Background: an optimization exercise with open tools, aiming at small area. Do not read the settings as production practice. Function was checked by simulation only, so behaviour that the tests miss may differ from the original. The series may have gaps, and a smaller design here may also do less where the tests do not look. Power and IR drop assume default switching activity.

==> run_1/cell_classes.png <==
Drawn at 1 px/um. Fill, decap, tap and diode cells in gray.
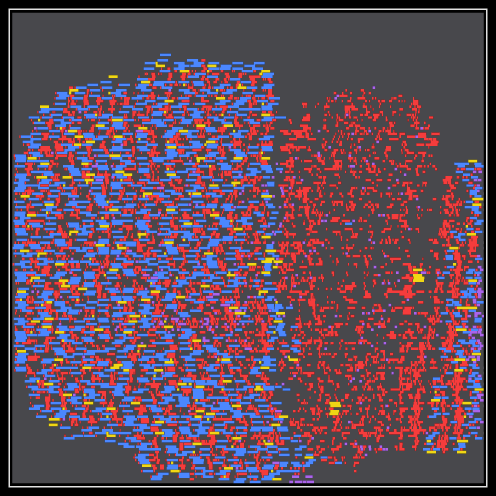
==> run_1/final_worst_path.png <==
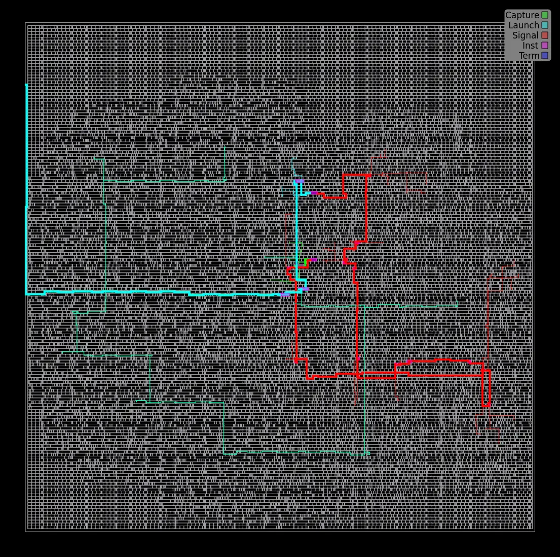
==> run_1/met4.png <==
Drawn at 1 px/um.
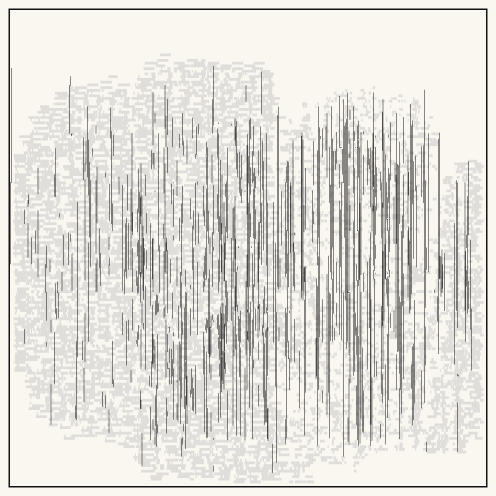
==> run_1/registers.png <==
Drawn at 1 px/um. Other sequential cells in the stronger gray, the rest of the logic in the fainter gray.
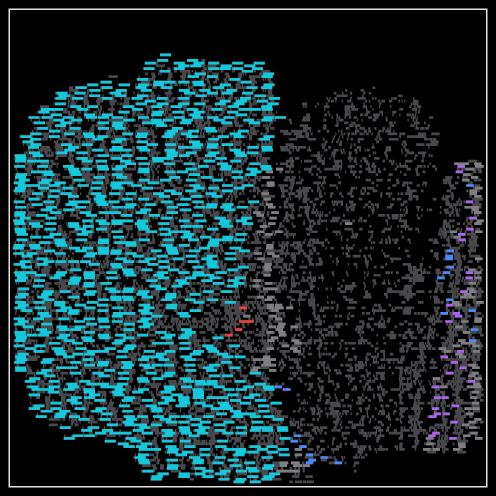
$ cat design/flow/run.sh
#!/bin/bash
# synth_recipe.tcl (not shown) runs the flow's synth.tcl, then flattens the netlist and writes it again
# the make line also repeats each setting of config.mk as NAME=value (left out here)
make -C /OpenROAD-flow-scripts/flow DESIGN_CONFIG=/design/flow/config.mk WORK_HOME=/design/flow/orfs CLKGATE_MAP_FILE= SYNTH_SCRIPT=/design/flow/synth_recipe.tcl finish
$ cat design/flow/config.mk
export PLATFORM = sky130hd
export DESIGN_NAME = riscv_top
export DESIGN_NICKNAME = riscv_top
export VERILOG_FILES = /design/flow/design.v
export SDC_FILE = /design/flow/constraint.sdc
export NUM_CORES = 4
export LEC_CHECK = 0
export CAP_MARGIN = 30
export CORE_MARGIN = 2
export CORE_UTILIZATION = 35
export SLEW_MARGIN = 30
$ cat design/flow/constraint.sdc
create_clock -name core_clock -period 8.0 [get_ports {clk}]
set_input_delay 1.6000 -clock core_clock [delete_from_list [all_inputs] [get_ports {clk}]]
set_output_delay 1.6000 -clock core_clock [all_outputs]
set_load 0.01 [all_outputs]
$ cat design/flow/design.v
module pc_reg (
    input clk,
    input rst_n,
    input wire[31:0] jump_addr_i,
    input wire       jump_ena_i,
    output reg[31:0] pc_o
);
    always @(posedge clk ) begin
        if(!rst_n)
            pc_o <= 32'b0;
        else if(jump_ena_i)
            pc_o <= jump_addr_i;
        else
            pc_o <= pc_o + 32'd4;
    end
endmodule  
module ifeach (
    input [31:0]    pc_addr_i,
    input [31:0]    rom_inst_i,
    output [31:0]   if_rom_addr_o,
    output [31:0]   inst_addr_o,
    output [31:0]   inst_o
);
    assign if_rom_addr_o = pc_addr_i;
    assign inst_addr_o = pc_addr_i;
    assign inst_o = rom_inst_i;
endmodule  
module if_id (
    input clk,
    input rst_n,
    input [31:0] inst_i,
    input [31:0] inst_addr_i,
    input wire hold_flag_i,
    output reg [31:0] inst_o,
    output reg [31:0] inst_addr_o
);
  always @(posedge clk) begin
      if(!rst_n || hold_flag_i) begin
            inst_o <= 32'h00000013;
            inst_addr_o <= 32'd0;
      end else begin
            inst_o <= inst_i;
            inst_addr_o <= inst_addr_i;
      end
  end
endmodule  
module id (
    input [31:0]    inst_addr_i,
    input [31:0]    inst_i,
    output reg[4:0]   rs1_addr_o,
    output reg[4:0]   rs2_addr_o,
    input [31:0]    rs1_data_i,
    input [31:0]    rs2_data_i,
    output wire[31:0]   inst_addr_o,
    output wire[31:0]   inst_o,
    output reg[31:0]    op_1_o,
    output reg[31:0]    op_2_o,
    output reg[4:0]     wd_addr_o,
    output reg          reg_wen    
);
    assign inst_addr_o = inst_addr_i;
    assign inst_o = inst_i;
    wire [6:0] opcode;
    wire [4:0] rd;
    wire [2:0] func3;
    wire [4:0] rs1;
    wire [4:0] rs2;
    wire [6:0] func7;
    assign {func7, rs2, rs1, func3, rd, opcode} = inst_i;
  always @(*) begin
      case(opcode) 
         7'b0010011:begin
             case (func3)
                3'b000, 3'b010, 3'b011, 3'b100, 3'b110, 3'b111: begin
                    rs1_addr_o  = rs1;
                    rs2_addr_o  = 'b0;
                    op_1_o      = rs1_data_i;
                    op_2_o      = {{20{func7[6]}}, func7, rs2};
                    wd_addr_o   = rd;
                    reg_wen     = 1'b1;
                end
                3'b001, 3'b101: begin
                    rs1_addr_o  = rs1;
                    rs2_addr_o  = 'b0;
                    op_1_o      = rs1_data_i;
                    op_2_o      = {27'b0, rs2};
                    wd_addr_o   = rd;
                    reg_wen     = 1'b1;
                end
                default: begin
                    rs1_addr_o  = 'b0;
                    rs2_addr_o  = 'b0;
                    op_1_o      = 32'b0;
                    op_2_o      = 32'b0;
                    wd_addr_o   = 5'b0;
                    reg_wen     = 1'b0;
                end
             endcase
         end
         7'b0110011: begin
             case (func3)
                3'b000, 3'b001, 3'b010, 3'b011, 3'b100, 3'b101, 3'b110, 3'b111: begin
                    rs1_addr_o  = rs1;
                    rs2_addr_o  = rs2;
                    op_1_o      = rs1_data_i;
                    op_2_o      = rs2_data_i;
                    wd_addr_o   = rd;
                    reg_wen     = 1'b1;
                end   
                default: begin
                    rs1_addr_o  = 'b0;
                    rs2_addr_o  = 'b0;
                    op_1_o      = 32'b0;
                    op_2_o      = 32'b0;
                    wd_addr_o   = 5'b0;
                    reg_wen     = 1'b0;
                end 
             endcase
         end
         7'b1100011: begin
            case(func3)
                3'b001, 3'b000, 3'b100, 3'b101, 3'b110, 3'b111: begin
                    rs1_addr_o  = rs1;
                    rs2_addr_o  = rs2;
                    op_1_o      = rs1_data_i;
                    op_2_o      = rs2_data_i;
                    wd_addr_o   = 5'b0;
                    reg_wen     = 1'b0;
                end
                default: begin
                    rs1_addr_o  = 'b0;
                    rs2_addr_o  = 'b0;
                    op_1_o      = 32'b0;
                    op_2_o      = 32'b0;
                    wd_addr_o   = 5'b0;
                    reg_wen     = 1'b0;
                end
            endcase
         end
         7'b0110111: begin
            rs1_addr_o  = 'b0;
            rs2_addr_o  = 'b0;
            op_1_o      = {inst_i[31:12],12'b0};
            op_2_o      = 32'b0;
            wd_addr_o   = rd;
            reg_wen     = 1'b1;
        end
         7'b1101111: begin
            rs1_addr_o  = 'b0;
            rs2_addr_o  = 'b0;
            op_1_o      = {{12{inst_i[31]}}, inst_i[19:12], inst_i[20], inst_i[30:21], 1'b0};
            op_2_o      = 32'b0;
            wd_addr_o   = rd;
            reg_wen     = 1'b1;
         end
          7'b1100111: begin
            rs1_addr_o  = rs1;
            rs2_addr_o  = 'b0;
            op_1_o      = rs1_data_i;
            op_2_o      = {{20{func7[6]}}, func7, rs2};
            wd_addr_o   = rd;
            reg_wen     = 1'b1;
         end
         7'b0010111: begin
            rs1_addr_o  = 'b0;
            rs2_addr_o  = 'b0;
            op_1_o      = {inst_i[31:12],12'b0};
            op_2_o      = 32'b0;
            wd_addr_o   = rd;
            reg_wen     = 1'b1;
         end
        default: begin
            rs1_addr_o  = 'b0;
            rs2_addr_o  = 'b0;
            op_1_o      = 32'b0;
            op_2_o      = 32'b0;
            wd_addr_o   = 5'b0;
            reg_wen     = 1'b0;
        end 
      endcase
  end
endmodule  
module id_ex (
    input clk,
    input rst_n,
    input [31:0]   inst_i,
    input [31:0]   inst_addr_i,
    input [31:0]   rs1_data_i,
    input [31:0]   rs2_data_i,
    input [4:0]    wd_addr_i,
    input wire     rd_wen_i,
    input wire     hold_flag_i,
    output reg [31:0]   inst_addr_o,
    output reg [31:0]   inst_o,
    output reg [31:0]   rs1_data_o,
    output reg [31:0]   rs2_data_o,
    output reg [4:0]    rd_addr_o,
    output reg          rd_wen_o
);
  always @(posedge clk) begin
      if(!rst_n || hold_flag_i) begin
            inst_addr_o     <= 32'b0;
            inst_o          <= 32'h00000013;
            rs1_data_o      <= 32'b0;
            rs2_data_o      <= 32'b0;
            rd_addr_o       <= 5'b0;
            rd_wen_o        <= 1'b0;
      end else begin
            inst_addr_o     <= inst_addr_i;
            inst_o          <= inst_i;
            rs1_data_o      <= rs1_data_i;
            rs2_data_o      <= rs2_data_i;
            rd_addr_o       <= wd_addr_i;
            rd_wen_o        <= rd_wen_i;          
      end  
  end
endmodule  
module ex (
    input [31:0]        inst_i,
    input [31:0]        inst_addr_i,
    input [31:0]  rs1_data_i,
    input [31:0]  rs2_data_i,
    input [4:0]         rd_addr_i,
    input wire          rd_wen_i,
    output reg[4:0]     rd_addr_o,
    output reg[31:0]    rd_data_o,
    output reg          rd_wen_o,
    output reg[31:0]    jump_addr_o,
    output reg          jump_ena_o,
    output reg          hold_flag_o
);
    wire [6:0] opcode;
    wire [4:0] rd;
    wire [2:0] func3;
    wire [4:0] rs1;
    wire [4:0] rs2;
    wire [6:0] func7;
    wire op1_i_equal_op2_i;
    wire op1_i_less_than_op2_i_signed;
    wire op1_i_less_than_op2_i_unsigned;
    wire[31:0] jump_imm;
    assign {func7, rs2, rs1, func3, rd, opcode}   = inst_i;
    assign op1_i_equal_op2_i                      = (rs1_data_i == rs2_data_i);
    assign op1_i_less_than_op2_i_signed           = ($signed(rs1_data_i) < $signed(rs2_data_i));
    assign op1_i_less_than_op2_i_unsigned         = (rs1_data_i < rs2_data_i);
    assign jump_imm                               = {{20{func7[6]}}, rd[0], func7[5:0], rd[4:1], 1'b0};
  always @(*) begin
      case(opcode)
        7'b0010011: begin
            jump_addr_o = 32'b0;
            jump_ena_o  = 1'b0;
            hold_flag_o = 1'b0;
            case (func3)
                3'b000: begin
                    rd_addr_o = rd_addr_i;
                    rd_data_o = rs1_data_i + rs2_data_i;
                    rd_wen_o = rd_wen_i;
                end
                3'b010: begin
                    rd_addr_o = rd_addr_i;
                    rd_data_o = {31'b0, op1_i_less_than_op2_i_signed};
                    rd_wen_o = rd_wen_i;
                end
                3'b011: begin
                    rd_addr_o = rd_addr_i;
                    rd_data_o = {31'b0, op1_i_less_than_op2_i_unsigned};
                    rd_wen_o = rd_wen_i;
                end
                3'b100: begin
                    rd_addr_o = rd_addr_i;
                    rd_data_o = rs1_data_i ^ rs2_data_i;
                    rd_wen_o = rd_wen_i;
                end
                3'b110: begin
                    rd_addr_o = rd_addr_i;
                    rd_data_o = rs1_data_i | rs2_data_i;
                    rd_wen_o = rd_wen_i;
                end
                3'b111: begin
                    rd_addr_o = rd_addr_i;
                    rd_data_o = rs1_data_i & rs2_data_i;
                    rd_wen_o = rd_wen_i;
                end
                3'b001: begin
                    rd_addr_o = rd_addr_i;
                    rd_data_o = rs1_data_i << rs2_data_i;
                    rd_wen_o = rd_wen_i;
                end
                3'b101: begin
                    rd_addr_o = rd_addr_i;
                    rd_wen_o = rd_wen_i;
                    if(func7[5] == 1'b1) begin
                        rd_data_o = $signed(rs1_data_i)>>>rs2_data_i;
                    end else begin
                        rd_data_o = rs1_data_i>>rs2_data_i;
                    end
                end
                default: begin
                    rd_addr_o = 'b0;
                    rd_data_o = 'b0;
                    rd_wen_o = 'b0;
                end
            endcase
        end
        7'b0110011: begin
            jump_addr_o = 32'b0;
            jump_ena_o  = 1'b0;
            hold_flag_o = 1'b0;
            case (func3)
                3'b000: begin
                    if(func7 == 7'b000_0000) begin
                        rd_data_o = rs1_data_i + rs2_data_i;
                        rd_addr_o = rd_addr_i;
                        rd_wen_o = rd_wen_i;
                    end
                    else if(func7 == 7'b010_0000) begin
                        rd_data_o = rs1_data_i - rs2_data_i;
                        rd_addr_o = rd_addr_i;
                        rd_wen_o = rd_wen_i;
                    end
                    else begin
                        rd_data_o = 'b0;
                        rd_addr_o = 'b0;
                        rd_wen_o = 'b0;
                    end
                end 
                3'b001: begin
                    rd_data_o = rs1_data_i << rs2_data_i[4:0];
                    rd_addr_o = rd_addr_i;
                    rd_wen_o = rd_wen_i;
                end
                3'b010: begin
                    rd_data_o = {31'b0, op1_i_less_than_op2_i_signed};
                    rd_addr_o = rd_addr_i;
                    rd_wen_o = rd_wen_i;
                end
                3'b011: begin
                    rd_data_o = {31'b0, op1_i_less_than_op2_i_unsigned};
                    rd_addr_o = rd_addr_i;
                    rd_wen_o = rd_wen_i;
                end
                3'b100: begin
                    rd_data_o = rs2_data_i ^ rs1_data_i;
                    rd_addr_o = rd_addr_i;
                    rd_wen_o = rd_wen_i;
                end
                3'b101: begin
                    rd_addr_o = rd_addr_i;
                    rd_wen_o = rd_wen_i;
                    if(func7 == 7'b010_0000) begin
                        rd_data_o = $signed(rs1_data_i) >>> rs2_data_i[4:0];
                    end else begin
                        rd_data_o = rs1_data_i >> rs2_data_i[4:0];
                    end
                end
                3'b110: begin
                    rd_data_o = rs2_data_i | rs1_data_i;
                    rd_addr_o = rd_addr_i;
                    rd_wen_o = rd_wen_i;
                end
                3'b111: begin
                    rd_data_o = rs2_data_i & rs1_data_i;
                    rd_addr_o = rd_addr_i;
                    rd_wen_o = rd_wen_i;
                end
                default: begin
                    rd_addr_o = 'b0;
                    rd_data_o = 'b0;
                    rd_wen_o = 'b0;
                end
            endcase
        end 
        7'b1100011: begin
            rd_addr_o = 'b0;
            rd_data_o = 'b0;
            rd_wen_o = 'b0;
            case(func3) 
                3'b001: begin
                    jump_addr_o = (inst_addr_i + jump_imm) & {32{~op1_i_equal_op2_i}};
                    jump_ena_o  = ~op1_i_equal_op2_i;
                    hold_flag_o = 1'b0;
                end
                3'b000: begin
                    jump_addr_o = (inst_addr_i + jump_imm) & {32{op1_i_equal_op2_i}};
                    jump_ena_o  = op1_i_equal_op2_i;
                    hold_flag_o = 1'b0;
                end
                 3'b100: begin
                    jump_addr_o = (inst_addr_i + jump_imm) & {32{op1_i_less_than_op2_i_signed}};
                    jump_ena_o  = op1_i_less_than_op2_i_signed;
                    hold_flag_o = 1'b0;
                 end
                 3'b101: begin
                    jump_addr_o = (inst_addr_i + jump_imm) & {32{~op1_i_less_than_op2_i_signed}};
                    jump_ena_o  = ~op1_i_less_than_op2_i_signed;
                    hold_flag_o = 1'b0;
                 end
                 3'b110: begin
                    jump_addr_o = (inst_addr_i + jump_imm) & {32{op1_i_less_than_op2_i_unsigned}};
                    jump_ena_o  = op1_i_less_than_op2_i_unsigned;
                    hold_flag_o = 1'b0;
                 end
                 3'b111: begin
                    jump_addr_o = (inst_addr_i + jump_imm) & {32{~op1_i_less_than_op2_i_unsigned}};
                    jump_ena_o  = ~op1_i_less_than_op2_i_unsigned;
                    hold_flag_o = 1'b0;
                 end
                default: begin
                    jump_addr_o = 32'b0;
                    jump_ena_o  = 1'b0;
                    hold_flag_o = 1'b0;
                end
            endcase
        end
        7'b0110111: begin
            jump_addr_o = 32'b0;
            jump_ena_o  = 1'b0;
            hold_flag_o = 1'b0;
            rd_addr_o = rd_addr_i;
            rd_data_o = rs1_data_i;
            rd_wen_o = rd_wen_i;
        end
        7'b0010111: begin
            jump_addr_o = 32'b0;
            jump_ena_o  = 1'b0;
            hold_flag_o = 1'b0;
            rd_addr_o = rd_addr_i;
            rd_data_o = rs1_data_i + inst_addr_i;
            rd_wen_o = rd_wen_i;
        end
        7'b1101111: begin
            jump_addr_o = rs1_data_i + inst_addr_i;
            jump_ena_o  = 1'b1;
            hold_flag_o = 1'b0;
            rd_addr_o = rd_addr_i;
            rd_data_o = inst_addr_i+32'h4;
            rd_wen_o = rd_wen_i;
        end
        7'b1100111: begin
            jump_addr_o = rs1_data_i + rs2_data_i;
            jump_ena_o  = 1'b1;
            hold_flag_o = 1'b0;
            rd_addr_o = rd_addr_i;
            rd_data_o = inst_addr_i+32'h4;
            rd_wen_o = rd_wen_i;
        end
        default: begin
            jump_addr_o = 32'b0;
            jump_ena_o  = 1'b0;
            hold_flag_o = 1'b0;
            rd_addr_o = 'b0;
            rd_data_o = 'b0;
            rd_wen_o = 'b0;
        end
      endcase
  end
endmodule  
module regs (
    input clk,
    input rst_n,
    input [4:0] reg1_raddr_i,
    input [4:0] reg2_raddr_i,
    output reg [31:0] reg1_rdata_o,
    output reg [31:0] reg2_rdata_o,
    input [31:0] reg_wdata_i,
    input [4:0]  reg_waddr_i,
    input wire   reg_wen
);
    reg[31:0] rf[0:31];
    integer i;
    always @(*) begin
        if(!rst_n) begin
            reg1_rdata_o = 32'b0;
            reg2_rdata_o = 32'b0;
        end  else begin
            if(reg1_raddr_i == 32'b0)
                reg1_rdata_o = 32'b0;
            else if(reg_wen && reg1_raddr_i == reg_waddr_i)
                reg1_rdata_o = reg_wdata_i;
            else
                reg1_rdata_o = rf[reg1_raddr_i];
            if(reg2_raddr_i == 32'b0)
                reg2_rdata_o = 32'b0;
            else if(reg_wen && reg2_raddr_i == reg_waddr_i)
                reg2_rdata_o = reg_wdata_i;
            else
                reg2_rdata_o = rf[reg2_raddr_i];
        end
    end
    always @(posedge clk) begin
        if(!rst_n) begin
            for(i=0;i<32;i=i+1) begin
                rf[i] <= 32'b0;
            end
        end else begin
            if(reg_wen && reg_waddr_i != 5'b0) 
                rf[reg_waddr_i] <= reg_wdata_i;
        end
    end
endmodule  
module ctrl (
    input wire[31:0]    jump_addr_i,
    input wire          jump_ena_i,
    input wire          hold_flag_i,
    output wire[31:0]    jump_addr_o,
    output wire          jump_ena_o,
    output wire          hold_flag_o
);
    assign jump_addr_o = jump_addr_i;
    assign jump_ena_o = jump_ena_i;
    assign hold_flag_o = hold_flag_i | jump_ena_i;
endmodule  
module riscv_top (
    input           clk,
    input           rst_n,
    input [31:0]    inst_i,
    output[31:0]    inst_addr_o
);
    wire [31:0]     pc_io;
    wire [31:0]     if_inst_addr;
    wire [31:0]     if_inst;
    wire [31:0]     if_id_inst_addr;
    wire [31:0]     if_id_inst;
    wire [4:0]      id_rs1_addr;
    wire [4:0]      id_rs2_addr;
    wire [31:0]     regs_rs1_data;
    wire [31:0]     regs_rs2_data;
    wire [31:0]     id_inst_addr;
    wire [31:0]     id_inst;
    wire [31:0]     id_op_1;
    wire [31:0]     id_op_2;
    wire [4:0]      id_wd_addr;
    wire            id_reg_wen;  
    wire [31:0]     id_ex_inst_addr;
    wire [31:0]     id_ex_inst;
    wire [31:0]     id_ex_rs1_data;
    wire [31:0]     id_ex_rs2_data;
    wire [4:0]      id_ex_rd_addr;
    wire            id_ex_rd_wen;    
    wire [4:0]      ex_rd_addr;
    wire [31:0]     ex_rd_data;
    wire            ex_rd_wen;
    wire [31:0]     ex_jump_addr;
    wire            ex_jump_ena;
    wire            ex_hold_flag;
    wire [31:0]     ctrl_jump_addr;
    wire            ctrl_jump_ena;
    wire            ctrl_hold_flag;
    pc_reg m_pc_reg(
        .clk            (clk),
        .rst_n          (rst_n),
        .jump_addr_i    (ctrl_jump_addr),
        .jump_ena_i     (ctrl_jump_ena),        
        .pc_o           (pc_io)
    );
    ifeach m_ifeach(
        .pc_addr_i      (pc_io),
        .rom_inst_i     (inst_i),
        .if_rom_addr_o  (inst_addr_o),
        .inst_addr_o    (if_inst_addr),
        .inst_o         (if_inst)
    );
    if_id m_if_id(
        .clk            (clk),
        .rst_n          (rst_n),
        .hold_flag_i    (ctrl_hold_flag),
        .inst_i         (if_inst),
        .inst_addr_i    (if_inst_addr),
        .inst_o         (if_id_inst),
        .inst_addr_o    (if_id_inst_addr)
    );
    id m_id (
        .inst_addr_i    (if_id_inst_addr),
        .inst_i         (if_id_inst),
        .rs1_addr_o     (id_rs1_addr),
        .rs2_addr_o     (id_rs2_addr),
        .rs1_data_i     (regs_rs1_data),
        .rs2_data_i     (regs_rs2_data),
        .inst_addr_o    (id_inst_addr),
        .inst_o         (id_inst),
        .op_1_o         (id_op_1),
        .op_2_o         (id_op_2),
        .wd_addr_o      (id_wd_addr),
        .reg_wen        (id_reg_wen) 
    );    
    regs m_regs(
        .clk            (clk),
        .rst_n          (rst_n),
        .reg1_raddr_i   (id_rs1_addr),
        .reg2_raddr_i   (id_rs2_addr),
        .reg1_rdata_o   (regs_rs1_data),
        .reg2_rdata_o   (regs_rs2_data),
        .reg_wdata_i    (ex_rd_data),
        .reg_waddr_i    (ex_rd_addr),
        .reg_wen        (ex_rd_wen)
    );
    id_ex m_id_ex(
        .clk            (clk),
        .rst_n          (rst_n),
        .hold_flag_i    (ctrl_hold_flag),
        .inst_i         (id_inst),
        .inst_addr_i    (id_inst_addr),
        .rs1_data_i     (id_op_1),
        .rs2_data_i     (id_op_2),
        .wd_addr_i      (id_wd_addr),
        .rd_wen_i       (id_reg_wen),
        .inst_addr_o    (id_ex_inst_addr),
        .inst_o         (id_ex_inst),
        .rs1_data_o     (id_ex_rs1_data),
        .rs2_data_o     (id_ex_rs2_data),
        .rd_addr_o      (id_ex_rd_addr),
        .rd_wen_o       (id_ex_rd_wen)
    );
    ex m_ex(
        .inst_i         (id_ex_inst),
        .inst_addr_i    (id_ex_inst_addr),
        .rs1_data_i     (id_ex_rs1_data),
        .rs2_data_i     (id_ex_rs2_data),
        .rd_addr_i      (id_ex_rd_addr),
        .rd_wen_i       (id_ex_rd_wen),
        .rd_addr_o      (ex_rd_addr),
        .rd_data_o      (ex_rd_data),
        .rd_wen_o       (ex_rd_wen),
        .jump_addr_o    (ex_jump_addr),
        .jump_ena_o     (ex_jump_ena),
        .hold_flag_o    (ex_hold_flag)
    );
    ctrl m_ctrl(
        .jump_addr_i    (ex_jump_addr),
        .jump_ena_i     (ex_jump_ena),
        .hold_flag_i    (ex_hold_flag),
        .jump_addr_o    (ctrl_jump_addr),
        .jump_ena_o     (ctrl_jump_ena),
        .hold_flag_o    (ctrl_hold_flag)
    );
endmodule  
==> flow_metrics.py, run 1 <==
metrics = {
    "sta": {
        "number_of_slew_limit_violations_in_the_final_report": 0,
        "max_slew_margin": 0.207,
        "final.min_clock_period_ns": 6.56,
    },
    "cts": {
        "clock-sinks": 1244,
        "cts_tree": "built",
        "cts_hold_buf": 0,
    },
    "drt": {
        "via_count": 72200,
        "route.final.wire_length_um": 397000,
        "drcViolationCount": 0,
        "met3_length_um": 47800,
    },
    "setup_path": {
        "critical_path.endpoint_type": "flop",
        "worstPathMaxFanout": 14,
    },
    "placement": {
        "placement.cell_area_mm2": 0.0825,
        "gp_congestion": 1.07,
    },
    "synth": {
        "cell_type_with_the_largest_total_area_after_synthesis": "sky130_fd_sc_hd__edfxtp_1",
        "synth_xor_xnor_area_share": 0.0184,
        "yosys.area.top_type_share": 0.394,
        "synth_top_flop_cell": "sky130_fd_sc_hd__edfxtp_1",
        "synth_compound_gate_area_share": 0.189,
    },
    "global_routing": {
        "grt_first_pass_wirelength_um": 547000,
    },
    "cells_and_area": {
        "design.final.nets": 7986,
        "fin_area_mm2": 0.0872,
    },
    "power": {
        "static-leakage-power_nw": 30.1,
        "switching_share": 0.291,
    },
    "floorplanning": {
        "initial_core_utilization": 0.352,
    },
    "status": {
        "status": "complete, no violations",
    },
}
-- cell_classes.png (at the start) --
legend:
  red:
    class: all other logic
    cells: 6052
  blue:
    class: flip-flops
    cells: 1244
  purple:
    class: other buffers and delay cells
    cells: 349
  yellow:
    class: clock drivers and dummy loads
    cells: 256

-- final_worst_path.png (at the start) --
final setup slack of the worst path: 1.44 ns
total negative slack for setup checks: 0 ns
utilization of the core after routing: 0.393

-- met4.png (at the start) --
wire length on this layer: 31.8 mm
nets with wire on the layer: 393
main direction: vertical

-- registers.png (at the start) --
legend:
  red:
    netlist_name: m_id_ex.rd_addr_o
    flops: 5
  blue:
    netlist_name: m_id_ex.inst_o
    flops: 22
  cyan:
    netlist_name: m_regs.rf
    flops: 1024
  purple:
    netlist_name: m_pc_reg.pc_o
    flops: 32
not colored: 161

-- run 1: cell families (layout without fill, tap and decap cells) --
kind of cell	Yosys count	in the layout
fa+ha+maj	164	164
flops	1244	1244
xor+xnor	164	164
other cells	1	43
buf+inv	885	728
compound gates	2164	2164
mux	629	629
simple gates	2776	2776
-- run 1: worst paths after layout --
path         depth (start not counted)                       to                    start  slack (ns)
min                                  1  m_id_ex.inst_addr_o[19]  m_if_id.inst_addr_o[19]        0.41
max                                 14    m_id_ex.rs1_data_o[8]    m_id_ex.rs2_data_o[5]        1.44
max reg2reg                         14    m_id_ex.rs1_data_o[8]    m_id_ex.rs2_data_o[5]        1.44
min reg2reg                          1  m_id_ex.inst_addr_o[19]  m_if_id.inst_addr_o[19]        0.41
-- run 1: worst max-delay path, delay by kind of cell (launching register included) --
family	cells	cell delay [ns]
and+or+nand+nor	4	1.94
AOI/OAI and AO/OA	5	1.86
buffers and inverters	4	1.26
DFF	1	0.77
adders and majority gates	1	0.62
-- run 1: power groups by stage --
stage / Clock [mW] / Sequential [mW] / Combinational (mW)
2_1_floorplan: 0 / 7.39 / 1.13
3_3_place_gp: 0 / 7.47 / 2.05
3_5_place_dp: 0 / 7.48 / 2.05
4_1_cts: 6.60 / 7.34 / 2.06
5_1_grt: 6.84 / 7.37 / 2.19
6_report: 6.58 / 7.35 / 2.18
-- run 1: cell usage after synthesis (28+ instances only) --
library cell	n
sky130_fd_sc_hd__a211oi_1	66
sky130_fd_sc_hd__a21o_1	71
sky130_fd_sc_hd__a21oi_1	712
sky130_fd_sc_hd__a221o_1	163
sky130_fd_sc_hd__a221oi_1	248
sky130_fd_sc_hd__a31oi_1	88
sky130_fd_sc_hd__and2_1	134
sky130_fd_sc_hd__and3_1	65
sky130_fd_sc_hd__buf_1	76
sky130_fd_sc_hd__buf_2	65
sky130_fd_sc_hd__clkbuf_1	604
sky130_fd_sc_hd__dfxtp_1	220
sky130_fd_sc_hd__edfxtp_1	1024
sky130_fd_sc_hd__ha_1	160
sky130_fd_sc_hd__inv_1	118
sky130_fd_sc_hd__mux2_2	413
sky130_fd_sc_hd__mux2i_1	45
sky130_fd_sc_hd__mux4_2	170
sky130_fd_sc_hd__nand2_1	557
sky130_fd_sc_hd__nand2b_1	69
sky130_fd_sc_hd__nand3_1	137
sky130_fd_sc_hd__nor2_1	1437
sky130_fd_sc_hd__nor2b_1	44
sky130_fd_sc_hd__nor3_1	151
sky130_fd_sc_hd__nor4_1	38
sky130_fd_sc_hd__o2111ai_1	31
sky130_fd_sc_hd__o211ai_1	28
sky130_fd_sc_hd__o21ai_0	317
sky130_fd_sc_hd__o221ai_1	41
sky130_fd_sc_hd__o22ai_1	29
sky130_fd_sc_hd__o31ai_1	29
sky130_fd_sc_hd__o32ai_1	34
sky130_fd_sc_hd__xnor2_1	113
sky130_fd_sc_hd__xor2_1	51
-- run 1: per-layer routing --
metal / track usage / vias to the layer above
li1: - / 29500
met1: 0.412 / 35700
met2: 0.527 / 5587
met3: 0.0940 / 1335
met4: 0.226 / 28
met5: 0.00512 / -
-- run 1: flip-flops by register name (all words and copies together), names as in the netlist --
signal,flops
m_id_ex.rs1_data_o,32
m_if_id.inst_addr_o,32
m_if_id.inst_o,32
m_regs.rf,1024
m_id_ex.inst_o,22
m_id_ex.rs2_data_o,32
m_id_ex.rd_wen_o,1
m_pc_reg.pc_o,32
m_id_ex.inst_addr_o,32
m_id_ex.rd_addr_o,5
-- run 1: layout make-up --
type,instances,share of cell area
multi-input combinational,5929,0.462
clock inverter,80,0.00982
clock buffer,176,0.0428
sequential,1244,0.403
antenna,11,0.000316
inverter,123,0.00531
tap,2975,0.0427
timing repair buffer,349,0.0337
-- run 1: per-stage QoR --
step | power, mW | hold slack, ns | utilization
2_1_floorplan | 8.52 | 0.406 | -
3_3_place_gp | 9.51 | 0.410 | 0.371
3_5_place_dp | 9.53 | 0.412 | 0.372
4_1_cts | 16.0 | 0.404 | 0.393
5_1_grt | 16.4 | 0.428 | 0.393
6_report | 16.1 | 0.408 | 0.393
==> run_1/zoom.png <==
Window x 109 to 129, y 109 to 129 um. Cells in gray, sequential cells in the stronger gray; small squares are vias.
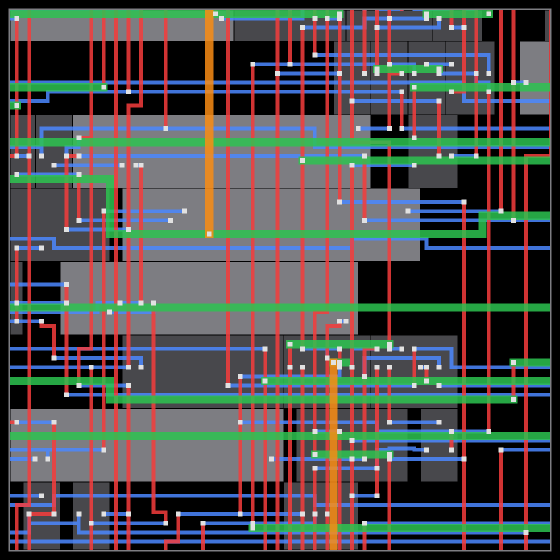

==> run 2: a larger rewrite; changed files in full <==
==> design/flow/design.v <==
module rf_rd_bit (
    input  [32:1] sel,
    input  [32:1] d,
    output        y
);
    assign y = |(sel & d);
endmodule
module riscv_top (
    input           clk,
    input           rst_n,
    input  [31:0]   inst_i,
    output [31:0]   inst_addr_o
);
    localparam [2:0] C_NONE   = 3'b000;
    localparam [2:0] C_BRANCH = 3'b001;
    localparam [2:0] C_OPIMM  = 3'b010;
    localparam [2:0] C_OP     = 3'b011;
    localparam [2:0] C_LUI    = 3'b100;
    localparam [2:0] C_AUIPC  = 3'b101;
    localparam [2:0] C_JAL    = 3'b110;
    localparam [2:0] C_JALR   = 3'b111;
    reg  [31:0] pc;          
    reg  [31:7] d_ir;        
    reg  [6:0]  d_op;
    reg         d_v;         
    reg  [31:7] e_ir;        
    reg  [2:0]  e_cls;
    wire        taken;
    wire [31:0] target;
    assign inst_addr_o = pc;
    reg  [2:0]  d_cls;
    always @(*) begin
        case (d_op)
            7'b0010011: d_cls = C_OPIMM;
            7'b0110011: d_cls = (d_ir[14:12] == 3'b000 && d_ir[31:25] != 7'b0000000 &&
                                 d_ir[31:25] != 7'b0100000) ? C_NONE : C_OP;
            7'b1100011: d_cls = (d_ir[14:13] == 2'b01) ? C_NONE : C_BRANCH;
            7'b0110111: d_cls = C_LUI;
            7'b0010111: d_cls = C_AUIPC;
            7'b1101111: d_cls = C_JAL;
            7'b1100111: d_cls = C_JALR;
            default:    d_cls = C_NONE;
        endcase
    end
    wire d_b30 = (d_op == 7'b0110011) ? (d_ir[31:25] == 7'b0100000) : d_ir[30];
    wire kill = !rst_n || taken;
    always @(posedge clk) begin
        if (!rst_n)     pc <= 32'b0;
        else if (taken) pc <= target;
        else            pc <= pc + 32'd4;
        d_ir  <= inst_i[31:7];
        d_op  <= inst_i[6:0];
        d_v   <= !kill;
        e_ir  <= {d_ir[31], d_b30, d_ir[29:7]};
        e_cls <= (kill || !d_v) ? C_NONE : d_cls;
    end
    wire [2:0]  f3   = e_ir[14:12];
    wire [4:0]  rs1a = e_ir[19:15];
    wire [4:0]  rs2a = e_ir[24:20];
    wire [4:0]  rda  = e_ir[11:7];
    wire        b30  = e_ir[30];
    wire is_branch = (e_cls == C_BRANCH);
    wire is_op     = (e_cls == C_OP);
    wire is_alu    = (e_cls == C_OPIMM) || is_op;
    wire is_lui    = (e_cls == C_LUI);
    wire is_auipc  = (e_cls == C_AUIPC);
    wire is_jal    = (e_cls == C_JAL);
    wire is_jalr   = (e_cls == C_JALR);
    wire we        = e_cls[2] | e_cls[1];
    wire use_rs1   = is_alu || is_branch || is_jalr;
    wire use_rs2   = is_op || is_branch;
    wire use_pc    = is_auipc || is_jal;
    wire [31:0] pc_ex = pc - 32'd8;
    wire [31:0] imm_i = {{20{e_ir[31]}}, e_ir[31:20]};
    wire [31:0] imm_b = {{20{e_ir[31]}}, e_ir[7], e_ir[30:25], e_ir[11:8], 1'b0};
    wire [31:0] imm_j = {{12{e_ir[31]}}, e_ir[19:12], e_ir[20], e_ir[30:21], 1'b0};
    wire [31:0] imm_u = {e_ir[31:12], 12'b0};
    wire [31:0] imm   = e_cls[2] ? (e_cls[1] ? (e_cls[0] ? imm_i : imm_j) : imm_u) : imm_i;
    reg  [31:0] rf [1:31];
    wire [31:0] wd;
    wire [31:0] wdr = rst_n ? wd : 32'b0;
    integer k;
    always @(posedge clk) begin
        for (k = 1; k < 32; k = k + 1) begin
            if (!rst_n || (we && rda == k))
                rf[k] <= wdr;
        end
    end
    reg  [32:1] sel1, sel2;
    always @(*) begin
        for (k = 1; k < 32; k = k + 1) begin
            sel1[k] = use_rs1 && (rs1a == k);
            sel2[k] = use_rs2 && (rs2a == k);
        end
        sel1[32] = use_pc;
        sel2[32] = !use_rs2;
    end
    wire [31:0] a, b;
    genvar gi, gj;
    generate
        for (gi = 0; gi < 32; gi = gi + 1) begin : g_rd
            wire [31:1] col;
            for (gj = 1; gj < 32; gj = gj + 1) begin : g_col
                assign col[gj] = rf[gj][gi];
            end
            rf_rd_bit u_rd1 (.sel(sel1), .d({pc_ex[gi], col}), .y(a[gi]));
            rf_rd_bit u_rd2 (.sel(sel2), .d({imm[gi],   col}), .y(b[gi]));
        end
    endgenerate
    wire        sub = is_branch || (is_alu && f3[2:1] == 2'b01) ||
                      (is_op && f3 == 3'b000 && b30);
    wire [32:0] s1  = {1'b0, a} + {1'b0, b ^ {32{sub}}} + {32'b0, sub};
    wire [31:0] sum = s1[31:0];
    wire        eq  = (a == b);
    wire        ltu = !s1[32];
    wire        lt  = (a[31] ^ b[31]) ? a[31] : sum[31];
    wire        left = (f3 == 3'b001);
    wire [4:0]  sham = b[4:0];
    reg  [31:0] a_rev, sl;
    always @(*) begin
        for (k = 0; k < 32; k = k + 1) a_rev[k] = a[31-k];
    end
    wire [31:0] sh_in = left ? a_rev : a;
    wire        fill  = !left && b30 && a[31];
    wire [63:0] sh_w  = {{32{fill}}, sh_in} >> sham;
    wire [31:0] sr    = sh_w[31:0];
    always @(*) begin
        for (k = 0; k < 32; k = k + 1) sl[k] = sr[31-k];
    end
    reg [31:0] alu;
    always @(*) begin
        case (f3)
            3'b000: alu = sum;
            3'b001: alu = sl;
            3'b010: alu = {31'b0, lt};
            3'b011: alu = {31'b0, ltu};
            3'b100: alu = a ^ b;
            3'b101: alu = sr;
            3'b110: alu = a | b;
            default: alu = a & b;
        endcase
    end
    wire [31:0] sum2 = pc_ex + (is_branch ? imm_b : 32'd4);
    assign wd = is_alu ? alu : (e_cls[1] ? sum2 : sum);
    wire cond = (f3[2] ? (f3[1] ? ltu : lt) : eq) ^ f3[0];
    assign taken  = is_jal || is_jalr || (is_branch && cond);
    assign target = is_branch ? sum2 : sum;
endmodule
==> design/flow/config.mk <==
export PLATFORM = sky130hd
export DESIGN_NAME = riscv_top
export DESIGN_NICKNAME = riscv_top
export VERILOG_FILES = /design/flow/design.v
export SDC_FILE = /design/flow/constraint.sdc
export NUM_CORES = 4
export LEC_CHECK = 0
export CAP_MARGIN = 30
export CORE_MARGIN = 2
export CORE_UTILIZATION = 40
export SLEW_MARGIN = 30
export SYNTH_HIERARCHICAL = 1
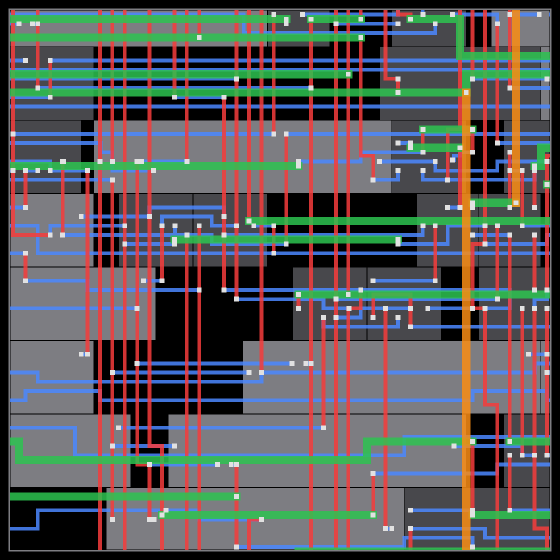
(run_2/zoom.png)
Window x 82 to 102, y 82 to 102 um. Cells in gray, sequential cells in the stronger gray; small squares are vias.
legend:
  orange:
    layer: met4
  green:
    layer: met3
  red:
    layer: met2
  blue:
    layer: met1
most frequent: a22oi_1 (7), edfxtp_1 (4), nand4_1 (2)
cells with their middle in the window: 16
sequential cells in the window: 4
netlist names of flops here include: rf (4)

==> run 2 against run 1 <==
  * Still clean
  * Combinational power is 46% lower
  * Routed wire length down 38%
  * Sequential power fell by 7.2%
  * Synthesized area shrank 32%
  * First-iteration DRC count down 33%
  * Setup slack worse by 1.1 ns
  * Critical endpoint is now rf[6][25]
  * Largest cell class is now flip-flops and latches
==> flow_metrics.py, run 2 <==
metrics = {
    "power": {
        "static-leakage-power_nw": 21.5,
        "power-per-cell-area_mw_per_mm2": 212,
        "report.power.total_mw": 13.3,
    },
    "cts": {
        "worstSkewPairLatency_ns": 0.78,
        "clock-sinks": 1085,
        "cts_hold_buf": 0,
        "cts_tree": "built",
    },
    "cells_and_area": {
        "largest_register_ffs": 992,
        "design.final.nets": 4670,
        "largest-register": "rf",
        "largest_registers_in_the_final_layout": "rf (992), pc (32)",
        "layout-drive-gt1-share": 0.147,
    },
    "synth": {
        "synth_compound_gate_area_share": 0.216,
        "cell_type_with_the_largest_total_area_after_synthesis": "sky130_fd_sc_hd__edfxtp_1",
        "synthMostInstantiatedCell": "sky130_fd_sc_hd__edfxtp_1",
        "synth_top_cells_by_count": "sky130_fd_sc_hd__edfxtp_1 (992), sky130_fd_sc_hd__a22oi_1 (971), sky130_fd_sc_hd__nand4_1 (265), sky130_fd_sc_hd__nand2_1 (209), sky130_fd_sc_hd__nor2_1 (206)",
        "synth_top_flop_cell": "sky130_fd_sc_hd__edfxtp_1",
        "synth_xor_xnor_area_share": 0.0235,
        "netlist_top_cells_area": "sky130_fd_sc_hd__edfxtp_1 (56%), sky130_fd_sc_hd__a22oi_1 (14%), sky130_fd_sc_hd__dfxtp_1 (3.5%)",
        "yosys.area.top_type_share": 0.558,
    },
    "sta": {
        "max_slew_margin": 0.239,
        "totalNegativeSetupSlack_ns": 0,
        "worst-slew-pin-transition_ns": 1.14,
        "final.min_clock_period_ns": 7.69,
        "min_period_over_period": 0.962,
        "number_of_slew_limit_violations_in_the_final_report": 0,
        "postLayoutSetupSlackWorst_ns": 0.307,
        "holdWs_ns": 0.324,
        "grt_setup_unrepaired": "no",
    },
    "setup_path": {
        "regToRegStartpoint": "pc[5]",
        "timing_worst_setup_path_type": "reg2reg",
        "setup.reg_to_reg.worst_slack_ns": 0.31,
        "critical_path.endpoint_type": "flop",
        "worstPathMaxFanout": 31,
        "cp_data_arrival_time_ns": 8.13,
        "crit_path_start": "pc[5]",
    },
    "floorplanning": {
        "initial_core_utilization": 0.404,
        "core.rowCount": 133,
    },
    "global_routing": {
        "grt_first_pass_wirelength_um": 335000,
    },
    "worst_hold_path": {
        "worst_hold_path_type": "reg2reg",
        "beginning_of_the_worst_hold_path": "d_ir[23]",
    },
    "drt": {
        "via_count": 45000,
        "drcViolationCount": 0,
        "route.final.wire_length_um": 245000,
    },
    "placement": {
        "gp_congestion": 1.10,
    },
    "status": {
        "status": "complete, no violations",
    },
}
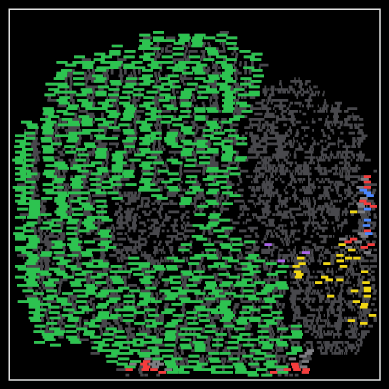
(run_2/registers.png)
Drawn at 1 px/um. Other sequential cells in the stronger gray, the rest of the logic in the fainter gray.
legend:
  green:
    netlist_name: rf
    flops: 992
  yellow:
    netlist_name: pc
    flops: 32
    where: south-east
  purple:
    netlist_name: e_cls
    flops: 3
  blue:
    netlist_name: d_op
    flops: 7
    where: east
  red:
    netlist_name: d_ir
    flops: 25
not colored: 26
utilization of the core after routing: 0.475
proportion of cell area occupied by registers: 0.505
power in sequential cells: 6.82 mW

-- run 2: changes by cell type in the layout (fill, tap and decap cells not counted), moves of 126 or more --
cell and delta:
sky130_fd_sc_hd__nand2_1 -295, sky130_fd_sc_hd__a221oi_1 -236, sky130_fd_sc_hd__mux2_2 -410, sky130_fd_sc_hd__nand4_1 +242
sky130_fd_sc_hd__nor2_1 -1285, sky130_fd_sc_hd__a21oi_1 -579, sky130_fd_sc_hd__mux4_2 -135, sky130_fd_sc_hd__a221o_1 -160
sky130_fd_sc_hd__o21ai_0 -203, sky130_fd_sc_hd__nor3_1 -126, sky130_fd_sc_hd__a22oi_1 +946
-- run 2: cell families after synthesis --
logic type                 after synthesis
muxes                                   85
DFF                                   1085
adders and majority gates              130
and+or+nand+nor                        972
AOI/OAI and AO/OA                     1571
xor gates and xnor gates               143
buffers and inverters                  224
-- run 2: path summary, 6_finish.rpt --
check,to,cells after the start
max,rf[6][25],22
min,e_ir[23],0
max reg2reg,rf[6][25],22
min reg2reg,e_ir[23],0
-- run 2: per-layer routing --
| layer | global-route usage | vias to the layer above | part of all wire |
|---|---|---|---|
| met1 | 0.448 | 22300 | 0.36 |
| li1 | - | 18200 | - |
| met3 | 0.119 | 740 | 0.14 |
| met4 | 0.230 | 40 | 0.079 |
| met2 | 0.504 | 3750 | 0.42 |
| met5 | 0 | - | 0.0011 |
-- run 2: modules after synthesis, one instance, submodules excluded --
module | cells | copies in the design | flops+latches | cell area [um2]
rf_rd_bit | 21 | 64 | 0 | 158
riscv_top | 2866 | 1 | 1085 | 43300
-- run 2: cell type report --
class,count,area (um2)
well taps,1755,2200
repair buffers,309,2960
inverters,98,368
fillers,11700,69200
multi-input cells,2901,21700
clock buffers,152,3100
clock inverters,58,643
flip-flops and latches,1085,31700
diodes,24,60.1
-- run 2: power by group through the flow --
stage / Sequential, mW / Clock (mW) / Combinational [mW]
finish: 6.82 / 5.32 / 1.18
floorplan: 6.87 / 0 / 0.564
global route: 6.85 / 5.57 / 1.20
global placement: 6.91 / 0 / 1.13
detailed placement: 6.92 / 0 / 1.13
CTS: 6.81 / 5.35 / 1.14
-- run 2: stage by stage --
step / cells / instance area [um2]
2_1_floorplan: 4210 / 53400
3_3_place_gp: 6146 / 58900
3_5_place_dp: 6148 / 58900
4_1_cts: 6358 / 62700
5_1_grt: 6359 / 62700
6_report: 6382 / 62700
-- run 2: worst max-delay path, stage by stage, from the launching register on --
cell	delay, ns
sky130_fd_sc_hd__dfxtp_1	0.41
sky130_fd_sc_hd__nor2_1	0.21
sky130_fd_sc_hd__nand3_1	0.13
sky130_fd_sc_hd__or3_1	0.39
sky130_fd_sc_hd__nor4_1	0.42
sky130_fd_sc_hd__nand2_1	0.17
sky130_fd_sc_hd__nor3_1	0.18
sky130_fd_sc_hd__buf_4	0.17
sky130_fd_sc_hd__nand2_1	0.07
sky130_fd_sc_hd__xnor2_1	0.21
sky130_fd_sc_hd__a22oi_1	0.23
sky130_fd_sc_hd__nand4_1	0.65
sky130_fd_sc_hd__or4_1	1.14
sky130_fd_sc_hd__mux4_2	0.66
sky130_fd_sc_hd__mux2i_1	0.26
sky130_fd_sc_hd__mux2i_1	0.15
sky130_fd_sc_hd__o21ai_0	0.49
sky130_fd_sc_hd__a21oi_1	0.26
sky130_fd_sc_hd__o21ai_0	0.48
sky130_fd_sc_hd__a21oi_1	0.22
sky130_fd_sc_hd__o21ai_0	0.14
sky130_fd_sc_hd__a21oi_2	0.08
sky130_fd_sc_hd__buf_12	0.19
==> run_2/final_worst_path.png <==
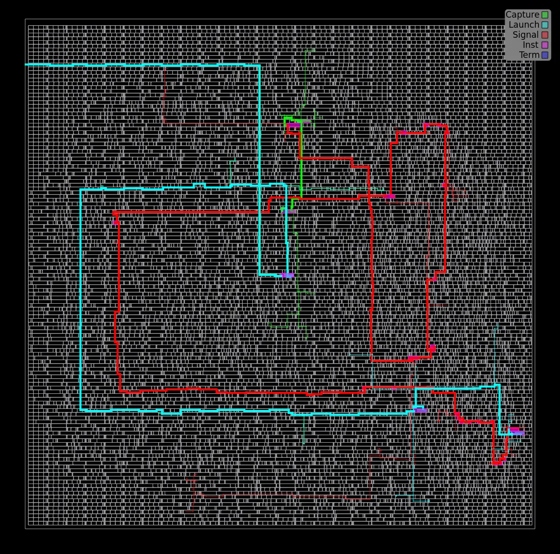

==> run 3: changes to the inputs <==
--- a/design/flow/design.v
+++ b/design/flow/design.v
@@ -28,6 +28,27 @@
     wire        taken;
     wire [31:0] target;
     assign inst_addr_o = pc;
+    function [32:0] bk_carry(input [31:0] pp, input [31:0] gg, input cin);
+        reg [31:0] G, P;
+        integer l, i;
+        begin
+            G = gg; P = pp;
+            G[0] = gg[0] | (pp[0] & cin);
+            for (l = 0; l < 5; l = l + 1)
+                for (i = 0; i < 32; i = i + 1)
+                    if (((i + 1) % (2 << l)) == 0) begin
+                        G[i] = G[i] | (P[i] & G[i - (1 << l)]);
+                        P[i] = P[i] & P[i - (1 << l)];
+                    end
+            for (l = 3; l >= 0; l = l - 1)
+                for (i = 0; i < 32; i = i + 1)
+                    if (((i + 1) % (2 << l)) == (1 << l) && i >= (2 << l)) begin
+                        G[i] = G[i] | (P[i] & G[i - (1 << l)]);
+                        P[i] = P[i] & P[i - (1 << l)];
+                    end
+            bk_carry = {G, cin};
+        end
+    endfunction
     reg  [2:0]  d_cls;
     always @(*) begin
         case (d_op)
@@ -109,11 +130,14 @@
     endgenerate
     wire        sub = is_branch || (is_alu && f3[2:1] == 2'b01) ||
                       (is_op && f3 == 3'b000 && b30);
-    wire [32:0] s1  = {1'b0, a} + {1'b0, b ^ {32{sub}}} + {32'b0, sub};
-    wire [31:0] sum = s1[31:0];
-    wire        eq  = (a == b);
-    wire        ltu = !s1[32];
-    wire        lt  = (a[31] ^ b[31]) ? a[31] : sum[31];
+    wire [31:0] bx  = b ^ {32{sub}};
+    wire [31:0] p   = a ^ bx;
+    wire [31:0] g   = a & bx;
+    wire [32:0] c   = bk_carry(p, g, sub);
+    wire [31:0] sum = p ^ c[31:0];
+    wire        eq  = &p;                
+    wire        ltu = !c[32];
+    wire        lt  = p[31] ? sum[31] : a[31];
     wire        left = (f3 == 3'b001);
     wire [4:0]  sham = b[4:0];
     reg  [31:0] a_rev, sl;
@@ -127,21 +151,20 @@
     always @(*) begin
         for (k = 0; k < 32; k = k + 1) sl[k] = sr[31-k];
     end
-    reg [31:0] alu;
-    always @(*) begin
-        case (f3)
-            3'b000: alu = sum;
-            3'b001: alu = sl;
-            3'b010: alu = {31'b0, lt};
-            3'b011: alu = {31'b0, ltu};
-            3'b100: alu = a ^ b;
-            3'b101: alu = sr;
-            3'b110: alu = a | b;
-            default: alu = a & b;
-        endcase
-    end
-    wire [31:0] sum2 = pc_ex + (is_branch ? imm_b : 32'd4);
-    assign wd = is_alu ? alu : (e_cls[1] ? sum2 : sum);
+    wire [31:0] i2   = is_branch ? imm_b : 32'd4;
+    wire [32:0] c2   = bk_carry(pc_ex ^ i2, pc_ex & i2, 1'b0);
+    wire [31:0] sum2 = pc_ex ^ i2 ^ c2[31:0];
+    wire s_sum  = (is_alu && f3 == 3'b000) || is_lui || is_auipc;
+    wire s_sl   = is_alu && f3 == 3'b001;
+    wire s_lt   = is_alu && f3 == 3'b010;
+    wire s_ltu  = is_alu && f3 == 3'b011;
+    wire s_sr   = is_alu && f3 == 3'b101;
+    wire s_p    = is_alu && (f3 == 3'b100 || f3 == 3'b110);
+    wire s_g    = is_alu && (f3 == 3'b110 || f3 == 3'b111);
+    wire s_link = is_jal || is_jalr;
+    assign wd = ({32{s_sum}} & sum) | ({32{s_sl}} & sl) | ({32{s_sr}} & sr) |
+                ({32{s_p}} & p) | ({32{s_g}} & g) | ({32{s_link}} & sum2) |
+                {31'b0, (s_lt && lt) || (s_ltu && ltu)};
     wire cond = (f3[2] ? (f3[1] ? ltu : lt) : eq) ^ f3[0];
     assign taken  = is_jal || is_jalr || (is_branch && cond);
     assign target = is_branch ? sum2 : sum;
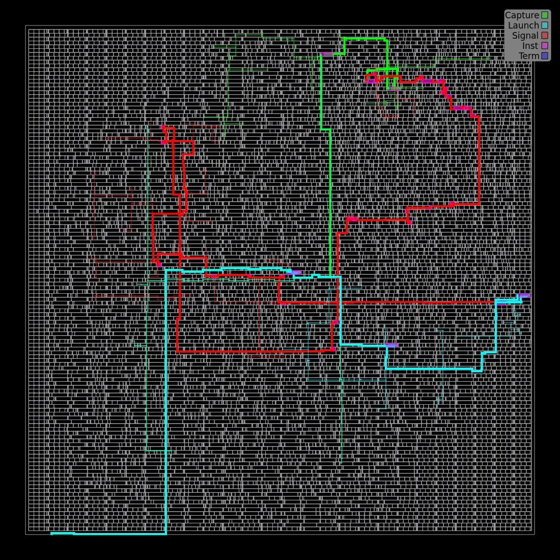
(run_3/final_worst_path.png)
min Tclk post-route: 7.79 ns
final cell count without fillers: 5904
final setup slack of the worst path: 0.214 ns

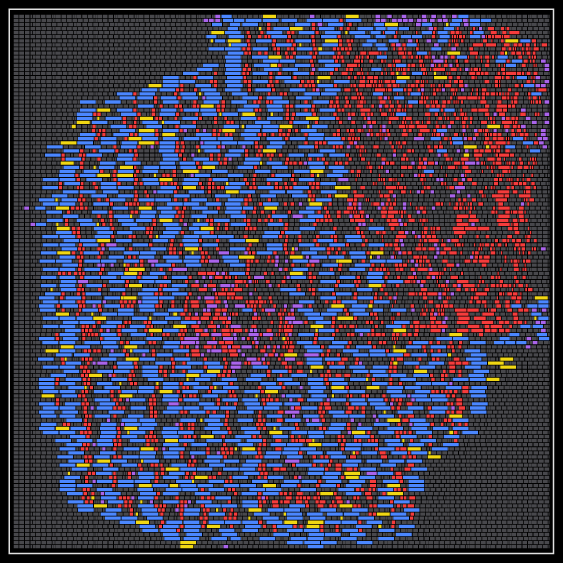
(run_3/cell_classes.png)
Drawn at 1.5 px/um. Fill, decap, tap and diode cells in gray.
legend:
  yellow:
    class: clock drivers and dummy loads
    cells: 214
  blue:
    class: flip-flops
    cells: 1085
  red:
    class: all other logic
    cells: 2575
  purple:
    class: other buffers and delay cells
    cells: 342

==> run 3 against run 2 <==
  * Via count is 7.0% lower
  * Die area is 3.9% lower
  * Critical path type unchanged
  * Final area is 3.2% lower
  * Largest cell class unchanged
  * Final cell count is 7.5% lower
  * Largest power group unchanged
  * Sequential power is 4.0% lower
  * Register-to-register slack worse by 0.09 ns
  * Combinational power is 33% lower
  * Still clean
  * Sequential share of layout area is 1.7 points higher
  * First-iteration DRC count is 9.5% lower
  * Clock-buffer cell count is 6 lower
  * Setup slack worse by 0.093 ns
  * Maximum frequency is 1.2% lower
==> flow_metrics.py, run 3 <==
metrics = {
    "cells_and_area": {
        "largest-register": "rf",
        "fin_area_mm2": 0.0607,
        "design.final.nets": 4247,
        "largest_registers_in_the_final_layout": "rf (992), pc (32)",
        "layout-drive-gt1-share": 0.165,
        "largest_register_ffs": 992,
        "layout.cells.most_common_list": "sky130_fd_sc_hd__edfxtp_1 (992), sky130_fd_sc_hd__a22oi_1 (965), sky130_fd_sc_hd__nand4_1 (268)",
        "layout.core_utilization": 0.477,
    },
    "drt": {
        "via_count": 41900,
        "route.final.wire_length_um": 229000,
        "drcViolationCount": 0,
    },
    "status": {
        "status": "complete, no violations",
    },
    "sta": {
        "min_period_over_period": 0.973,
        "setup_violating_endpoint_count_in_the_final_report": 0,
        "max_slew_margin": 0.255,
        "worst-slew-pin-transition_ns": 1.11,
        "number_of_slew_limit_violations_in_the_final_report": 0,
    },
    "synth": {
        "synth_top_cells_by_count": "sky130_fd_sc_hd__edfxtp_1 (992), sky130_fd_sc_hd__a22oi_1 (965), sky130_fd_sc_hd__nand4_1 (268), sky130_fd_sc_hd__nor2_1 (154), sky130_fd_sc_hd__nand2_1 (131)",
        "netlist_top_cells_area": "sky130_fd_sc_hd__edfxtp_1 (58%), sky130_fd_sc_hd__a22oi_1 (14%), sky130_fd_sc_hd__dfxtp_1 (3.6%)",
        "synth_top_flop_cell": "sky130_fd_sc_hd__edfxtp_1",
        "yosys.area.top_type_share": 0.581,
        "synthMostInstantiatedCell": "sky130_fd_sc_hd__edfxtp_1",
        "ys_seq_elements": 1085,
        "cell_type_with_the_largest_total_area_after_synthesis": "sky130_fd_sc_hd__edfxtp_1",
    },
    "setup_path": {
        "timing_worst_setup_path_type": "reg2reg",
        "critical_path.max_stage_delay_ns": 0.74,
        "critical_path.endpoint_type": "flop",
        "worstSetupStartpointType": "flop",
        "critical-path-slowest-cell": "sky130_fd_sc_hd__or4_1",
        "cp_data_arrival_time_ns": 8.46,
    },
    "cts": {
        "cts_hold_buf": 0,
        "cts_tree": "built",
        "worstSkewPairLatency_ns": 0.78,
    },
    "worst_hold_path": {
        "worst_hold_path_type": "reg2reg",
    },
    "power": {
        "power-per-cell-area_mw_per_mm2": 209,
        "static-leakage-power_nw": 20.9,
    },
    "placement": {
        "gp_congestion": 1.06,
        "placement.cell_area_mm2": 0.0567,
        "placed_cells_incl_taps": 5651,
    },
    "floorplanning": {
        "core.rowCount": 131,
        "initial_core_utilization": 0.402,
    },
    "global_routing": {
        "grt_first_pass_wirelength_um": 309000,
    },
}
run 3: changes by cell type after synthesis, sizes merged, moves of 42 or more:
cell / change
xnor2: -53
nand2: -78
inv: -64
nor2: -52
o21ai: -46
a21oi: -42
ha: -64
run 3: what timing repair did:
item / CTS / global route
setup buffers: 0 / 7
endpoints found under the hold margin: 0 / 0
endpoints found under the setup margin: 0 / 15
resized for setup: 0 / 10
run 3: per-layer routing:
| metal | wire (um) | vias up | global-route usage |
|---|---|---|---|
| met3 | 29800 | 647 | 0.0892 |
| met1 | 84400 | 21000 | 0.445 |
| met4 | 17800 | 28 | 0.226 |
| met2 | 97000 | 3333 | 0.490 |
| li1 | - | 16800 | - |
| met5 | 179 | - | 0 |
run 3: per-module statistics from Yosys, one instance, submodules excluded:
module / cells / area [um2] / copies in the design
rf_rd_bit: 21 / 158 / 64
riscv_top: 2421 / 41100 / 1
run 3: area by class of cell:
cell class	instances	area, um2
Fill cell	11000	66700
Sequential cell	1085	31700
Multi-Input combinational cell	2542	19700
Timing Repair Buffer	342	3320
Clock buffer	146	2980
Tap cell	1662	2080
Clock inverter	68	744
Inverter	33	129
Antenna cell	26	65.1
run 3: final timing paths:
path | startpoint | endpoint | slack [ns] | cells past startpoint
max | e_ir[21] | e_cls[2] | 0.21 | 27
min | d_ir[10] | e_ir[10] | 0.32 | 0
max reg2reg | e_ir[21] | e_cls[2] | 0.21 | 27
min reg2reg | d_ir[10] | e_ir[10] | 0.32 | 0
run 3: worst max-delay path: cells and delay by family (launching register included):
| family | cells | cell delay, ns |
|---|---|---|
| and+or+nand+nor | 10 | 2.98 |
| AOI/OAI and AO/OA | 8 | 1.60 |
| buffers and inverters | 4 | 0.98 |
| adders and majority gates | 2 | 0.87 |
| muxes | 2 | 0.51 |
| DFF | 1 | 0.42 |
| xor gates and xnor gates | 1 | 0.26 |
run 3: through the flow:
step           TNS (ns)  total power, mW  hold WS [ns]
6_report              0             12.7         0.323
3_3_place_gp          0             7.41         0.311
4_1_cts               0             12.7         0.327
2_1_floorplan         0             7.02         0.310
3_5_place_dp          0             7.42         0.312
5_1_grt        -0.00526             13.0         0.333
run 3: cell families after synthesis:
family	count (synthesis)
AOI/OAI and AO/OA	1433
DFF	1085
and+or+nand+nor	799
buffers and inverters	141
xor gates and xnor gates	117
muxes	95
adders and majority gates	95
run 3: power by group:
part           internal (mW)  switching (mW)  total, mW
combinational          0.215           0.578      0.793
clock                   3.01            2.34       5.35
sequential              6.40           0.141       6.55
total                   9.62            3.06       12.7
==> run_3/met4.png <==
Drawn at 1 px/um.
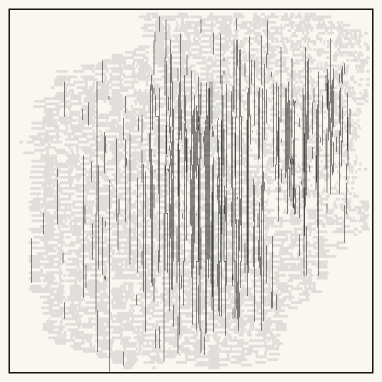

--- run 4 (changed files replaced; the others as in run 3) ---
==> design/flow/design.v <==
module rf_ao3n (
    input  [2:0] sel,
    input  [2:0] d,
    output       y_n
);
    assign y_n = ~|(sel & d);
endmodule
module rf_rd_bit (
    input  [32:1] sel,
    input  [32:1] d,
    output        y
);
    wire [10:0] t_n;
    genvar gk;
    generate
        for (gk = 0; gk < 10; gk = gk + 1) begin : g_t
            rf_ao3n u_t (.sel(sel[3*gk+3:3*gk+1]), .d(d[3*gk+3:3*gk+1]), .y_n(t_n[gk]));
        end
    endgenerate
    assign t_n[10] = ~|(sel[32:31] & d[32:31]);
    assign y = ~&t_n;
endmodule
module sh_mux2i (
    input         s,
    input  [31:0] d1,
    input  [31:0] d0,
    output [31:0] y
);
    assign y = ~(s ? d1 : d0);
endmodule
module riscv_top (
    input           clk,
    input           rst_n,
    input  [31:0]   inst_i,
    output [31:0]   inst_addr_o
);
    localparam [3:0] C_NONE   = 4'b0000;
    localparam [3:0] C_LUI    = 4'b0001;
    localparam [3:0] C_OPIMM  = 4'b1000;
    localparam [3:0] C_JALR   = 4'b1001;
    localparam [3:0] C_OP     = 4'b1100;
    localparam [3:0] C_BRANCH = 4'b1101;
    localparam [3:0] C_AUIPC  = 4'b0010;
    localparam [3:0] C_JAL    = 4'b0011;
    reg  [31:0] pc;          
    reg  [31:7] d_ir;        
    reg  [3:0]  d_cls;
    reg  [31:7] e_ir;        
    reg  [3:0]  e_cls;
    wire        taken;
    wire [31:0] target;
    assign inst_addr_o = pc;
    function [32:0] bk_carry(input [31:0] pp, input [31:0] gg, input cin);
        reg [31:0] G, P;
        integer l, i;
        begin
            G = gg; P = pp;
            G[0] = gg[0] | (pp[0] & cin);
            for (l = 0; l < 5; l = l + 1)
                for (i = 0; i < 32; i = i + 1)
                    if (((i + 1) % (2 << l)) == 0) begin
                        G[i] = G[i] | (P[i] & G[i - (1 << l)]);
                        P[i] = P[i] & P[i - (1 << l)];
                    end
            for (l = 3; l >= 0; l = l - 1)
                for (i = 0; i < 32; i = i + 1)
                    if (((i + 1) % (2 << l)) == (1 << l) && i >= (2 << l)) begin
                        G[i] = G[i] | (P[i] & G[i - (1 << l)]);
                        P[i] = P[i] & P[i - (1 << l)];
                    end
            bk_carry = {G, cin};
        end
    endfunction
    wire [6:0] f_op = inst_i[6:0];
    wire [6:0] f_f7 = inst_i[31:25];
    wire [2:0] f_f3 = inst_i[14:12];
    reg  [3:0] f_cls;
    always @(*) begin
        case (f_op)
            7'b0010011: f_cls = C_OPIMM;
            7'b0110011: f_cls = (f_f3 == 3'b000 && f_f7 != 7'b0000000 &&
                                 f_f7 != 7'b0100000) ? C_NONE : C_OP;
            7'b1100011: f_cls = (f_f3[2:1] == 2'b01) ? C_NONE : C_BRANCH;
            7'b0110111: f_cls = C_LUI;
            7'b0010111: f_cls = C_AUIPC;
            7'b1101111: f_cls = C_JAL;
            7'b1100111: f_cls = C_JALR;
            default:    f_cls = C_NONE;
        endcase
    end
    wire f_b30 = (f_op == 7'b0110011) ? (f_f7 == 7'b0100000) : inst_i[30];
    wire kill = !rst_n || taken;
    always @(posedge clk) begin
        if (!rst_n)     pc <= 32'b0;
        else if (taken) pc <= target;
        else            pc <= pc + 32'd4;
        d_ir  <= {inst_i[31], f_b30, inst_i[29:7]};
        d_cls <= kill ? C_NONE : f_cls;
        e_ir  <= d_ir;
        e_cls <= kill ? C_NONE : d_cls;
    end
    wire [2:0]  f3   = e_ir[14:12];
    wire [4:0]  rs1a = e_ir[19:15];
    wire [4:0]  rs2a = e_ir[24:20];
    wire [4:0]  rda  = e_ir[11:7];
    wire        b30  = e_ir[30];
    wire use_rs1   = e_cls[3];
    wire use_rs2   = e_cls[2];
    wire use_pc    = e_cls[1];
    wire cx        = e_cls[0];
    wire is_branch = use_rs2 && cx;
    wire is_op     = use_rs2 && !cx;
    wire is_alu    = use_rs1 && !cx;
    wire is_jalr   = use_rs1 && !use_rs2 && cx;
    wire is_jal    = use_pc && cx;
    wire is_jump   = is_jal || is_jalr;
    wire is_upper  = (!use_rs1 && cx && !use_pc) || (use_pc && !cx);   
    wire we        = (use_rs1 && !use_rs2) || is_op || use_pc || (cx && !use_rs1);
    wire [31:0] pc_ex = pc - 32'd8;
    wire [31:0] imm_i = {{20{e_ir[31]}}, e_ir[31:20]};
    wire [31:0] imm_b = {{20{e_ir[31]}}, e_ir[7], e_ir[30:25], e_ir[11:8], 1'b0};
    wire [31:0] imm_j = {{12{e_ir[31]}}, e_ir[19:12], e_ir[20], e_ir[30:21], 1'b0};
    wire [31:0] imm_u = {e_ir[31:12], 12'b0};
    wire [31:0] imm   = use_rs1 ? imm_i : (is_upper ? imm_u : imm_j);
    reg  [31:0] rf [1:31];
    wire [31:0] wd;
    wire [31:0] wdr = rst_n ? wd : 32'b0;
    integer k;
    always @(posedge clk) begin
        for (k = 1; k < 32; k = k + 1) begin
            if (!rst_n || (we && rda == k))
                rf[k] <= wdr;
        end
    end
    reg  [32:1] sel1, sel2;
    always @(*) begin
        for (k = 1; k < 32; k = k + 1) begin
            sel1[k] = use_rs1 && (rs1a == k);
            sel2[k] = use_rs2 && (rs2a == k);
        end
        sel1[32] = use_pc;
        sel2[32] = !use_rs2;
    end
    wire [31:0] a, b;
    genvar gi, gj;
    generate
        for (gi = 0; gi < 32; gi = gi + 1) begin : g_rd
            wire [31:1] col;
            for (gj = 1; gj < 32; gj = gj + 1) begin : g_col
                assign col[gj] = rf[gj][gi];
            end
            rf_rd_bit u_rd1 (.sel(sel1), .d({pc_ex[gi], col}), .y(a[gi]));
            rf_rd_bit u_rd2 (.sel(sel2), .d({imm[gi],   col}), .y(b[gi]));
        end
    endgenerate
    wire        sub = is_branch || (is_alu && f3[2:1] == 2'b01) ||
                      (is_op && f3 == 3'b000 && b30);
    wire [31:0] bx  = b ^ {32{sub}};
    wire [31:0] p   = a ^ bx;
    wire [31:0] g   = a & bx;
    wire [32:0] c   = bk_carry(p, g, sub);
    wire [31:0] sum = p ^ c[31:0];
    wire        eq  = &p;                
    wire        ltu = !c[32];
    wire        lt  = p[31] ? sum[31] : a[31];
    wire        left   = (f3 == 3'b001);
    wire [4:0]  sham   = b[4:0];
    wire        fill   = !left && b30 && a[31];
    wire        fill_n = !fill;
    reg  [31:0] a_rev, sl;
    always @(*) begin
        for (k = 0; k < 32; k = k + 1) a_rev[k] = a[31-k];
    end
    wire [31:0] st0_n, st1, st2_n, st3, st4_n, sr;
    sh_mux2i u_st0 (.s(left),    .d1(a_rev),                        .d0(a),     .y(st0_n));
    sh_mux2i u_st1 (.s(sham[4]), .d1({{16{fill_n}}, st0_n[31:16]}), .d0(st0_n), .y(st1));
    sh_mux2i u_st2 (.s(sham[3]), .d1({{8{fill}},    st1[31:8]}),    .d0(st1),   .y(st2_n));
    sh_mux2i u_st3 (.s(sham[2]), .d1({{4{fill_n}},  st2_n[31:4]}),  .d0(st2_n), .y(st3));
    sh_mux2i u_st4 (.s(sham[1]), .d1({{2{fill}},    st3[31:2]}),    .d0(st3),   .y(st4_n));
    sh_mux2i u_st5 (.s(sham[0]), .d1({fill_n,       st4_n[31:1]}),  .d0(st4_n), .y(sr));
    always @(*) begin
        for (k = 0; k < 32; k = k + 1) sl[k] = sr[31-k];
    end
    wire [31:0] i2   = is_branch ? imm_b : 32'd4;
    wire [32:0] c2   = bk_carry(pc_ex ^ i2, pc_ex & i2, 1'b0);
    wire [31:0] sum2 = pc_ex ^ i2 ^ c2[31:0];
    wire s_sum  = (is_alu && f3 == 3'b000) || is_upper;
    wire s_sl   = is_alu && f3 == 3'b001;
    wire s_lt   = is_alu && f3 == 3'b010;
    wire s_ltu  = is_alu && f3 == 3'b011;
    wire s_sr   = is_alu && f3 == 3'b101;
    wire s_p    = is_alu && (f3 == 3'b100 || f3 == 3'b110);
    wire s_g    = is_alu && (f3 == 3'b110 || f3 == 3'b111);
    assign wd = ({32{s_sum}} & sum) | ({32{s_sl}} & sl) | ({32{s_sr}} & sr) |
                ({32{s_p}} & p) | ({32{s_g}} & g) | ({32{is_jump}} & sum2) |
                {31'b0, (s_lt && lt) || (s_ltu && ltu)};
    wire cond = (f3[2] ? (f3[1] ? ltu : lt) : eq) ^ f3[0];
    assign taken  = is_jump || (is_branch && cond);
    assign target = is_branch ? sum2 : sum;
endmodule
==> design/flow/config.mk <==
export PLATFORM = sky130hd
export DESIGN_NAME = riscv_top
export DESIGN_NICKNAME = riscv_top
export VERILOG_FILES = /design/flow/design.v
export SDC_FILE = /design/flow/constraint.sdc
export NUM_CORES = 4
export LEC_CHECK = 0
export CAP_MARGIN = 30
export CORE_MARGIN = 2
export CORE_UTILIZATION = 40
export CTS_CLUSTER_DIAMETER = 120
export CTS_CLUSTER_SIZE = 25
export SLEW_MARGIN = 30
export SYNTH_HIERARCHICAL = 1
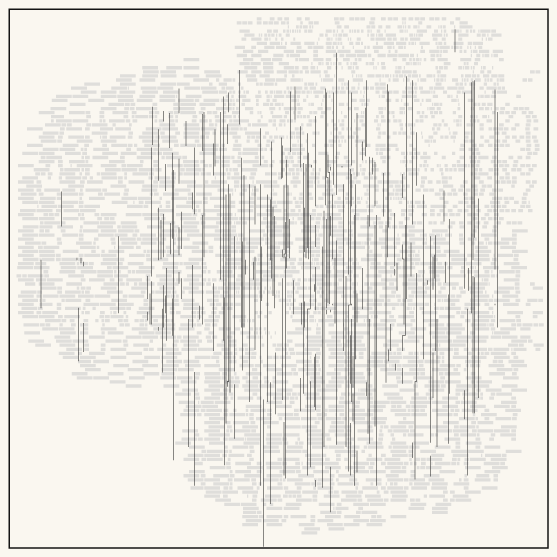
(run_4/met4.png)
Drawn at 1.5 px/um.
share of all routed wire: 5.9%
main direction: vertical
wire length on this layer: 11600 um

==> run 4 against run 3 <==
  * Still clean
  * Clock-buffer cell count fell by 59
  * Global-route usage fell by 4.1 points
  * Largest power group unchanged
  * Sequential power fell by 0.6%
  * Final area fell by 7.4%
  * Via count fell by 9.8%
  * Non-clock buffer count fell by 78
  * Combinational power fell by 18%
  * Highest routed layer unchanged
  * Routed wire length fell by 15%
==> flow_metrics.py, run 4 <==
metrics = {
    "sta": {
        "max_slew_margin": 0.256,
        "final.min_clock_period_ns": 7.58,
        "min_period_over_period": 0.947,
        "totalNegativeSetupSlack_ns": 0,
        "number_of_slew_limit_violations_in_the_final_report": 0,
        "setup_violating_endpoint_count_in_the_final_report": 0,
    },
    "cts": {
        "worstSkewPairLatency_ns": 0.70,
        "cts_tree": "built",
        "cts_hold_buf": 0,
    },
    "cells_and_area": {
        "layout.cells.most_common_list": "sky130_fd_sc_hd__edfxtp_1 (992), sky130_fd_sc_hd__a222oi_1 (655), sky130_fd_sc_hd__mux2i_1 (206)",
        "sequential_cell_area_mm2": 0.0316,
        "fillerInstances": 10900,
        "largest-register": "rf",
    },
    "setup_path": {
        "critical_path.endpoint_type": "flop",
        "timing_worst_setup_path_type": "reg2reg",
        "cp_num_buf_inv": 3,
        "cp_data_arrival_time_ns": 8.16,
        "cpLargestDelayFamily": "simple AND/OR/NAND/NOR gates",
        "critical_path.max_stage_delay_ns": 0.59,
        "critical-path-slowest-cell": "sky130_fd_sc_hd__or4_4",
    },
    "power": {
        "report.power.total_mw": 10.2,
        "static-leakage-power_nw": 19.8,
        "power-per-cell-area_mw_per_mm2": 181,
    },
    "synth": {
        "netlist_top_cells_area": "sky130_fd_sc_hd__edfxtp_1 (59%), sky130_fd_sc_hd__a222oi_1 (13%), sky130_fd_sc_hd__mux2i_1 (4.1%)",
        "yosys.area.top_type_share": 0.594,
        "synth_top_cells_by_count": "sky130_fd_sc_hd__edfxtp_1 (992), sky130_fd_sc_hd__a222oi_1 (655), sky130_fd_sc_hd__mux2i_1 (206), sky130_fd_sc_hd__nand2_1 (206), sky130_fd_sc_hd__nand4_1 (146)",
        "synthMostInstantiatedCell": "sky130_fd_sc_hd__edfxtp_1",
        "synth_top_flop_cell": "sky130_fd_sc_hd__edfxtp_1",
    },
    "placement": {
        "gp_congestion": 1.03,
    },
    "drt": {
        "drcViolationCount": 0,
    },
    "global_routing": {
        "grt_first_pass_wirelength_um": 271000,
    },
    "status": {
        "status": "complete, no violations",
    },
    "floorplanning": {
        "initial_core_utilization": 0.404,
    },
}
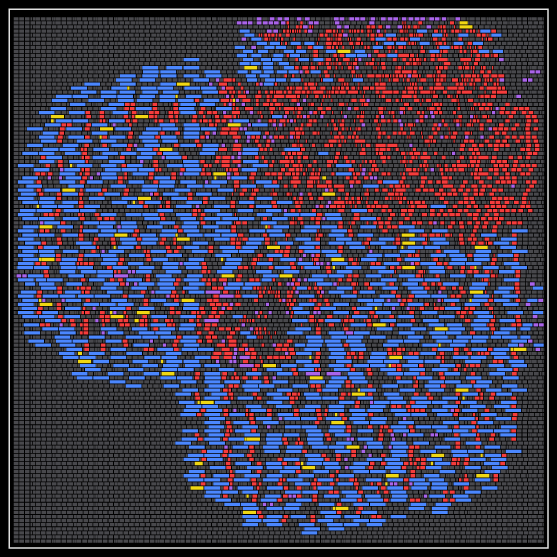
(run_4/cell_classes.png)
Drawn at 1.5 px/um. Fill, decap, tap and diode cells in gray.
legend:
  purple:
    class: other buffers and delay cells
    cells: 264
  yellow:
    class: clock drivers and dummy loads
    cells: 93
  red:
    class: all other logic
    cells: 2174
  blue:
    class: flip-flops
    cells: 1082
cell row count: 129
floorplan core area: 0.124 mm2
utilization of the core after routing: 0.453

==> run 4: cell count changes after synthesis, moves of 66 or more <==
cell and delta:
sky130_fd_sc_hd__a22oi_1 -931, sky130_fd_sc_hd__mux2i_1 +148, sky130_fd_sc_hd__nand4_1 -122, sky130_fd_sc_hd__a222oi_1 +640
sky130_fd_sc_hd__or4_1 -66, sky130_fd_sc_hd__nand2_1 +75
==> run 4: final cells by class <==
| type | count | area share |
|---|---|---|
| antenna | 5 | 0.000223 |
| clock buffer | 87 | 0.0251 |
| clock inverter | 6 | 0.00116 |
| inverter | 28 | 0.00187 |
| multi-input combinational | 2146 | 0.332 |
| sequential | 1082 | 0.562 |
| tap | 1637 | 0.0365 |
| timing repair buffer | 264 | 0.0410 |
==> run 4: worst paths after layout <==
check | start | cells after the start | endpoint | slack (ns)
max | e_ir[20] | 26 | pc[15] | 0.42
min reg2reg | d_ir[7] | 0 | e_ir[7] | 0.33
max reg2reg | e_ir[20] | 26 | pc[15] | 0.42
min | d_ir[7] | 0 | e_ir[7] | 0.33
==> run 4: power breakdown <==
| part | total, mW | leakage [nW] | internal, mW | switching (mW) |
|---|---|---|---|---|
| Clock | 3.02 | 0.703 | 1.23 | 1.79 |
| Sequential | 6.51 | 10.8 | 6.37 | 0.134 |
| Combinational | 0.648 | 8.33 | 0.198 | 0.450 |
| Total | 10.2 | 19.8 | 7.80 | 2.37 |
==> run 4: cell families (layout without fill, tap and decap cells) <==
family                   after synthesis  after routing  share of synthesized area
buffers and inverters                133            385                     0.0158
other                                  0              5                          0
adder cells (fa/ha/maj)               96             96                     0.0287
XOR/XNOR                             116            116                     0.0204
AND/OR/NAND/NOR                      701            701                     0.0787
flip-flops                          1082           1082                      0.630
multiplexers                         223            223                     0.0450
AO/OA/AOI/OAI                       1010           1010                      0.181
==> run 4: per-layer routing <==
layer	vias to the layer above	part of all wire	GRT usage
li1	15500	-	-
met1	18900	0.36	0.391
met2	2875	0.43	0.441
met3	446	0.15	0.0987
met4	14	0.059	0.144
met5	-	0.00044	0
==> run 4: per-module statistics from Yosys (local to each module, per instance) <==
module | cells | cell area [um2] | flip-flops and latches | copies in the design
riscv_top | 2185 | 39200 | 1082 | 1
sh_mux2i | 36 | 377 | 0 | 6
rf_rd_bit | 5 | 36.3 | 0 | 64
rf_ao3n | 1 | 10.0 | 0 | 640
==> run 4: metrics by stage <==
stage | instance area (um2) | hold slack, ns | util | cells
after floorplan | 50200 | 0.310 | - | 3361
after global placement | 54500 | 0.312 | 0.439 | 5149
after global routing | 56200 | 0.339 | 0.453 | 5250
after CTS | 56000 | 0.332 | 0.451 | 5244
final | 56200 | 0.326 | 0.453 | 5255
after detailed placement | 54500 | 0.312 | 0.439 | 5151
==> run 4: timing repair <==
| action | CTS | global route |
|---|---|---|
| resized for setup | 0 | 3 |
| buffers inserted | 0 | 0 |
| setup endpoints to repair | 0 | 66 |
==> run_4/met1.png <==
Drawn at 1 px/um.
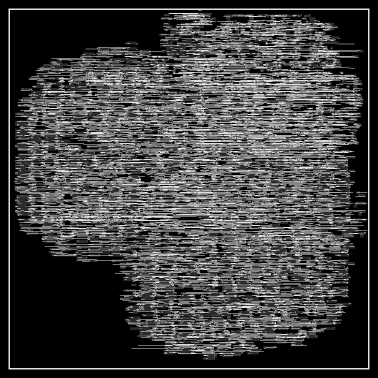

==> run 5: changes to the inputs <==
==> design/flow/flow/run.sh (new file) <==
#!/bin/bash
# Own layout flow: the standard flow (standard synthesis unchanged), with
# two changes to how the layout is made:
#  - clock tree synthesis without dummy loads, with larger sink clusters
#  - port buffers of the smallest buffer cell
# The full output of the flow's tools goes to flow_make.log in this folder;
# ORFS also keeps each step's own log under orfs/logs/.
set -euo pipefail
export CTS_ARGS="-sink_clustering_enable -repair_clock_nets -sink_clustering_size 25 -sink_clustering_max_diameter 120 -dont_use_dummy_load"
export BUFFER_PORTS_ARGS="-buffer_cell sky130_fd_sc_hd__buf_1"
bash standard.sh > flow_make.log 2>&1
==> design/flow/standard.sh (new file) <==
#!/bin/bash
# synth_recipe.tcl (not shown) runs the flow's synth.tcl, then flattens the netlist and writes it again
# the make line also repeats each setting of config.mk as NAME=value (left out here)
make -C /OpenROAD-flow-scripts/flow DESIGN_CONFIG=/design/flow/config.mk WORK_HOME=/design/flow/orfs CLKGATE_MAP_FILE= SYNTH_SCRIPT=/design/flow/synth_recipe.tcl "${@:-finish}"
removed: design/flow/run.sh
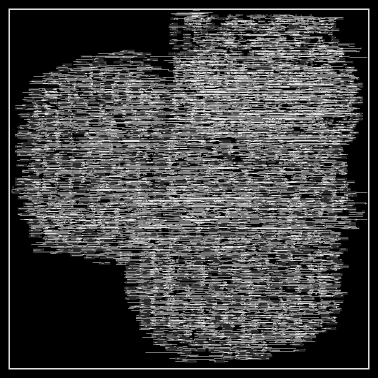
(run_5/met1.png)
Drawn at 1 px/um.
nets with wire on the layer: 3564
wire length on this layer: 71.5 mm
main direction: horizontal
longest straight run: 141 um
share of all routed wire: 37%

==> run 5 against run 4 <==
  * Global-route usage fell by 0.13 points
  * Non-clock buffer count shrank 7
  * Final area decreased by 0.81%
  * Clock-buffer cell count fell by 37
  * Combinational power down 3%
  * Still clean
  * Critical path depth is 2 higher
  * Sequential power about the same
  * Via count rose by 0.55%
  * Maximum frequency decreased by 2.5%
  * Synthesized cell count stayed put
  * Setup slack lost 0.19 ns
==> flow_metrics.py, run 5 <==
metrics = {
    "status": {
        "status": "complete, no violations",
    },
    "setup_path": {
        "worstPathMaxFanout": 35,
        "cp_data_arrival_time_ns": 8.33,
        "timing_worst_setup_path_type": "reg2reg",
        "worstRegToRegCells": 28,
        "worstSetupStartpointType": "flop",
        "regToRegStartpoint": "e_cls[2]",
        "critical-path-slowest-cell": "sky130_fd_sc_hd__nor2_4",
        "setup.reg_to_reg.worst_slack_ns": 0.23,
        "critical_path.max_stage_delay_ns": 0.77,
        "r2r_end": "pc[2]",
        "critical_path.endpoint_type": "flop",
    },
    "global_routing": {
        "grt_first_pass_wirelength_um": 271000,
        "grt_util_all_layers": 0.296,
    },
    "cts": {
        "clock-sinks": 1082,
        "cts_hold_buf": 0,
        "cts_setup_buffers": 0,
        "worstSkewPairLatency_ns": 0.72,
        "cts_tree": "built",
    },
    "sta": {
        "totalNegativeSetupSlack_ns": 0,
        "min_period_over_period": 0.972,
        "number_of_slew_limit_violations_in_the_final_report": 0,
        "holdWs_ns": 0.333,
        "setup_violating_endpoint_count_in_the_final_report": 0,
        "max_slew_margin": 0.278,
    },
    "worst_hold_path": {
        "hold_depth": 0,
        "beginning_of_the_worst_hold_path": "d_ir[31]",
        "timing.hold.worst_endpoint": "e_ir[31]",
    },
    "placement": {
        "gp_congestion": 1.03,
        "placement.cell_area_mm2": 0.0543,
    },
    "power": {
        "static-leakage-power_nw": 19.6,
        "power-per-cell-area_mw_per_mm2": 179,
        "report.power.total_mw": 9.97,
    },
    "synth": {
        "synth.cell_area_mm2": 0.0502,
        "synth.yosys.seq_area_share": 0.630,
        "netlist_top_cells_area": "sky130_fd_sc_hd__edfxtp_1 (59%), sky130_fd_sc_hd__a222oi_1 (13%), sky130_fd_sc_hd__mux2i_1 (4.1%)",
        "synth_top_cells_by_count": "sky130_fd_sc_hd__edfxtp_1 (992), sky130_fd_sc_hd__a222oi_1 (655), sky130_fd_sc_hd__mux2i_1 (206), sky130_fd_sc_hd__nand2_1 (206), sky130_fd_sc_hd__nand4_1 (146)",
        "synthCells": 3361,
        "yosys.area.top_type_share": 0.594,
        "asr_flop_ratio_synth": 0,
        "synth_top_flop_cell": "sky130_fd_sc_hd__edfxtp_1",
        "synthMostInstantiatedCell": "sky130_fd_sc_hd__edfxtp_1",
    },
    "drt": {
        "via_count": 38000,
        "detail-route-antenna-nets": 0,
        "drcViolationCount": 0,
        "detailed_route_wire_length_per_cell_um": 37.5,
    },
    "cells_and_area": {
        "largest-register": "rf",
        "fin_area_mm2": 0.0557,
        "layout.cells.most_common_list": "sky130_fd_sc_hd__edfxtp_1 (992), sky130_fd_sc_hd__a222oi_1 (655), sky130_fd_sc_hd__mux2i_1 (206)",
    },
    "floorplanning": {
        "initial_core_utilization": 0.404,
        "coreArea_mm2": 0.124,
        "core.rowCount": 129,
    },
}
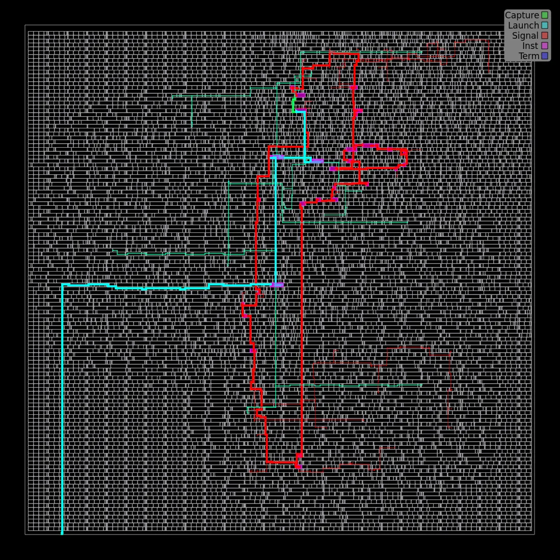
(run_5/final_worst_path.png)
final setup slack of the worst path: 0.228 ns
min Tclk post-route: 7.77 ns
utilization of the core after routing: 0.449

[run 5: metrics by stage]
stage | instances | worst slack (ns) | util
CTS | 5196 | 0.327 | 0.448
finish | 5207 | 0.228 | 0.449
floorplan | 3361 | 0.215 | -
global route | 5202 | 0.0580 | 0.449
global placement | 5132 | 0.453 | 0.435
detailed placement | 5146 | 0.369 | 0.438
[run 5: Yosys stat by module (local to each module, per instance)]
| module | cells | copies in the design | flops+latches | cell area (um2) |
|---|---|---|---|---|
| riscv_top | 2185 | 1 | 1082 | 39200 |
| sh_mux2i | 36 | 6 | 0 | 377 |
| rf_rd_bit | 5 | 64 | 0 | 36.3 |
| rf_ao3n | 1 | 640 | 0 | 10.0 |
[run 5: report_power, final]
part | leakage (nW) | internal, mW | switching (mW) | total (mW)
registers | 10.8 | 6.37 | 0.141 | 6.51
clock network | 0.616 | 1.12 | 1.71 | 2.83
logic | 8.19 | 0.186 | 0.445 | 0.631
[run 5: final cells by class]
type | count | area [um2]
inverters | 28 | 105
repair buffers | 257 | 2060
multi-input cells | 2148 | 18700
well taps | 1637 | 2050
diodes | 5 | 12.5
fillers | 10900 | 68400
flip-flops and latches | 1082 | 31600
clock buffers | 50 | 1250
[run 5: worst max-delay path, delay by kind of cell (launching register included)]
kind | cells | cell delay [ns]
buffers and inverters | 4 | 0.74
and+or+nand+nor | 11 | 3.05
DFF | 1 | 0.56
adders and majority gates | 3 | 0.78
AOI/OAI and AO/OA | 8 | 1.84
xor gates and xnor gates | 1 | 0.23
muxes | 1 | 0.40
[run 5: cells by family after synthesis]
logic type	share of synthesized area
XOR/XNOR	0.0204
adder cells (fa/ha/maj)	0.0287
flip-flops	0.630
multiplexers	0.0450
AO/OA/AOI/OAI	0.181
AND/OR/NAND/NOR	0.0787
buffers and inverters	0.0158
[run 5: per-layer routing]
metal | wire, um | GRT usage | part of all wire
met5 | 264 | 0 | 0.0014
met4 | 12400 | 0.155 | 0.063
met3 | 28600 | 0.0981 | 0.15
met2 | 82800 | 0.431 | 0.42
met1 | 71500 | 0.392 | 0.37
[run 5: worst max path at each step]
stage	startpoint	end	slack [ns]	depth (start not counted)
5_1_grt	e_ir[17]	pc[3]	0.06	27
3_5_place_dp	e_cls[2]	pc[16]	0.37	27
6_report	e_cls[2]	pc[2]	0.23	28
4_1_cts	e_ir[17]	pc[16]	0.33	27
3_3_place_gp	e_cls[2]	pc[2]	0.45	26
2_1_floorplan	e_cls[2]	rf[10][0]	0.21	24
[run 5: repair_timing]
action | CTS | global route
hold endpoints to repair | 0 | 0
endpoints found under the setup margin | 0 | 35
gates resized for setup | 0 | 6
==> run_5/cell_classes.png <==
Drawn at 1.5 px/um. Fill, decap, tap and diode cells in gray.
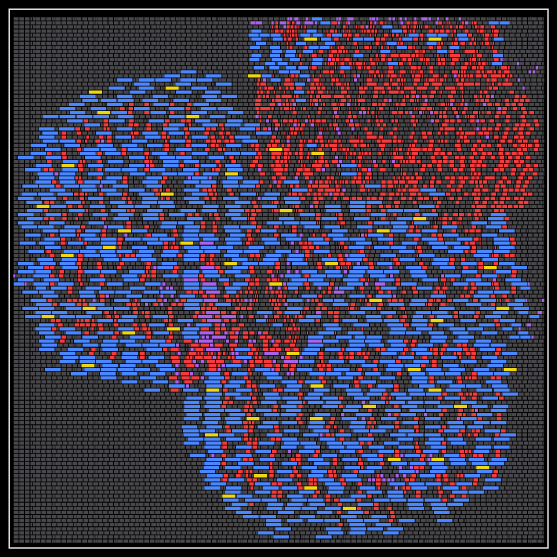

==> run 6: changes to the inputs <==
--- a/design/flow/design.v
+++ b/design/flow/design.v
@@ -124,12 +124,11 @@
     wire [31:0] imm   = use_rs1 ? imm_i : (is_upper ? imm_u : imm_j);
     reg  [31:0] rf [1:31];
     wire [31:0] wd;
-    wire [31:0] wdr = rst_n ? wd : 32'b0;
     integer k;
     always @(posedge clk) begin
         for (k = 1; k < 32; k = k + 1) begin
             if (!rst_n || (we && rda == k))
-                rf[k] <= wdr;
+                rf[k] <= wd;
         end
     end
     reg  [32:1] sel1, sel2;
@@ -184,15 +183,17 @@
     wire [31:0] i2   = is_branch ? imm_b : 32'd4;
     wire [32:0] c2   = bk_carry(pc_ex ^ i2, pc_ex & i2, 1'b0);
     wire [31:0] sum2 = pc_ex ^ i2 ^ c2[31:0];
-    wire s_sum  = (is_alu && f3 == 3'b000) || is_upper;
-    wire s_sl   = is_alu && f3 == 3'b001;
-    wire s_lt   = is_alu && f3 == 3'b010;
-    wire s_ltu  = is_alu && f3 == 3'b011;
-    wire s_sr   = is_alu && f3 == 3'b101;
-    wire s_p    = is_alu && (f3 == 3'b100 || f3 == 3'b110);
-    wire s_g    = is_alu && (f3 == 3'b110 || f3 == 3'b111);
+    wire alu_r  = is_alu && rst_n;
+    wire s_sum  = (alu_r && f3 == 3'b000) || (is_upper && rst_n);
+    wire s_sl   = alu_r && f3 == 3'b001;
+    wire s_lt   = alu_r && f3 == 3'b010;
+    wire s_ltu  = alu_r && f3 == 3'b011;
+    wire s_sr   = alu_r && f3 == 3'b101;
+    wire s_p    = alu_r && (f3 == 3'b100 || f3 == 3'b110);
+    wire s_g    = alu_r && (f3 == 3'b110 || f3 == 3'b111);
+    wire s_link = is_jump && rst_n;
     assign wd = ({32{s_sum}} & sum) | ({32{s_sl}} & sl) | ({32{s_sr}} & sr) |
-                ({32{s_p}} & p) | ({32{s_g}} & g) | ({32{is_jump}} & sum2) |
+                ({32{s_p}} & p) | ({32{s_g}} & g) | ({32{s_link}} & sum2) |
                 {31'b0, (s_lt && lt) || (s_ltu && ltu)};
     wire cond = (f3[2] ? (f3[1] ? ltu : lt) : eq) ^ f3[0];
     assign taken  = is_jump || (is_branch && cond);
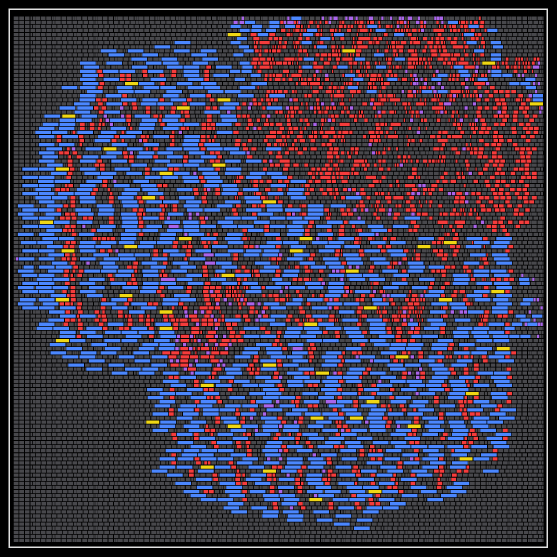
(run_6/cell_classes.png)
Drawn at 1.5 px/um. Fill, decap, tap and diode cells in gray.
legend:
  red:
    class: all other logic
    cells: 2191
  blue:
    class: flip-flops
    cells: 1082
  purple:
    class: other buffers and delay cells
    cells: 264
  yellow:
    class: cells driving clock nets
    cells: 50

==> run 6 against run 5 <==
  * Sequential share of layout area rose by 0.42 points
  * Utilization is 0.27 points lower
  * Combinational power increased by 3.6%
  * Critical path type unchanged
==> flow_metrics.py, run 6 <==
metrics = {
    "status": {
        "status": "complete, no violations",
    },
    "cts": {
        "cts-resized-gates": 0,
        "worstSkewPairLatency_ns": 0.72,
        "cts_hold_buf": 0,
        "cts_tree": "built",
        "cts_setup_buffers": 0,
        "clock-sinks": 1082,
    },
    "setup_path": {
        "worstPathMaxFanout": 31,
        "worstSetupStartpointType": "flop",
        "critical_path.endpoint_type": "flop",
        "worstRegToRegCells": 21,
        "timing_worst_setup_path_type": "reg2reg",
        "cp_data_arrival_time_ns": 7.75,
    },
    "drt": {
        "drcViolationCount": 0,
        "detailed_route_wire_length_per_cell_um": 39.2,
        "via_count": 38800,
    },
    "synth": {
        "synth_top_cells_by_count": "sky130_fd_sc_hd__edfxtp_1 (992), sky130_fd_sc_hd__a222oi_1 (646), sky130_fd_sc_hd__nand2_1 (199), sky130_fd_sc_hd__mux2i_1 (193), sky130_fd_sc_hd__nand4_1 (147)",
        "synthMostInstantiatedCell": "sky130_fd_sc_hd__edfxtp_1",
        "synthCells": 3376,
        "synth_top_flop_cell": "sky130_fd_sc_hd__edfxtp_1",
        "synth.yosys.seq_area_share": 0.631,
        "synth.cell_area_mm2": 0.0501,
        "netlist_top_cells_area": "sky130_fd_sc_hd__edfxtp_1 (60%), sky130_fd_sc_hd__a222oi_1 (13%), sky130_fd_sc_hd__mux2i_1 (3.9%)",
        "yosys.area.top_type_share": 0.595,
        "asr_flop_ratio_synth": 0,
    },
    "sta": {
        "number_of_slew_limit_violations_in_the_final_report": 0,
        "totalNegativeSetupSlack_ns": 0,
        "final.min_clock_period_ns": 7.39,
        "min_period_over_period": 0.924,
        "max_slew_margin": 0.239,
    },
    "placement": {
        "gp_congestion": 1.06,
        "placement.cell_area_mm2": 0.0540,
    },
    "power": {
        "power-per-cell-area_mw_per_mm2": 182,
        "report.power.total_mw": 10.1,
    },
    "cells_and_area": {
        "fin_area_mm2": 0.0553,
    },
    "global_routing": {
        "grt_first_pass_wirelength_um": 280000,
    },
    "floorplanning": {
        "core.rowCount": 129,
        "initial_core_utilization": 0.404,
        "coreArea_mm2": 0.124,
    },
}
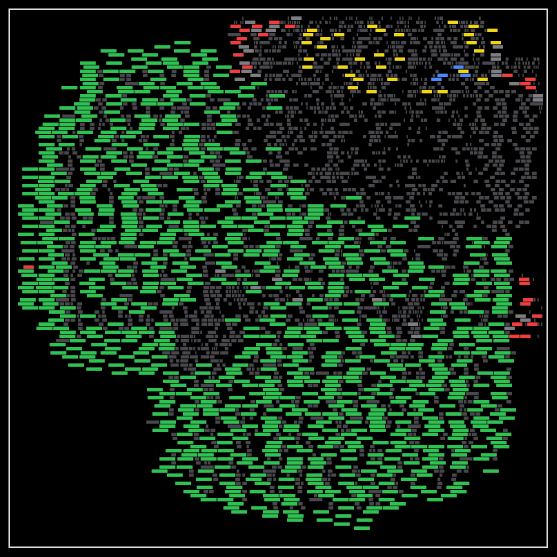
(run_6/registers.png)
Drawn at 1.5 px/um. Other sequential cells in the stronger gray, the rest of the logic in the fainter gray.
legend:
  red:
    netlist_name: d_ir
    flops: 25
  green:
    netlist_name: rf
    flops: 992
    where: widely spread
  yellow:
    netlist_name: pc
    flops: 32
  blue:
    netlist_name: e_cls
    flops: 4
    where: north-east
proportion of cell area occupied by registers: 0.571
utilization of the core after routing: 0.446
area taken by flip-flops and latches: 0.0316 mm2
power in sequential cells: 6.57 mW

==> run 6: worst paths after layout <==
kind	startpoint	to	slack, ns
hold reg to reg	d_ir[9]	e_ir[9]	0.33
hold / removal	d_ir[9]	e_ir[9]	0.33
setup / recovery	pc[3]	rf[27][30]	0.61
setup reg to reg	pc[3]	rf[27][30]	0.61
==> run 6: metrics by stage <==
stage               hold WS [ns]  setup slack [ns]  instances  utilization
floorplan                  0.310             0.826       3376            -
global placement           0.311             0.885       5171        0.435
detailed placement         0.312             0.837       5173        0.436
CTS                        0.336             0.797       5223        0.446
global route               0.344             0.236       5224        0.446
finish                     0.334             0.608       5229        0.446
==> run 6: power by group <==
group | internal (mW) | leakage [nW] | switching, mW
Combinational | 0.173 | 7.85 | 0.480
Clock | 1.12 | 0.616 | 1.73
Sequential | 6.43 | 10.9 | 0.148
Total | 7.72 | 19.4 | 2.36
==> run 6: cell type report <==
class                      count  area, um2
inverter                      35        131
tap                         1637       2050
clock buffer                  50       1250
timing repair buffer         264       1850
multi-input combinational   2156      18400
sequential                  1082      31600
fill                       11000      68600
antenna                        5       12.5
==> run 6: modules after synthesis, one instance, submodules excluded <==
module     times used  flip-flops and latches
sh_mux2i            6                       0
rf_ao3n           640                       0
rf_rd_bit          64                       0
riscv_top           1                    1082
==> run 6: critical path, cell delays in order (launching register included) <==
cell	delay, ns
sky130_fd_sc_hd__dfxtp_1	0.39
sky130_fd_sc_hd__inv_1	0.15
sky130_fd_sc_hd__ha_1	0.20
sky130_fd_sc_hd__nor3b_1	0.49
sky130_fd_sc_hd__nand2_1	0.18
sky130_fd_sc_hd__or3_1	0.36
sky130_fd_sc_hd__or2_2	0.32
sky130_fd_sc_hd__nor4_1	0.26
sky130_fd_sc_hd__xor2_1	0.66
sky130_fd_sc_hd__ha_1	0.33
sky130_fd_sc_hd__and4_1	0.25
sky130_fd_sc_hd__nand3_1	0.10
sky130_fd_sc_hd__or4_1	0.40
sky130_fd_sc_hd__o22ai_1	0.39
sky130_fd_sc_hd__a31oi_1	0.28
sky130_fd_sc_hd__o21ai_0	0.32
sky130_fd_sc_hd__nor4_1	0.11
sky130_fd_sc_hd__o31ai_1	0.58
sky130_fd_sc_hd__fa_1	0.59
sky130_fd_sc_hd__a221oi_1	0.33
sky130_fd_sc_hd__o21ai_2	0.09
sky130_fd_sc_hd__buf_4	0.27
==> run 6: routing by layer <==
metal  global-route usage  routed length (um)  share of wire
met5                    0                  75        0.00037
met4                0.165               13400          0.065
met3               0.0823               29300           0.14
met2                0.451               86400           0.42
met1                0.423               75700           0.37
==> run 6: cell families (layout without fill, tap and decap cells) <==
logic type	count (synthesis)	after routing	share of synthesized area
buffers and inverters	138	349	0.0171
other	0	5	0
AND/OR/NAND/NOR	725	725	0.0812
XOR/XNOR	119	119	0.0210
AO/OA/AOI/OAI	1023	1023	0.182
adder cells (fa/ha/maj)	95	95	0.0284
multiplexers	194	194	0.0388
flip-flops	1082	1082	0.631
==> run_6/final_worst_path.png <==
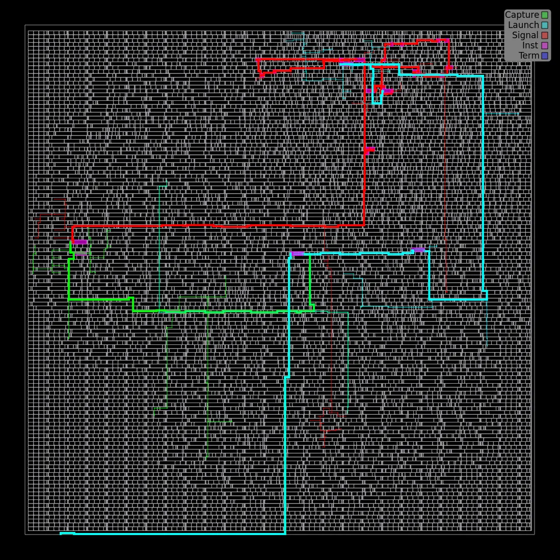

==> run 7: changes to the inputs <==
--- a/design/flow/config.mk
+++ b/design/flow/config.mk
@@ -5,10 +5,10 @@
 export SDC_FILE = /design/flow/constraint.sdc
 export NUM_CORES = 4
 export LEC_CHECK = 0
-export CAP_MARGIN = 30
+export CAP_MARGIN = 10
 export CORE_MARGIN = 2
 export CORE_UTILIZATION = 40
 export CTS_CLUSTER_DIAMETER = 120
 export CTS_CLUSTER_SIZE = 25
-export SLEW_MARGIN = 30
+export SLEW_MARGIN = 10
 export SYNTH_HIERARCHICAL = 1
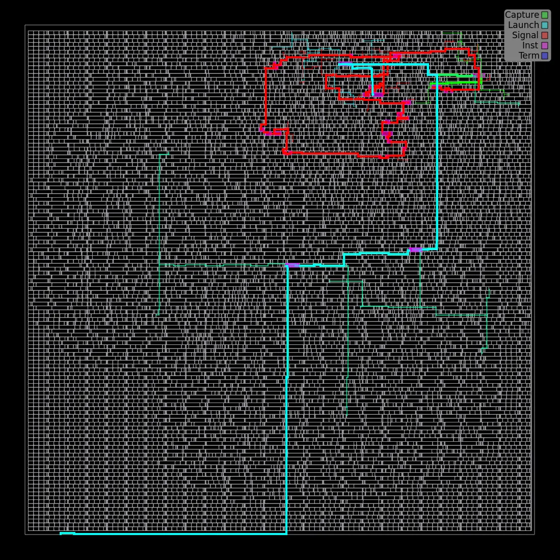
(run_7/final_worst_path.png)
final cell count without fillers: 5222
final setup slack of the worst path: 0.578 ns
min Tclk post-route: 7.42 ns

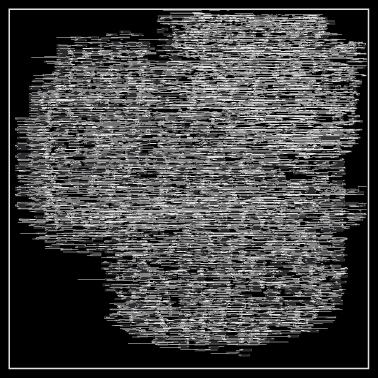
(run_7/met1.png)
Drawn at 1 px/um.
wire length on this layer: 75.0 mm
longest straight run: 188 um
nets with wire on the layer: 3565
wire length reported by the detailed router: 204000 um
via count of the routed design: 38600
met1 global-route usage: 0.427

==> run 7 against run 6 <==
  * Critical endpoint is now e_cls[3]
  * Utilization decreased by 0.083 points
  * Via count decreased by 0.48%
  * Synthesized cell count unchanged
  * Combinational power about the same
  * Largest power group unchanged
  * Critical path type unchanged
  * Maximum frequency decreased by 0.41%
  * Critical path depth increased by 6
  * Worst hold slack got worse by 0.065 ns
  * Final cell count decreased by 0.13%
  * Setup slack got worse by 0.030 ns
  * Register-to-register slack got worse by 0.03 ns
  * First-iteration DRC count increased by 1.7%
==> flow_metrics.py, run 7 <==
metrics = {
    "synth": {
        "synth-edff-count": 992,
        "synth_top_cells_by_count": "sky130_fd_sc_hd__edfxtp_1 (992), sky130_fd_sc_hd__a222oi_1 (646), sky130_fd_sc_hd__nand2_1 (199), sky130_fd_sc_hd__mux2i_1 (193), sky130_fd_sc_hd__nand4_1 (147)",
        "asr_flop_ratio_synth": 0,
        "synth_top_flop_cell": "sky130_fd_sc_hd__edfxtp_1",
        "synth_area_per_cell_um2": 14.8,
        "ys_seq_elements": 1082,
        "synthMostInstantiatedCell": "sky130_fd_sc_hd__edfxtp_1",
        "count_of_synthesis_stage_warnings_from_yosys": 8,
        "synth.yosys.seq_area_share": 0.631,
        "synth.cell_area_mm2": 0.0501,
        "synthCells": 3376,
        "yosys.area.top_type_share": 0.595,
        "netlist_top_cells_area": "sky130_fd_sc_hd__edfxtp_1 (60%), sky130_fd_sc_hd__a222oi_1 (13%), sky130_fd_sc_hd__mux2i_1 (3.9%)",
    },
    "sta": {
        "min_period_over_period": 0.928,
        "worst-slew-pin-transition_ns": 1.37,
        "totalNegativeSetupSlack_ns": 0,
        "max_slew_margin": 0.0862,
        "number_of_slew_limit_violations_in_the_final_report": 0,
    },
    "cells_and_area": {
        "design.final.nets": 3715,
        "layout-drive-gt1-share": 0.121,
        "syn_to_final_growth_pct": 10.3,
        "layout.cells.most_common_list": "sky130_fd_sc_hd__edfxtp_1 (992), sky130_fd_sc_hd__a222oi_1 (646), sky130_fd_sc_hd__nand2_1 (199)",
        "fillerInstances": 11000,
        "largest_register_ffs": 992,
    },
    "global_routing": {
        "first_global_vias": 35800,
        "antenna_found_initial": 12,
        "grt_util_all_layers": 0.308,
        "grt_first_pass_wirelength_um": 279000,
        "global_route.overflow_total": 0,
        "grt_start_max_net_pins": 53,
    },
    "floorplanning": {
        "die-area_mm2": 0.128,
        "coreArea_mm2": 0.124,
        "initial_core_utilization": 0.404,
        "floorplan.io_pins": 66,
        "core.rowCount": 129,
    },
    "setup_path": {
        "critical_path.endpoint_type": "flop",
        "cp_data_arrival_time_ns": 7.99,
        "worstPathRequired_ns": 8.56,
        "worstPathMaxFanout": 33,
        "worstSetupStartpointType": "flop",
        "timing_worst_setup_path_type": "reg2reg",
    },
    "placement": {
        "preCtsSetupSlack_ns": 0.831,
        "place_hpwl_um": 138000,
        "gp_congestion": 1.06,
    },
    "cts": {
        "largest_buffer_count_on_any_clock_path": 3,
        "cts_tree": "built",
        "cts-resized-gates": 0,
        "clock-sinks": 1082,
        "cts_setup_buffers": 0,
        "cts_hold_buf": 0,
        "worstSkewPairLatency_ns": 0.72,
        "htree_levels": 2,
        "cts.reportedPaths.clkPinSlew_ns": 0.11,
    },
    "drt": {
        "drcViolationCount": 0,
        "detailed_route_wire_length_per_cell_um": 39.0,
        "drtPass1Iterations": 14,
        "detail-route-antenna-nets": 0,
    },
    "power": {
        "ir_drop_v": 0.000149,
        "power-per-cell-area_mw_per_mm2": 182,
    },
    "status": {
        "status": "complete, no violations",
    },
}
## run 7: modules after synthesis, one instance, submodules excluded
module     times used  cells
rf_rd_bit          64      5
rf_ao3n           640      1
riscv_top           1   2200
sh_mux2i            6     36
## run 7: logic make-up (layout without fill, tap and decap cells)
logic type | count (synthesis) | after routing | synth area share
and+or+nand+nor | 725 | 725 | 0.0812
muxes | 194 | 194 | 0.0388
xor gates and xnor gates | 119 | 119 | 0.0210
AOI/OAI and AO/OA | 1023 | 1023 | 0.182
DFF | 1082 | 1082 | 0.631
adders and majority gates | 95 | 95 | 0.0284
buffers and inverters | 138 | 346 | 0.0171
other | 0 | 1 | 0
## run 7: final timing paths
kind / start / end / slack (ns) / depth (start not counted)
min: d_ir[13] / e_ir[13] / 0.27 / 0
max reg2reg: pc[3] / e_cls[3] / 0.58 / 27
min reg2reg: d_ir[13] / e_ir[13] / 0.27 / 0
max: pc[3] / e_cls[3] / 0.58 / 27
## run 7: worst max-delay path, cell delays in order, from the launching register on
cell,delay (ns)
sky130_fd_sc_hd__dfxtp_1,0.39
sky130_fd_sc_hd__inv_1,0.15
sky130_fd_sc_hd__ha_1,0.19
sky130_fd_sc_hd__nor3b_1,0.55
sky130_fd_sc_hd__nand4b_2,0.30
sky130_fd_sc_hd__nor3_1,0.55
sky130_fd_sc_hd__nand2_1,0.18
sky130_fd_sc_hd__nor3_1,0.20
sky130_fd_sc_hd__xor2_1,0.16
sky130_fd_sc_hd__a22o_1,0.22
sky130_fd_sc_hd__or4_4,0.53
sky130_fd_sc_hd__ha_1,0.43
sky130_fd_sc_hd__nand2_1,0.07
sky130_fd_sc_hd__o21ai_0,0.45
sky130_fd_sc_hd__nor2_1,0.16
sky130_fd_sc_hd__a21oi_1,0.29
sky130_fd_sc_hd__and2_1,0.24
sky130_fd_sc_hd__a21o_1,0.13
sky130_fd_sc_hd__a21oi_1,0.07
sky130_fd_sc_hd__fa_1,0.42
sky130_fd_sc_hd__mux2i_1,0.28
sky130_fd_sc_hd__nor2_1,0.08
sky130_fd_sc_hd__a21oi_1,0.12
sky130_fd_sc_hd__o211a_1,0.19
sky130_fd_sc_hd__and4_1,0.19
sky130_fd_sc_hd__buf_4,0.37
sky130_fd_sc_hd__nor2_1,0.15
sky130_fd_sc_hd__and3_1,0.22
## run 7: cell type report
type                            count  area, um2  share of cell area
Inverter                           35        131             0.00238
Multi-Input combinational cell   2156      18400               0.333
Timing Repair Buffer              261       1790              0.0325
Clock buffer                       50       1250              0.0227
Tap cell                         1637       2050              0.0371
Antenna cell                        1       2.50           0.0000453
Sequential cell                  1082      31600               0.572
## run 7: through the flow
stage | power (mW) | hold slack, ns | util | instances | area [um2]
after floorplan | 7.01 | 0.310 | - | 3376 | 50100
after global placement | 7.32 | 0.311 | 0.435 | 5171 | 54000
after detailed placement | 7.33 | 0.312 | 0.435 | 5171 | 54000
after CTS | 10.1 | 0.269 | 0.446 | 5221 | 55200
after global routing | 10.3 | 0.266 | 0.446 | 5221 | 55200
final | 10.1 | 0.269 | 0.446 | 5222 | 55200
## run 7: report_power, final
part           leakage (nW)  internal [mW]  total [mW]  switching (mW)
Clock                 0.616           1.12        2.83            1.71
Sequential             10.9           6.43        6.57           0.148
Combinational          7.82          0.173       0.651           0.477
Total                  19.4           7.72        10.1            2.34
## run 7: routing by layer
metal | global-route usage | vias to the layer above | part of all wire
li1 | - | 15500 | -
met1 | 0.427 | 19200 | 0.37
met2 | 0.451 | 3335 | 0.42
met3 | 0.0724 | 457 | 0.14
met4 | 0.160 | 12 | 0.063
met5 | 0 | - | 0.00034
==> run_7/met4.png <==
Drawn at 1.5 px/um.
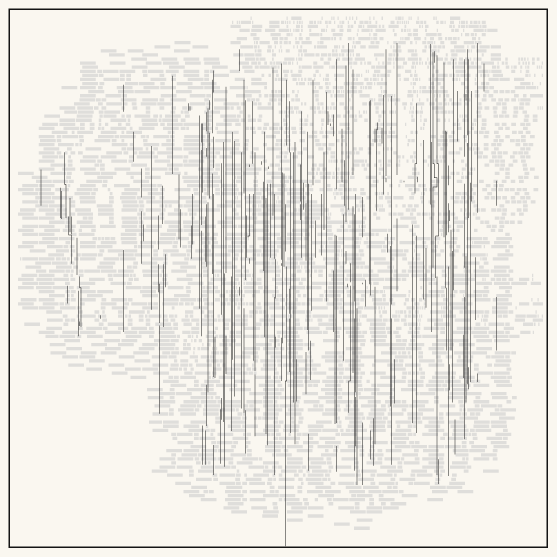

==> run 8: changes to the inputs <==
--- a/design/flow/design.v
+++ b/design/flow/design.v
@@ -8,7 +8,7 @@
 module rf_rd_bit (
     input  [32:1] sel,
     input  [32:1] d,
-    output        y
+    output [2:0]  u
 );
     wire [10:0] t_n;
     genvar gk;
@@ -18,7 +18,7 @@
         end
     endgenerate
     assign t_n[10] = ~|(sel[32:31] & d[32:31]);
-    assign y = ~&t_n;
+    assign u = {~&t_n[10:8], ~&t_n[7:4], ~&t_n[3:0]};
 endmodule
 module sh_mux2i (
     input         s,
@@ -148,8 +148,11 @@
             for (gj = 1; gj < 32; gj = gj + 1) begin : g_col
                 assign col[gj] = rf[gj][gi];
             end
-            rf_rd_bit u_rd1 (.sel(sel1), .d({pc_ex[gi], col}), .y(a[gi]));
-            rf_rd_bit u_rd2 (.sel(sel2), .d({imm[gi],   col}), .y(b[gi]));
+            wire [2:0] ua, ub;
+            rf_rd_bit u_rd1 (.sel(sel1), .d({pc_ex[gi], col}), .u(ua));
+            rf_rd_bit u_rd2 (.sel(sel2), .d({imm[gi],   col}), .u(ub));
+            assign a[gi] = |ua;
+            assign b[gi] = |ub;
         end
     endgenerate
     wire        sub = is_branch || (is_alu && f3[2:1] == 2'b01) ||
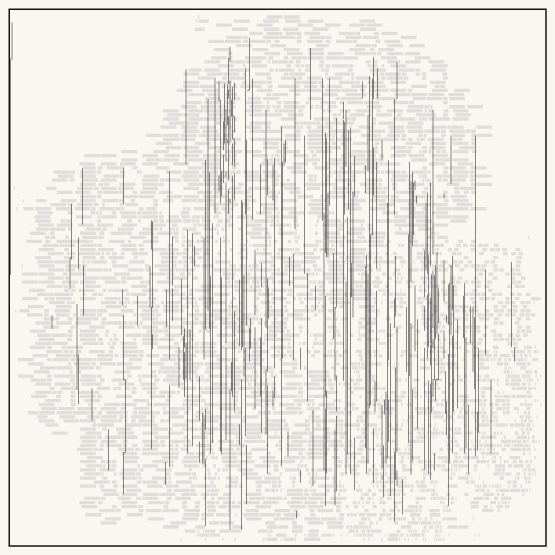
(run_8/met4.png)
Drawn at 1.5 px/um.
share of all routed wire: 6.8%
nets with wire on the layer: 196
longest straight run: 230 um
main direction: vertical
wire length on this layer: 14100 um

==> run 8 against run 7 <==
  * Still clean on timing, DRC and antenna
  * Die area decreased by 0.46%
  * Worst hold slack better by 0.055 ns
  * Register-to-register slack worse by 0.37 ns
  * Clock skew decreased by 0.040 ns
  * Critical path type unchanged
==> flow_metrics.py, run 8 <==
metrics = {
    "cells_and_area": {
        "multi_input_comb_area_mm2": 0.0182,
        "fillerInstances": 11000,
        "syn_to_final_growth_pct": 11.0,
        "layout.cells.most_common_list": "sky130_fd_sc_hd__edfxtp_1 (992), sky130_fd_sc_hd__a222oi_1 (652), sky130_fd_sc_hd__buf_4 (200)",
        "fin_area_mm2": 0.0553,
        "design.final.nets": 3788,
        "largest_register_ffs": 992,
        "layout-drive-gt1-share": 0.108,
    },
    "placement": {
        "placed_cells_incl_taps": 5236,
        "place_hpwl_um": 141000,
        "placement.cell_area_mm2": 0.0539,
    },
    "global_routing": {
        "grt_first_pass_wirelength_um": 284000,
        "global_route.usage.met1": 0.425,
        "antenna_found_initial": 12,
        "grtUsageMet2": 0.461,
        "met3_resource_use_gr": 0.0804,
        "first_global_vias": 36300,
        "grt_busiest_layer": "met2",
        "grt_start_max_net_pins": 42,
    },
    "synth": {
        "ys_seq_elements": 1082,
        "synthCells": 3431,
        "synth_top_cells_by_count": "sky130_fd_sc_hd__edfxtp_1 (992), sky130_fd_sc_hd__a222oi_1 (652), sky130_fd_sc_hd__mux2i_1 (194), sky130_fd_sc_hd__nor2_1 (149), sky130_fd_sc_hd__nand4_1 (143)",
        "yosys.area.top_type_share": 0.598,
        "synthMostInstantiatedCell": "sky130_fd_sc_hd__edfxtp_1",
        "synth-edff-count": 992,
        "synth.yosys.seq_area_share": 0.634,
        "asr_flop_ratio_synth": 0,
        "synth_area_per_cell_um2": 14.5,
        "synth_top_flop_cell": "sky130_fd_sc_hd__edfxtp_1",
    },
    "power": {
        "power-per-cell-area_mw_per_mm2": 181,
        "ir_drop_v": 0.000157,
    },
    "floorplanning": {
        "core.rowCount": 129,
        "die-area_mm2": 0.127,
        "floorplan.io_pins": 66,
        "coreArea_mm2": 0.124,
    },
    "sta": {
        "number_of_slew_limit_violations_in_the_final_report": 0,
        "totalNegativeSetupSlack_ns": 0,
        "worst-slew-pin-transition_ns": 1.18,
        "max_slew_margin": 0.209,
        "min_period_over_period": 0.974,
        "final.min_clock_period_ns": 7.79,
    },
    "drt": {
        "via_count": 39300,
        "detailed_route_wire_length_per_cell_um": 39.0,
        "detail-route-antenna-nets": 0,
        "route.final.wire_length_um": 206000,
    },
    "setup_path": {
        "worstSetupStartpointType": "flop",
        "cpLargestDelayFamily": "simple AND/OR/NAND/NOR gates",
        "worstPathMaxFanout": 26,
        "critical_path.endpoint_type": "flop",
        "worstPathRequired_ns": 8.64,
        "critical_path.max_stage_delay_ns": 1.02,
    },
    "cts": {
        "largest_buffer_count_on_any_clock_path": 3,
        "clock-sinks": 1082,
        "htree_levels": 2,
        "worstSkewPairLatency_ns": 0.72,
        "cts_tree": "built",
        "cts_hold_buf": 0,
    },
    "status": {
        "status": "complete, no violations",
    },
}
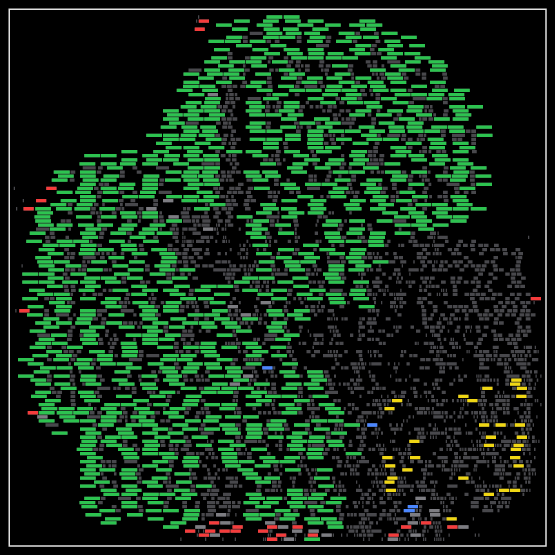
(run_8/registers.png)
Drawn at 1.5 px/um. Other sequential cells in the stronger gray, the rest of the logic in the fainter gray.
legend:
  blue:
    netlist_name: e_cls
    flops: 4
  yellow:
    netlist_name: pc
    flops: 32
    where: south-east
  green:
    netlist_name: rf
    flops: 992
  red:
    netlist_name: d_ir
    flops: 25
    where: widely spread
not colored: 29
power in sequential cells: 6.44 mW
proportion of cell area occupied by registers: 0.571
utilization of the core after routing: 0.447
area taken by flip-flops and latches: 0.0316 mm2

run 8: changes by cell type after synthesis, moves of 25 or more:
cell / previous run / this run
sky130_fd_sc_hd__or3_1: 5 / 47
sky130_fd_sc_hd__a21oi_1: 58 / 83
sky130_fd_sc_hd__nor3_1: 30 / 63
sky130_fd_sc_hd__a22oi_1: 44 / 98
sky130_fd_sc_hd__inv_1: 34 / 63
sky130_fd_sc_hd__or4_4: 67 / 1
sky130_fd_sc_hd__nor2_1: 115 / 149
sky130_fd_sc_hd__a22o_1: 66 / 9
sky130_fd_sc_hd__nand3_1: 65 / 112
sky130_fd_sc_hd__nand2_1: 199 / 100
run 8: kinds of logic after synthesis:
kind of cell | after synthesis | synth area share
simple gates | 711 | 0.0735
compound gates | 1070 | 0.186
xor+xnor | 116 | 0.0207
flops | 1082 | 0.634
buf+inv | 162 | 0.0176
fa+ha+maj | 95 | 0.0285
mux | 195 | 0.0392
run 8: what timing repair did:
action | 4_1_cts | 5_1_grt
setup endpoints to repair | 0 | 16
buffers inserted | 0 | 5
gates resized for setup | 0 | 1
run 8: cell type report:
cell class / instances / area share
multi-input combinational: 2189 / 0.330
antenna: 6 / 0.000272
clock buffer: 51 / 0.0231
inverter: 63 / 0.00428
tap: 1637 / 0.0371
timing repair buffer: 272 / 0.0342
sequential: 1082 / 0.571
run 8: worst register-to-register path: cells and delay by family, from the launching register on:
kind | cells | cell delay (ns)
simple gates | 9 | 3.16
fa+ha+maj | 2 | 0.77
buf+inv | 3 | 0.81
flops | 1 | 0.68
compound gates | 11 | 2.32
run 8: Yosys stat by module (local to each module, per instance):
module,flip-flops and latches,cell area [um2],times used
rf_ao3n,0,10.0,640
rf_rd_bit,0,25.0,64
riscv_top,1082,39500,1
sh_mux2i,0,377,6
run 8: worst paths after layout:
check | from | to | slack, ns | cells after the start
setup / recovery | e_cls[3] | pc[31] | 0.21 | 25
hold / removal | d_ir[9] | e_ir[9] | 0.32 | 0
setup reg to reg | e_cls[3] | pc[31] | 0.21 | 25
hold reg to reg | d_ir[9] | e_ir[9] | 0.32 | 0
run 8: layer usage:
layer,part of all wire,up-vias
met5,0.000053,-
met4,0.068,2
met3,0.14,560
met2,0.42,3476
met1,0.37,19500
li1,-,15800
run 8: where the power goes:
| part | internal, mW | switching [mW] | leakage, nW |
|---|---|---|---|
| registers | 6.33 | 0.110 | 11.3 |
| logic | 0.176 | 0.512 | 7.39 |
| clock network | 1.14 | 1.72 | 0.628 |
| total | 7.64 | 2.34 | 19.4 |
run 8: through the flow:
stage	setup WS, ns	power [mW]	util	hold slack [ns]
after floorplan	0.561	6.90	-	0.310
after CTS	0.383	9.98	0.446	0.327
final	0.208	9.98	0.447	0.324
after detailed placement	0.422	7.22	0.436	0.312
after global placement	0.464	7.22	0.436	0.312
after global routing	0.00591	10.2	0.447	0.332

-- afterwards: timing with drivers on the ports --
The flow's constraints put no driver on any port. The routed layouts listed below were extracted and timed again, unchanged, in two steps. Step 1 sets driving cells, clkbuf_16 on the clock port and buf_2 on the other inputs (assumed; they add their load-dependent delay and slew). Step 2 moves the port delays by t, midway between the first and last clock arrival at a register: inputs arrive t later, outputs are due t later. That takes back most of the time a late clock gives input paths. Slacks: ideal / step 1 / step 2; pairs: ideal / step 1.
run	t, ns	slack for setup (ns)	pins driven straight from the clock port
run 1	0.910	1.439 / 1.439 / 1.439	1
run 2	0.821	0.307 / 0.307 / 0.307	1
run 3	0.832	0.214 / 0.214 / 0.214	1
run 4	0.749	0.421 / 0.421 / 0.421	1
run 5	0.736	0.228 / 0.228 / 0.228	1
run 6	0.735	0.608 / 0.608 / 0.608	1
run 7	0.735	0.578 / 0.578 / 0.578	1
run 8	0.760	0.208 / 0.208 / 0.208	1
After both steps setup and hold are still met in every run listed.
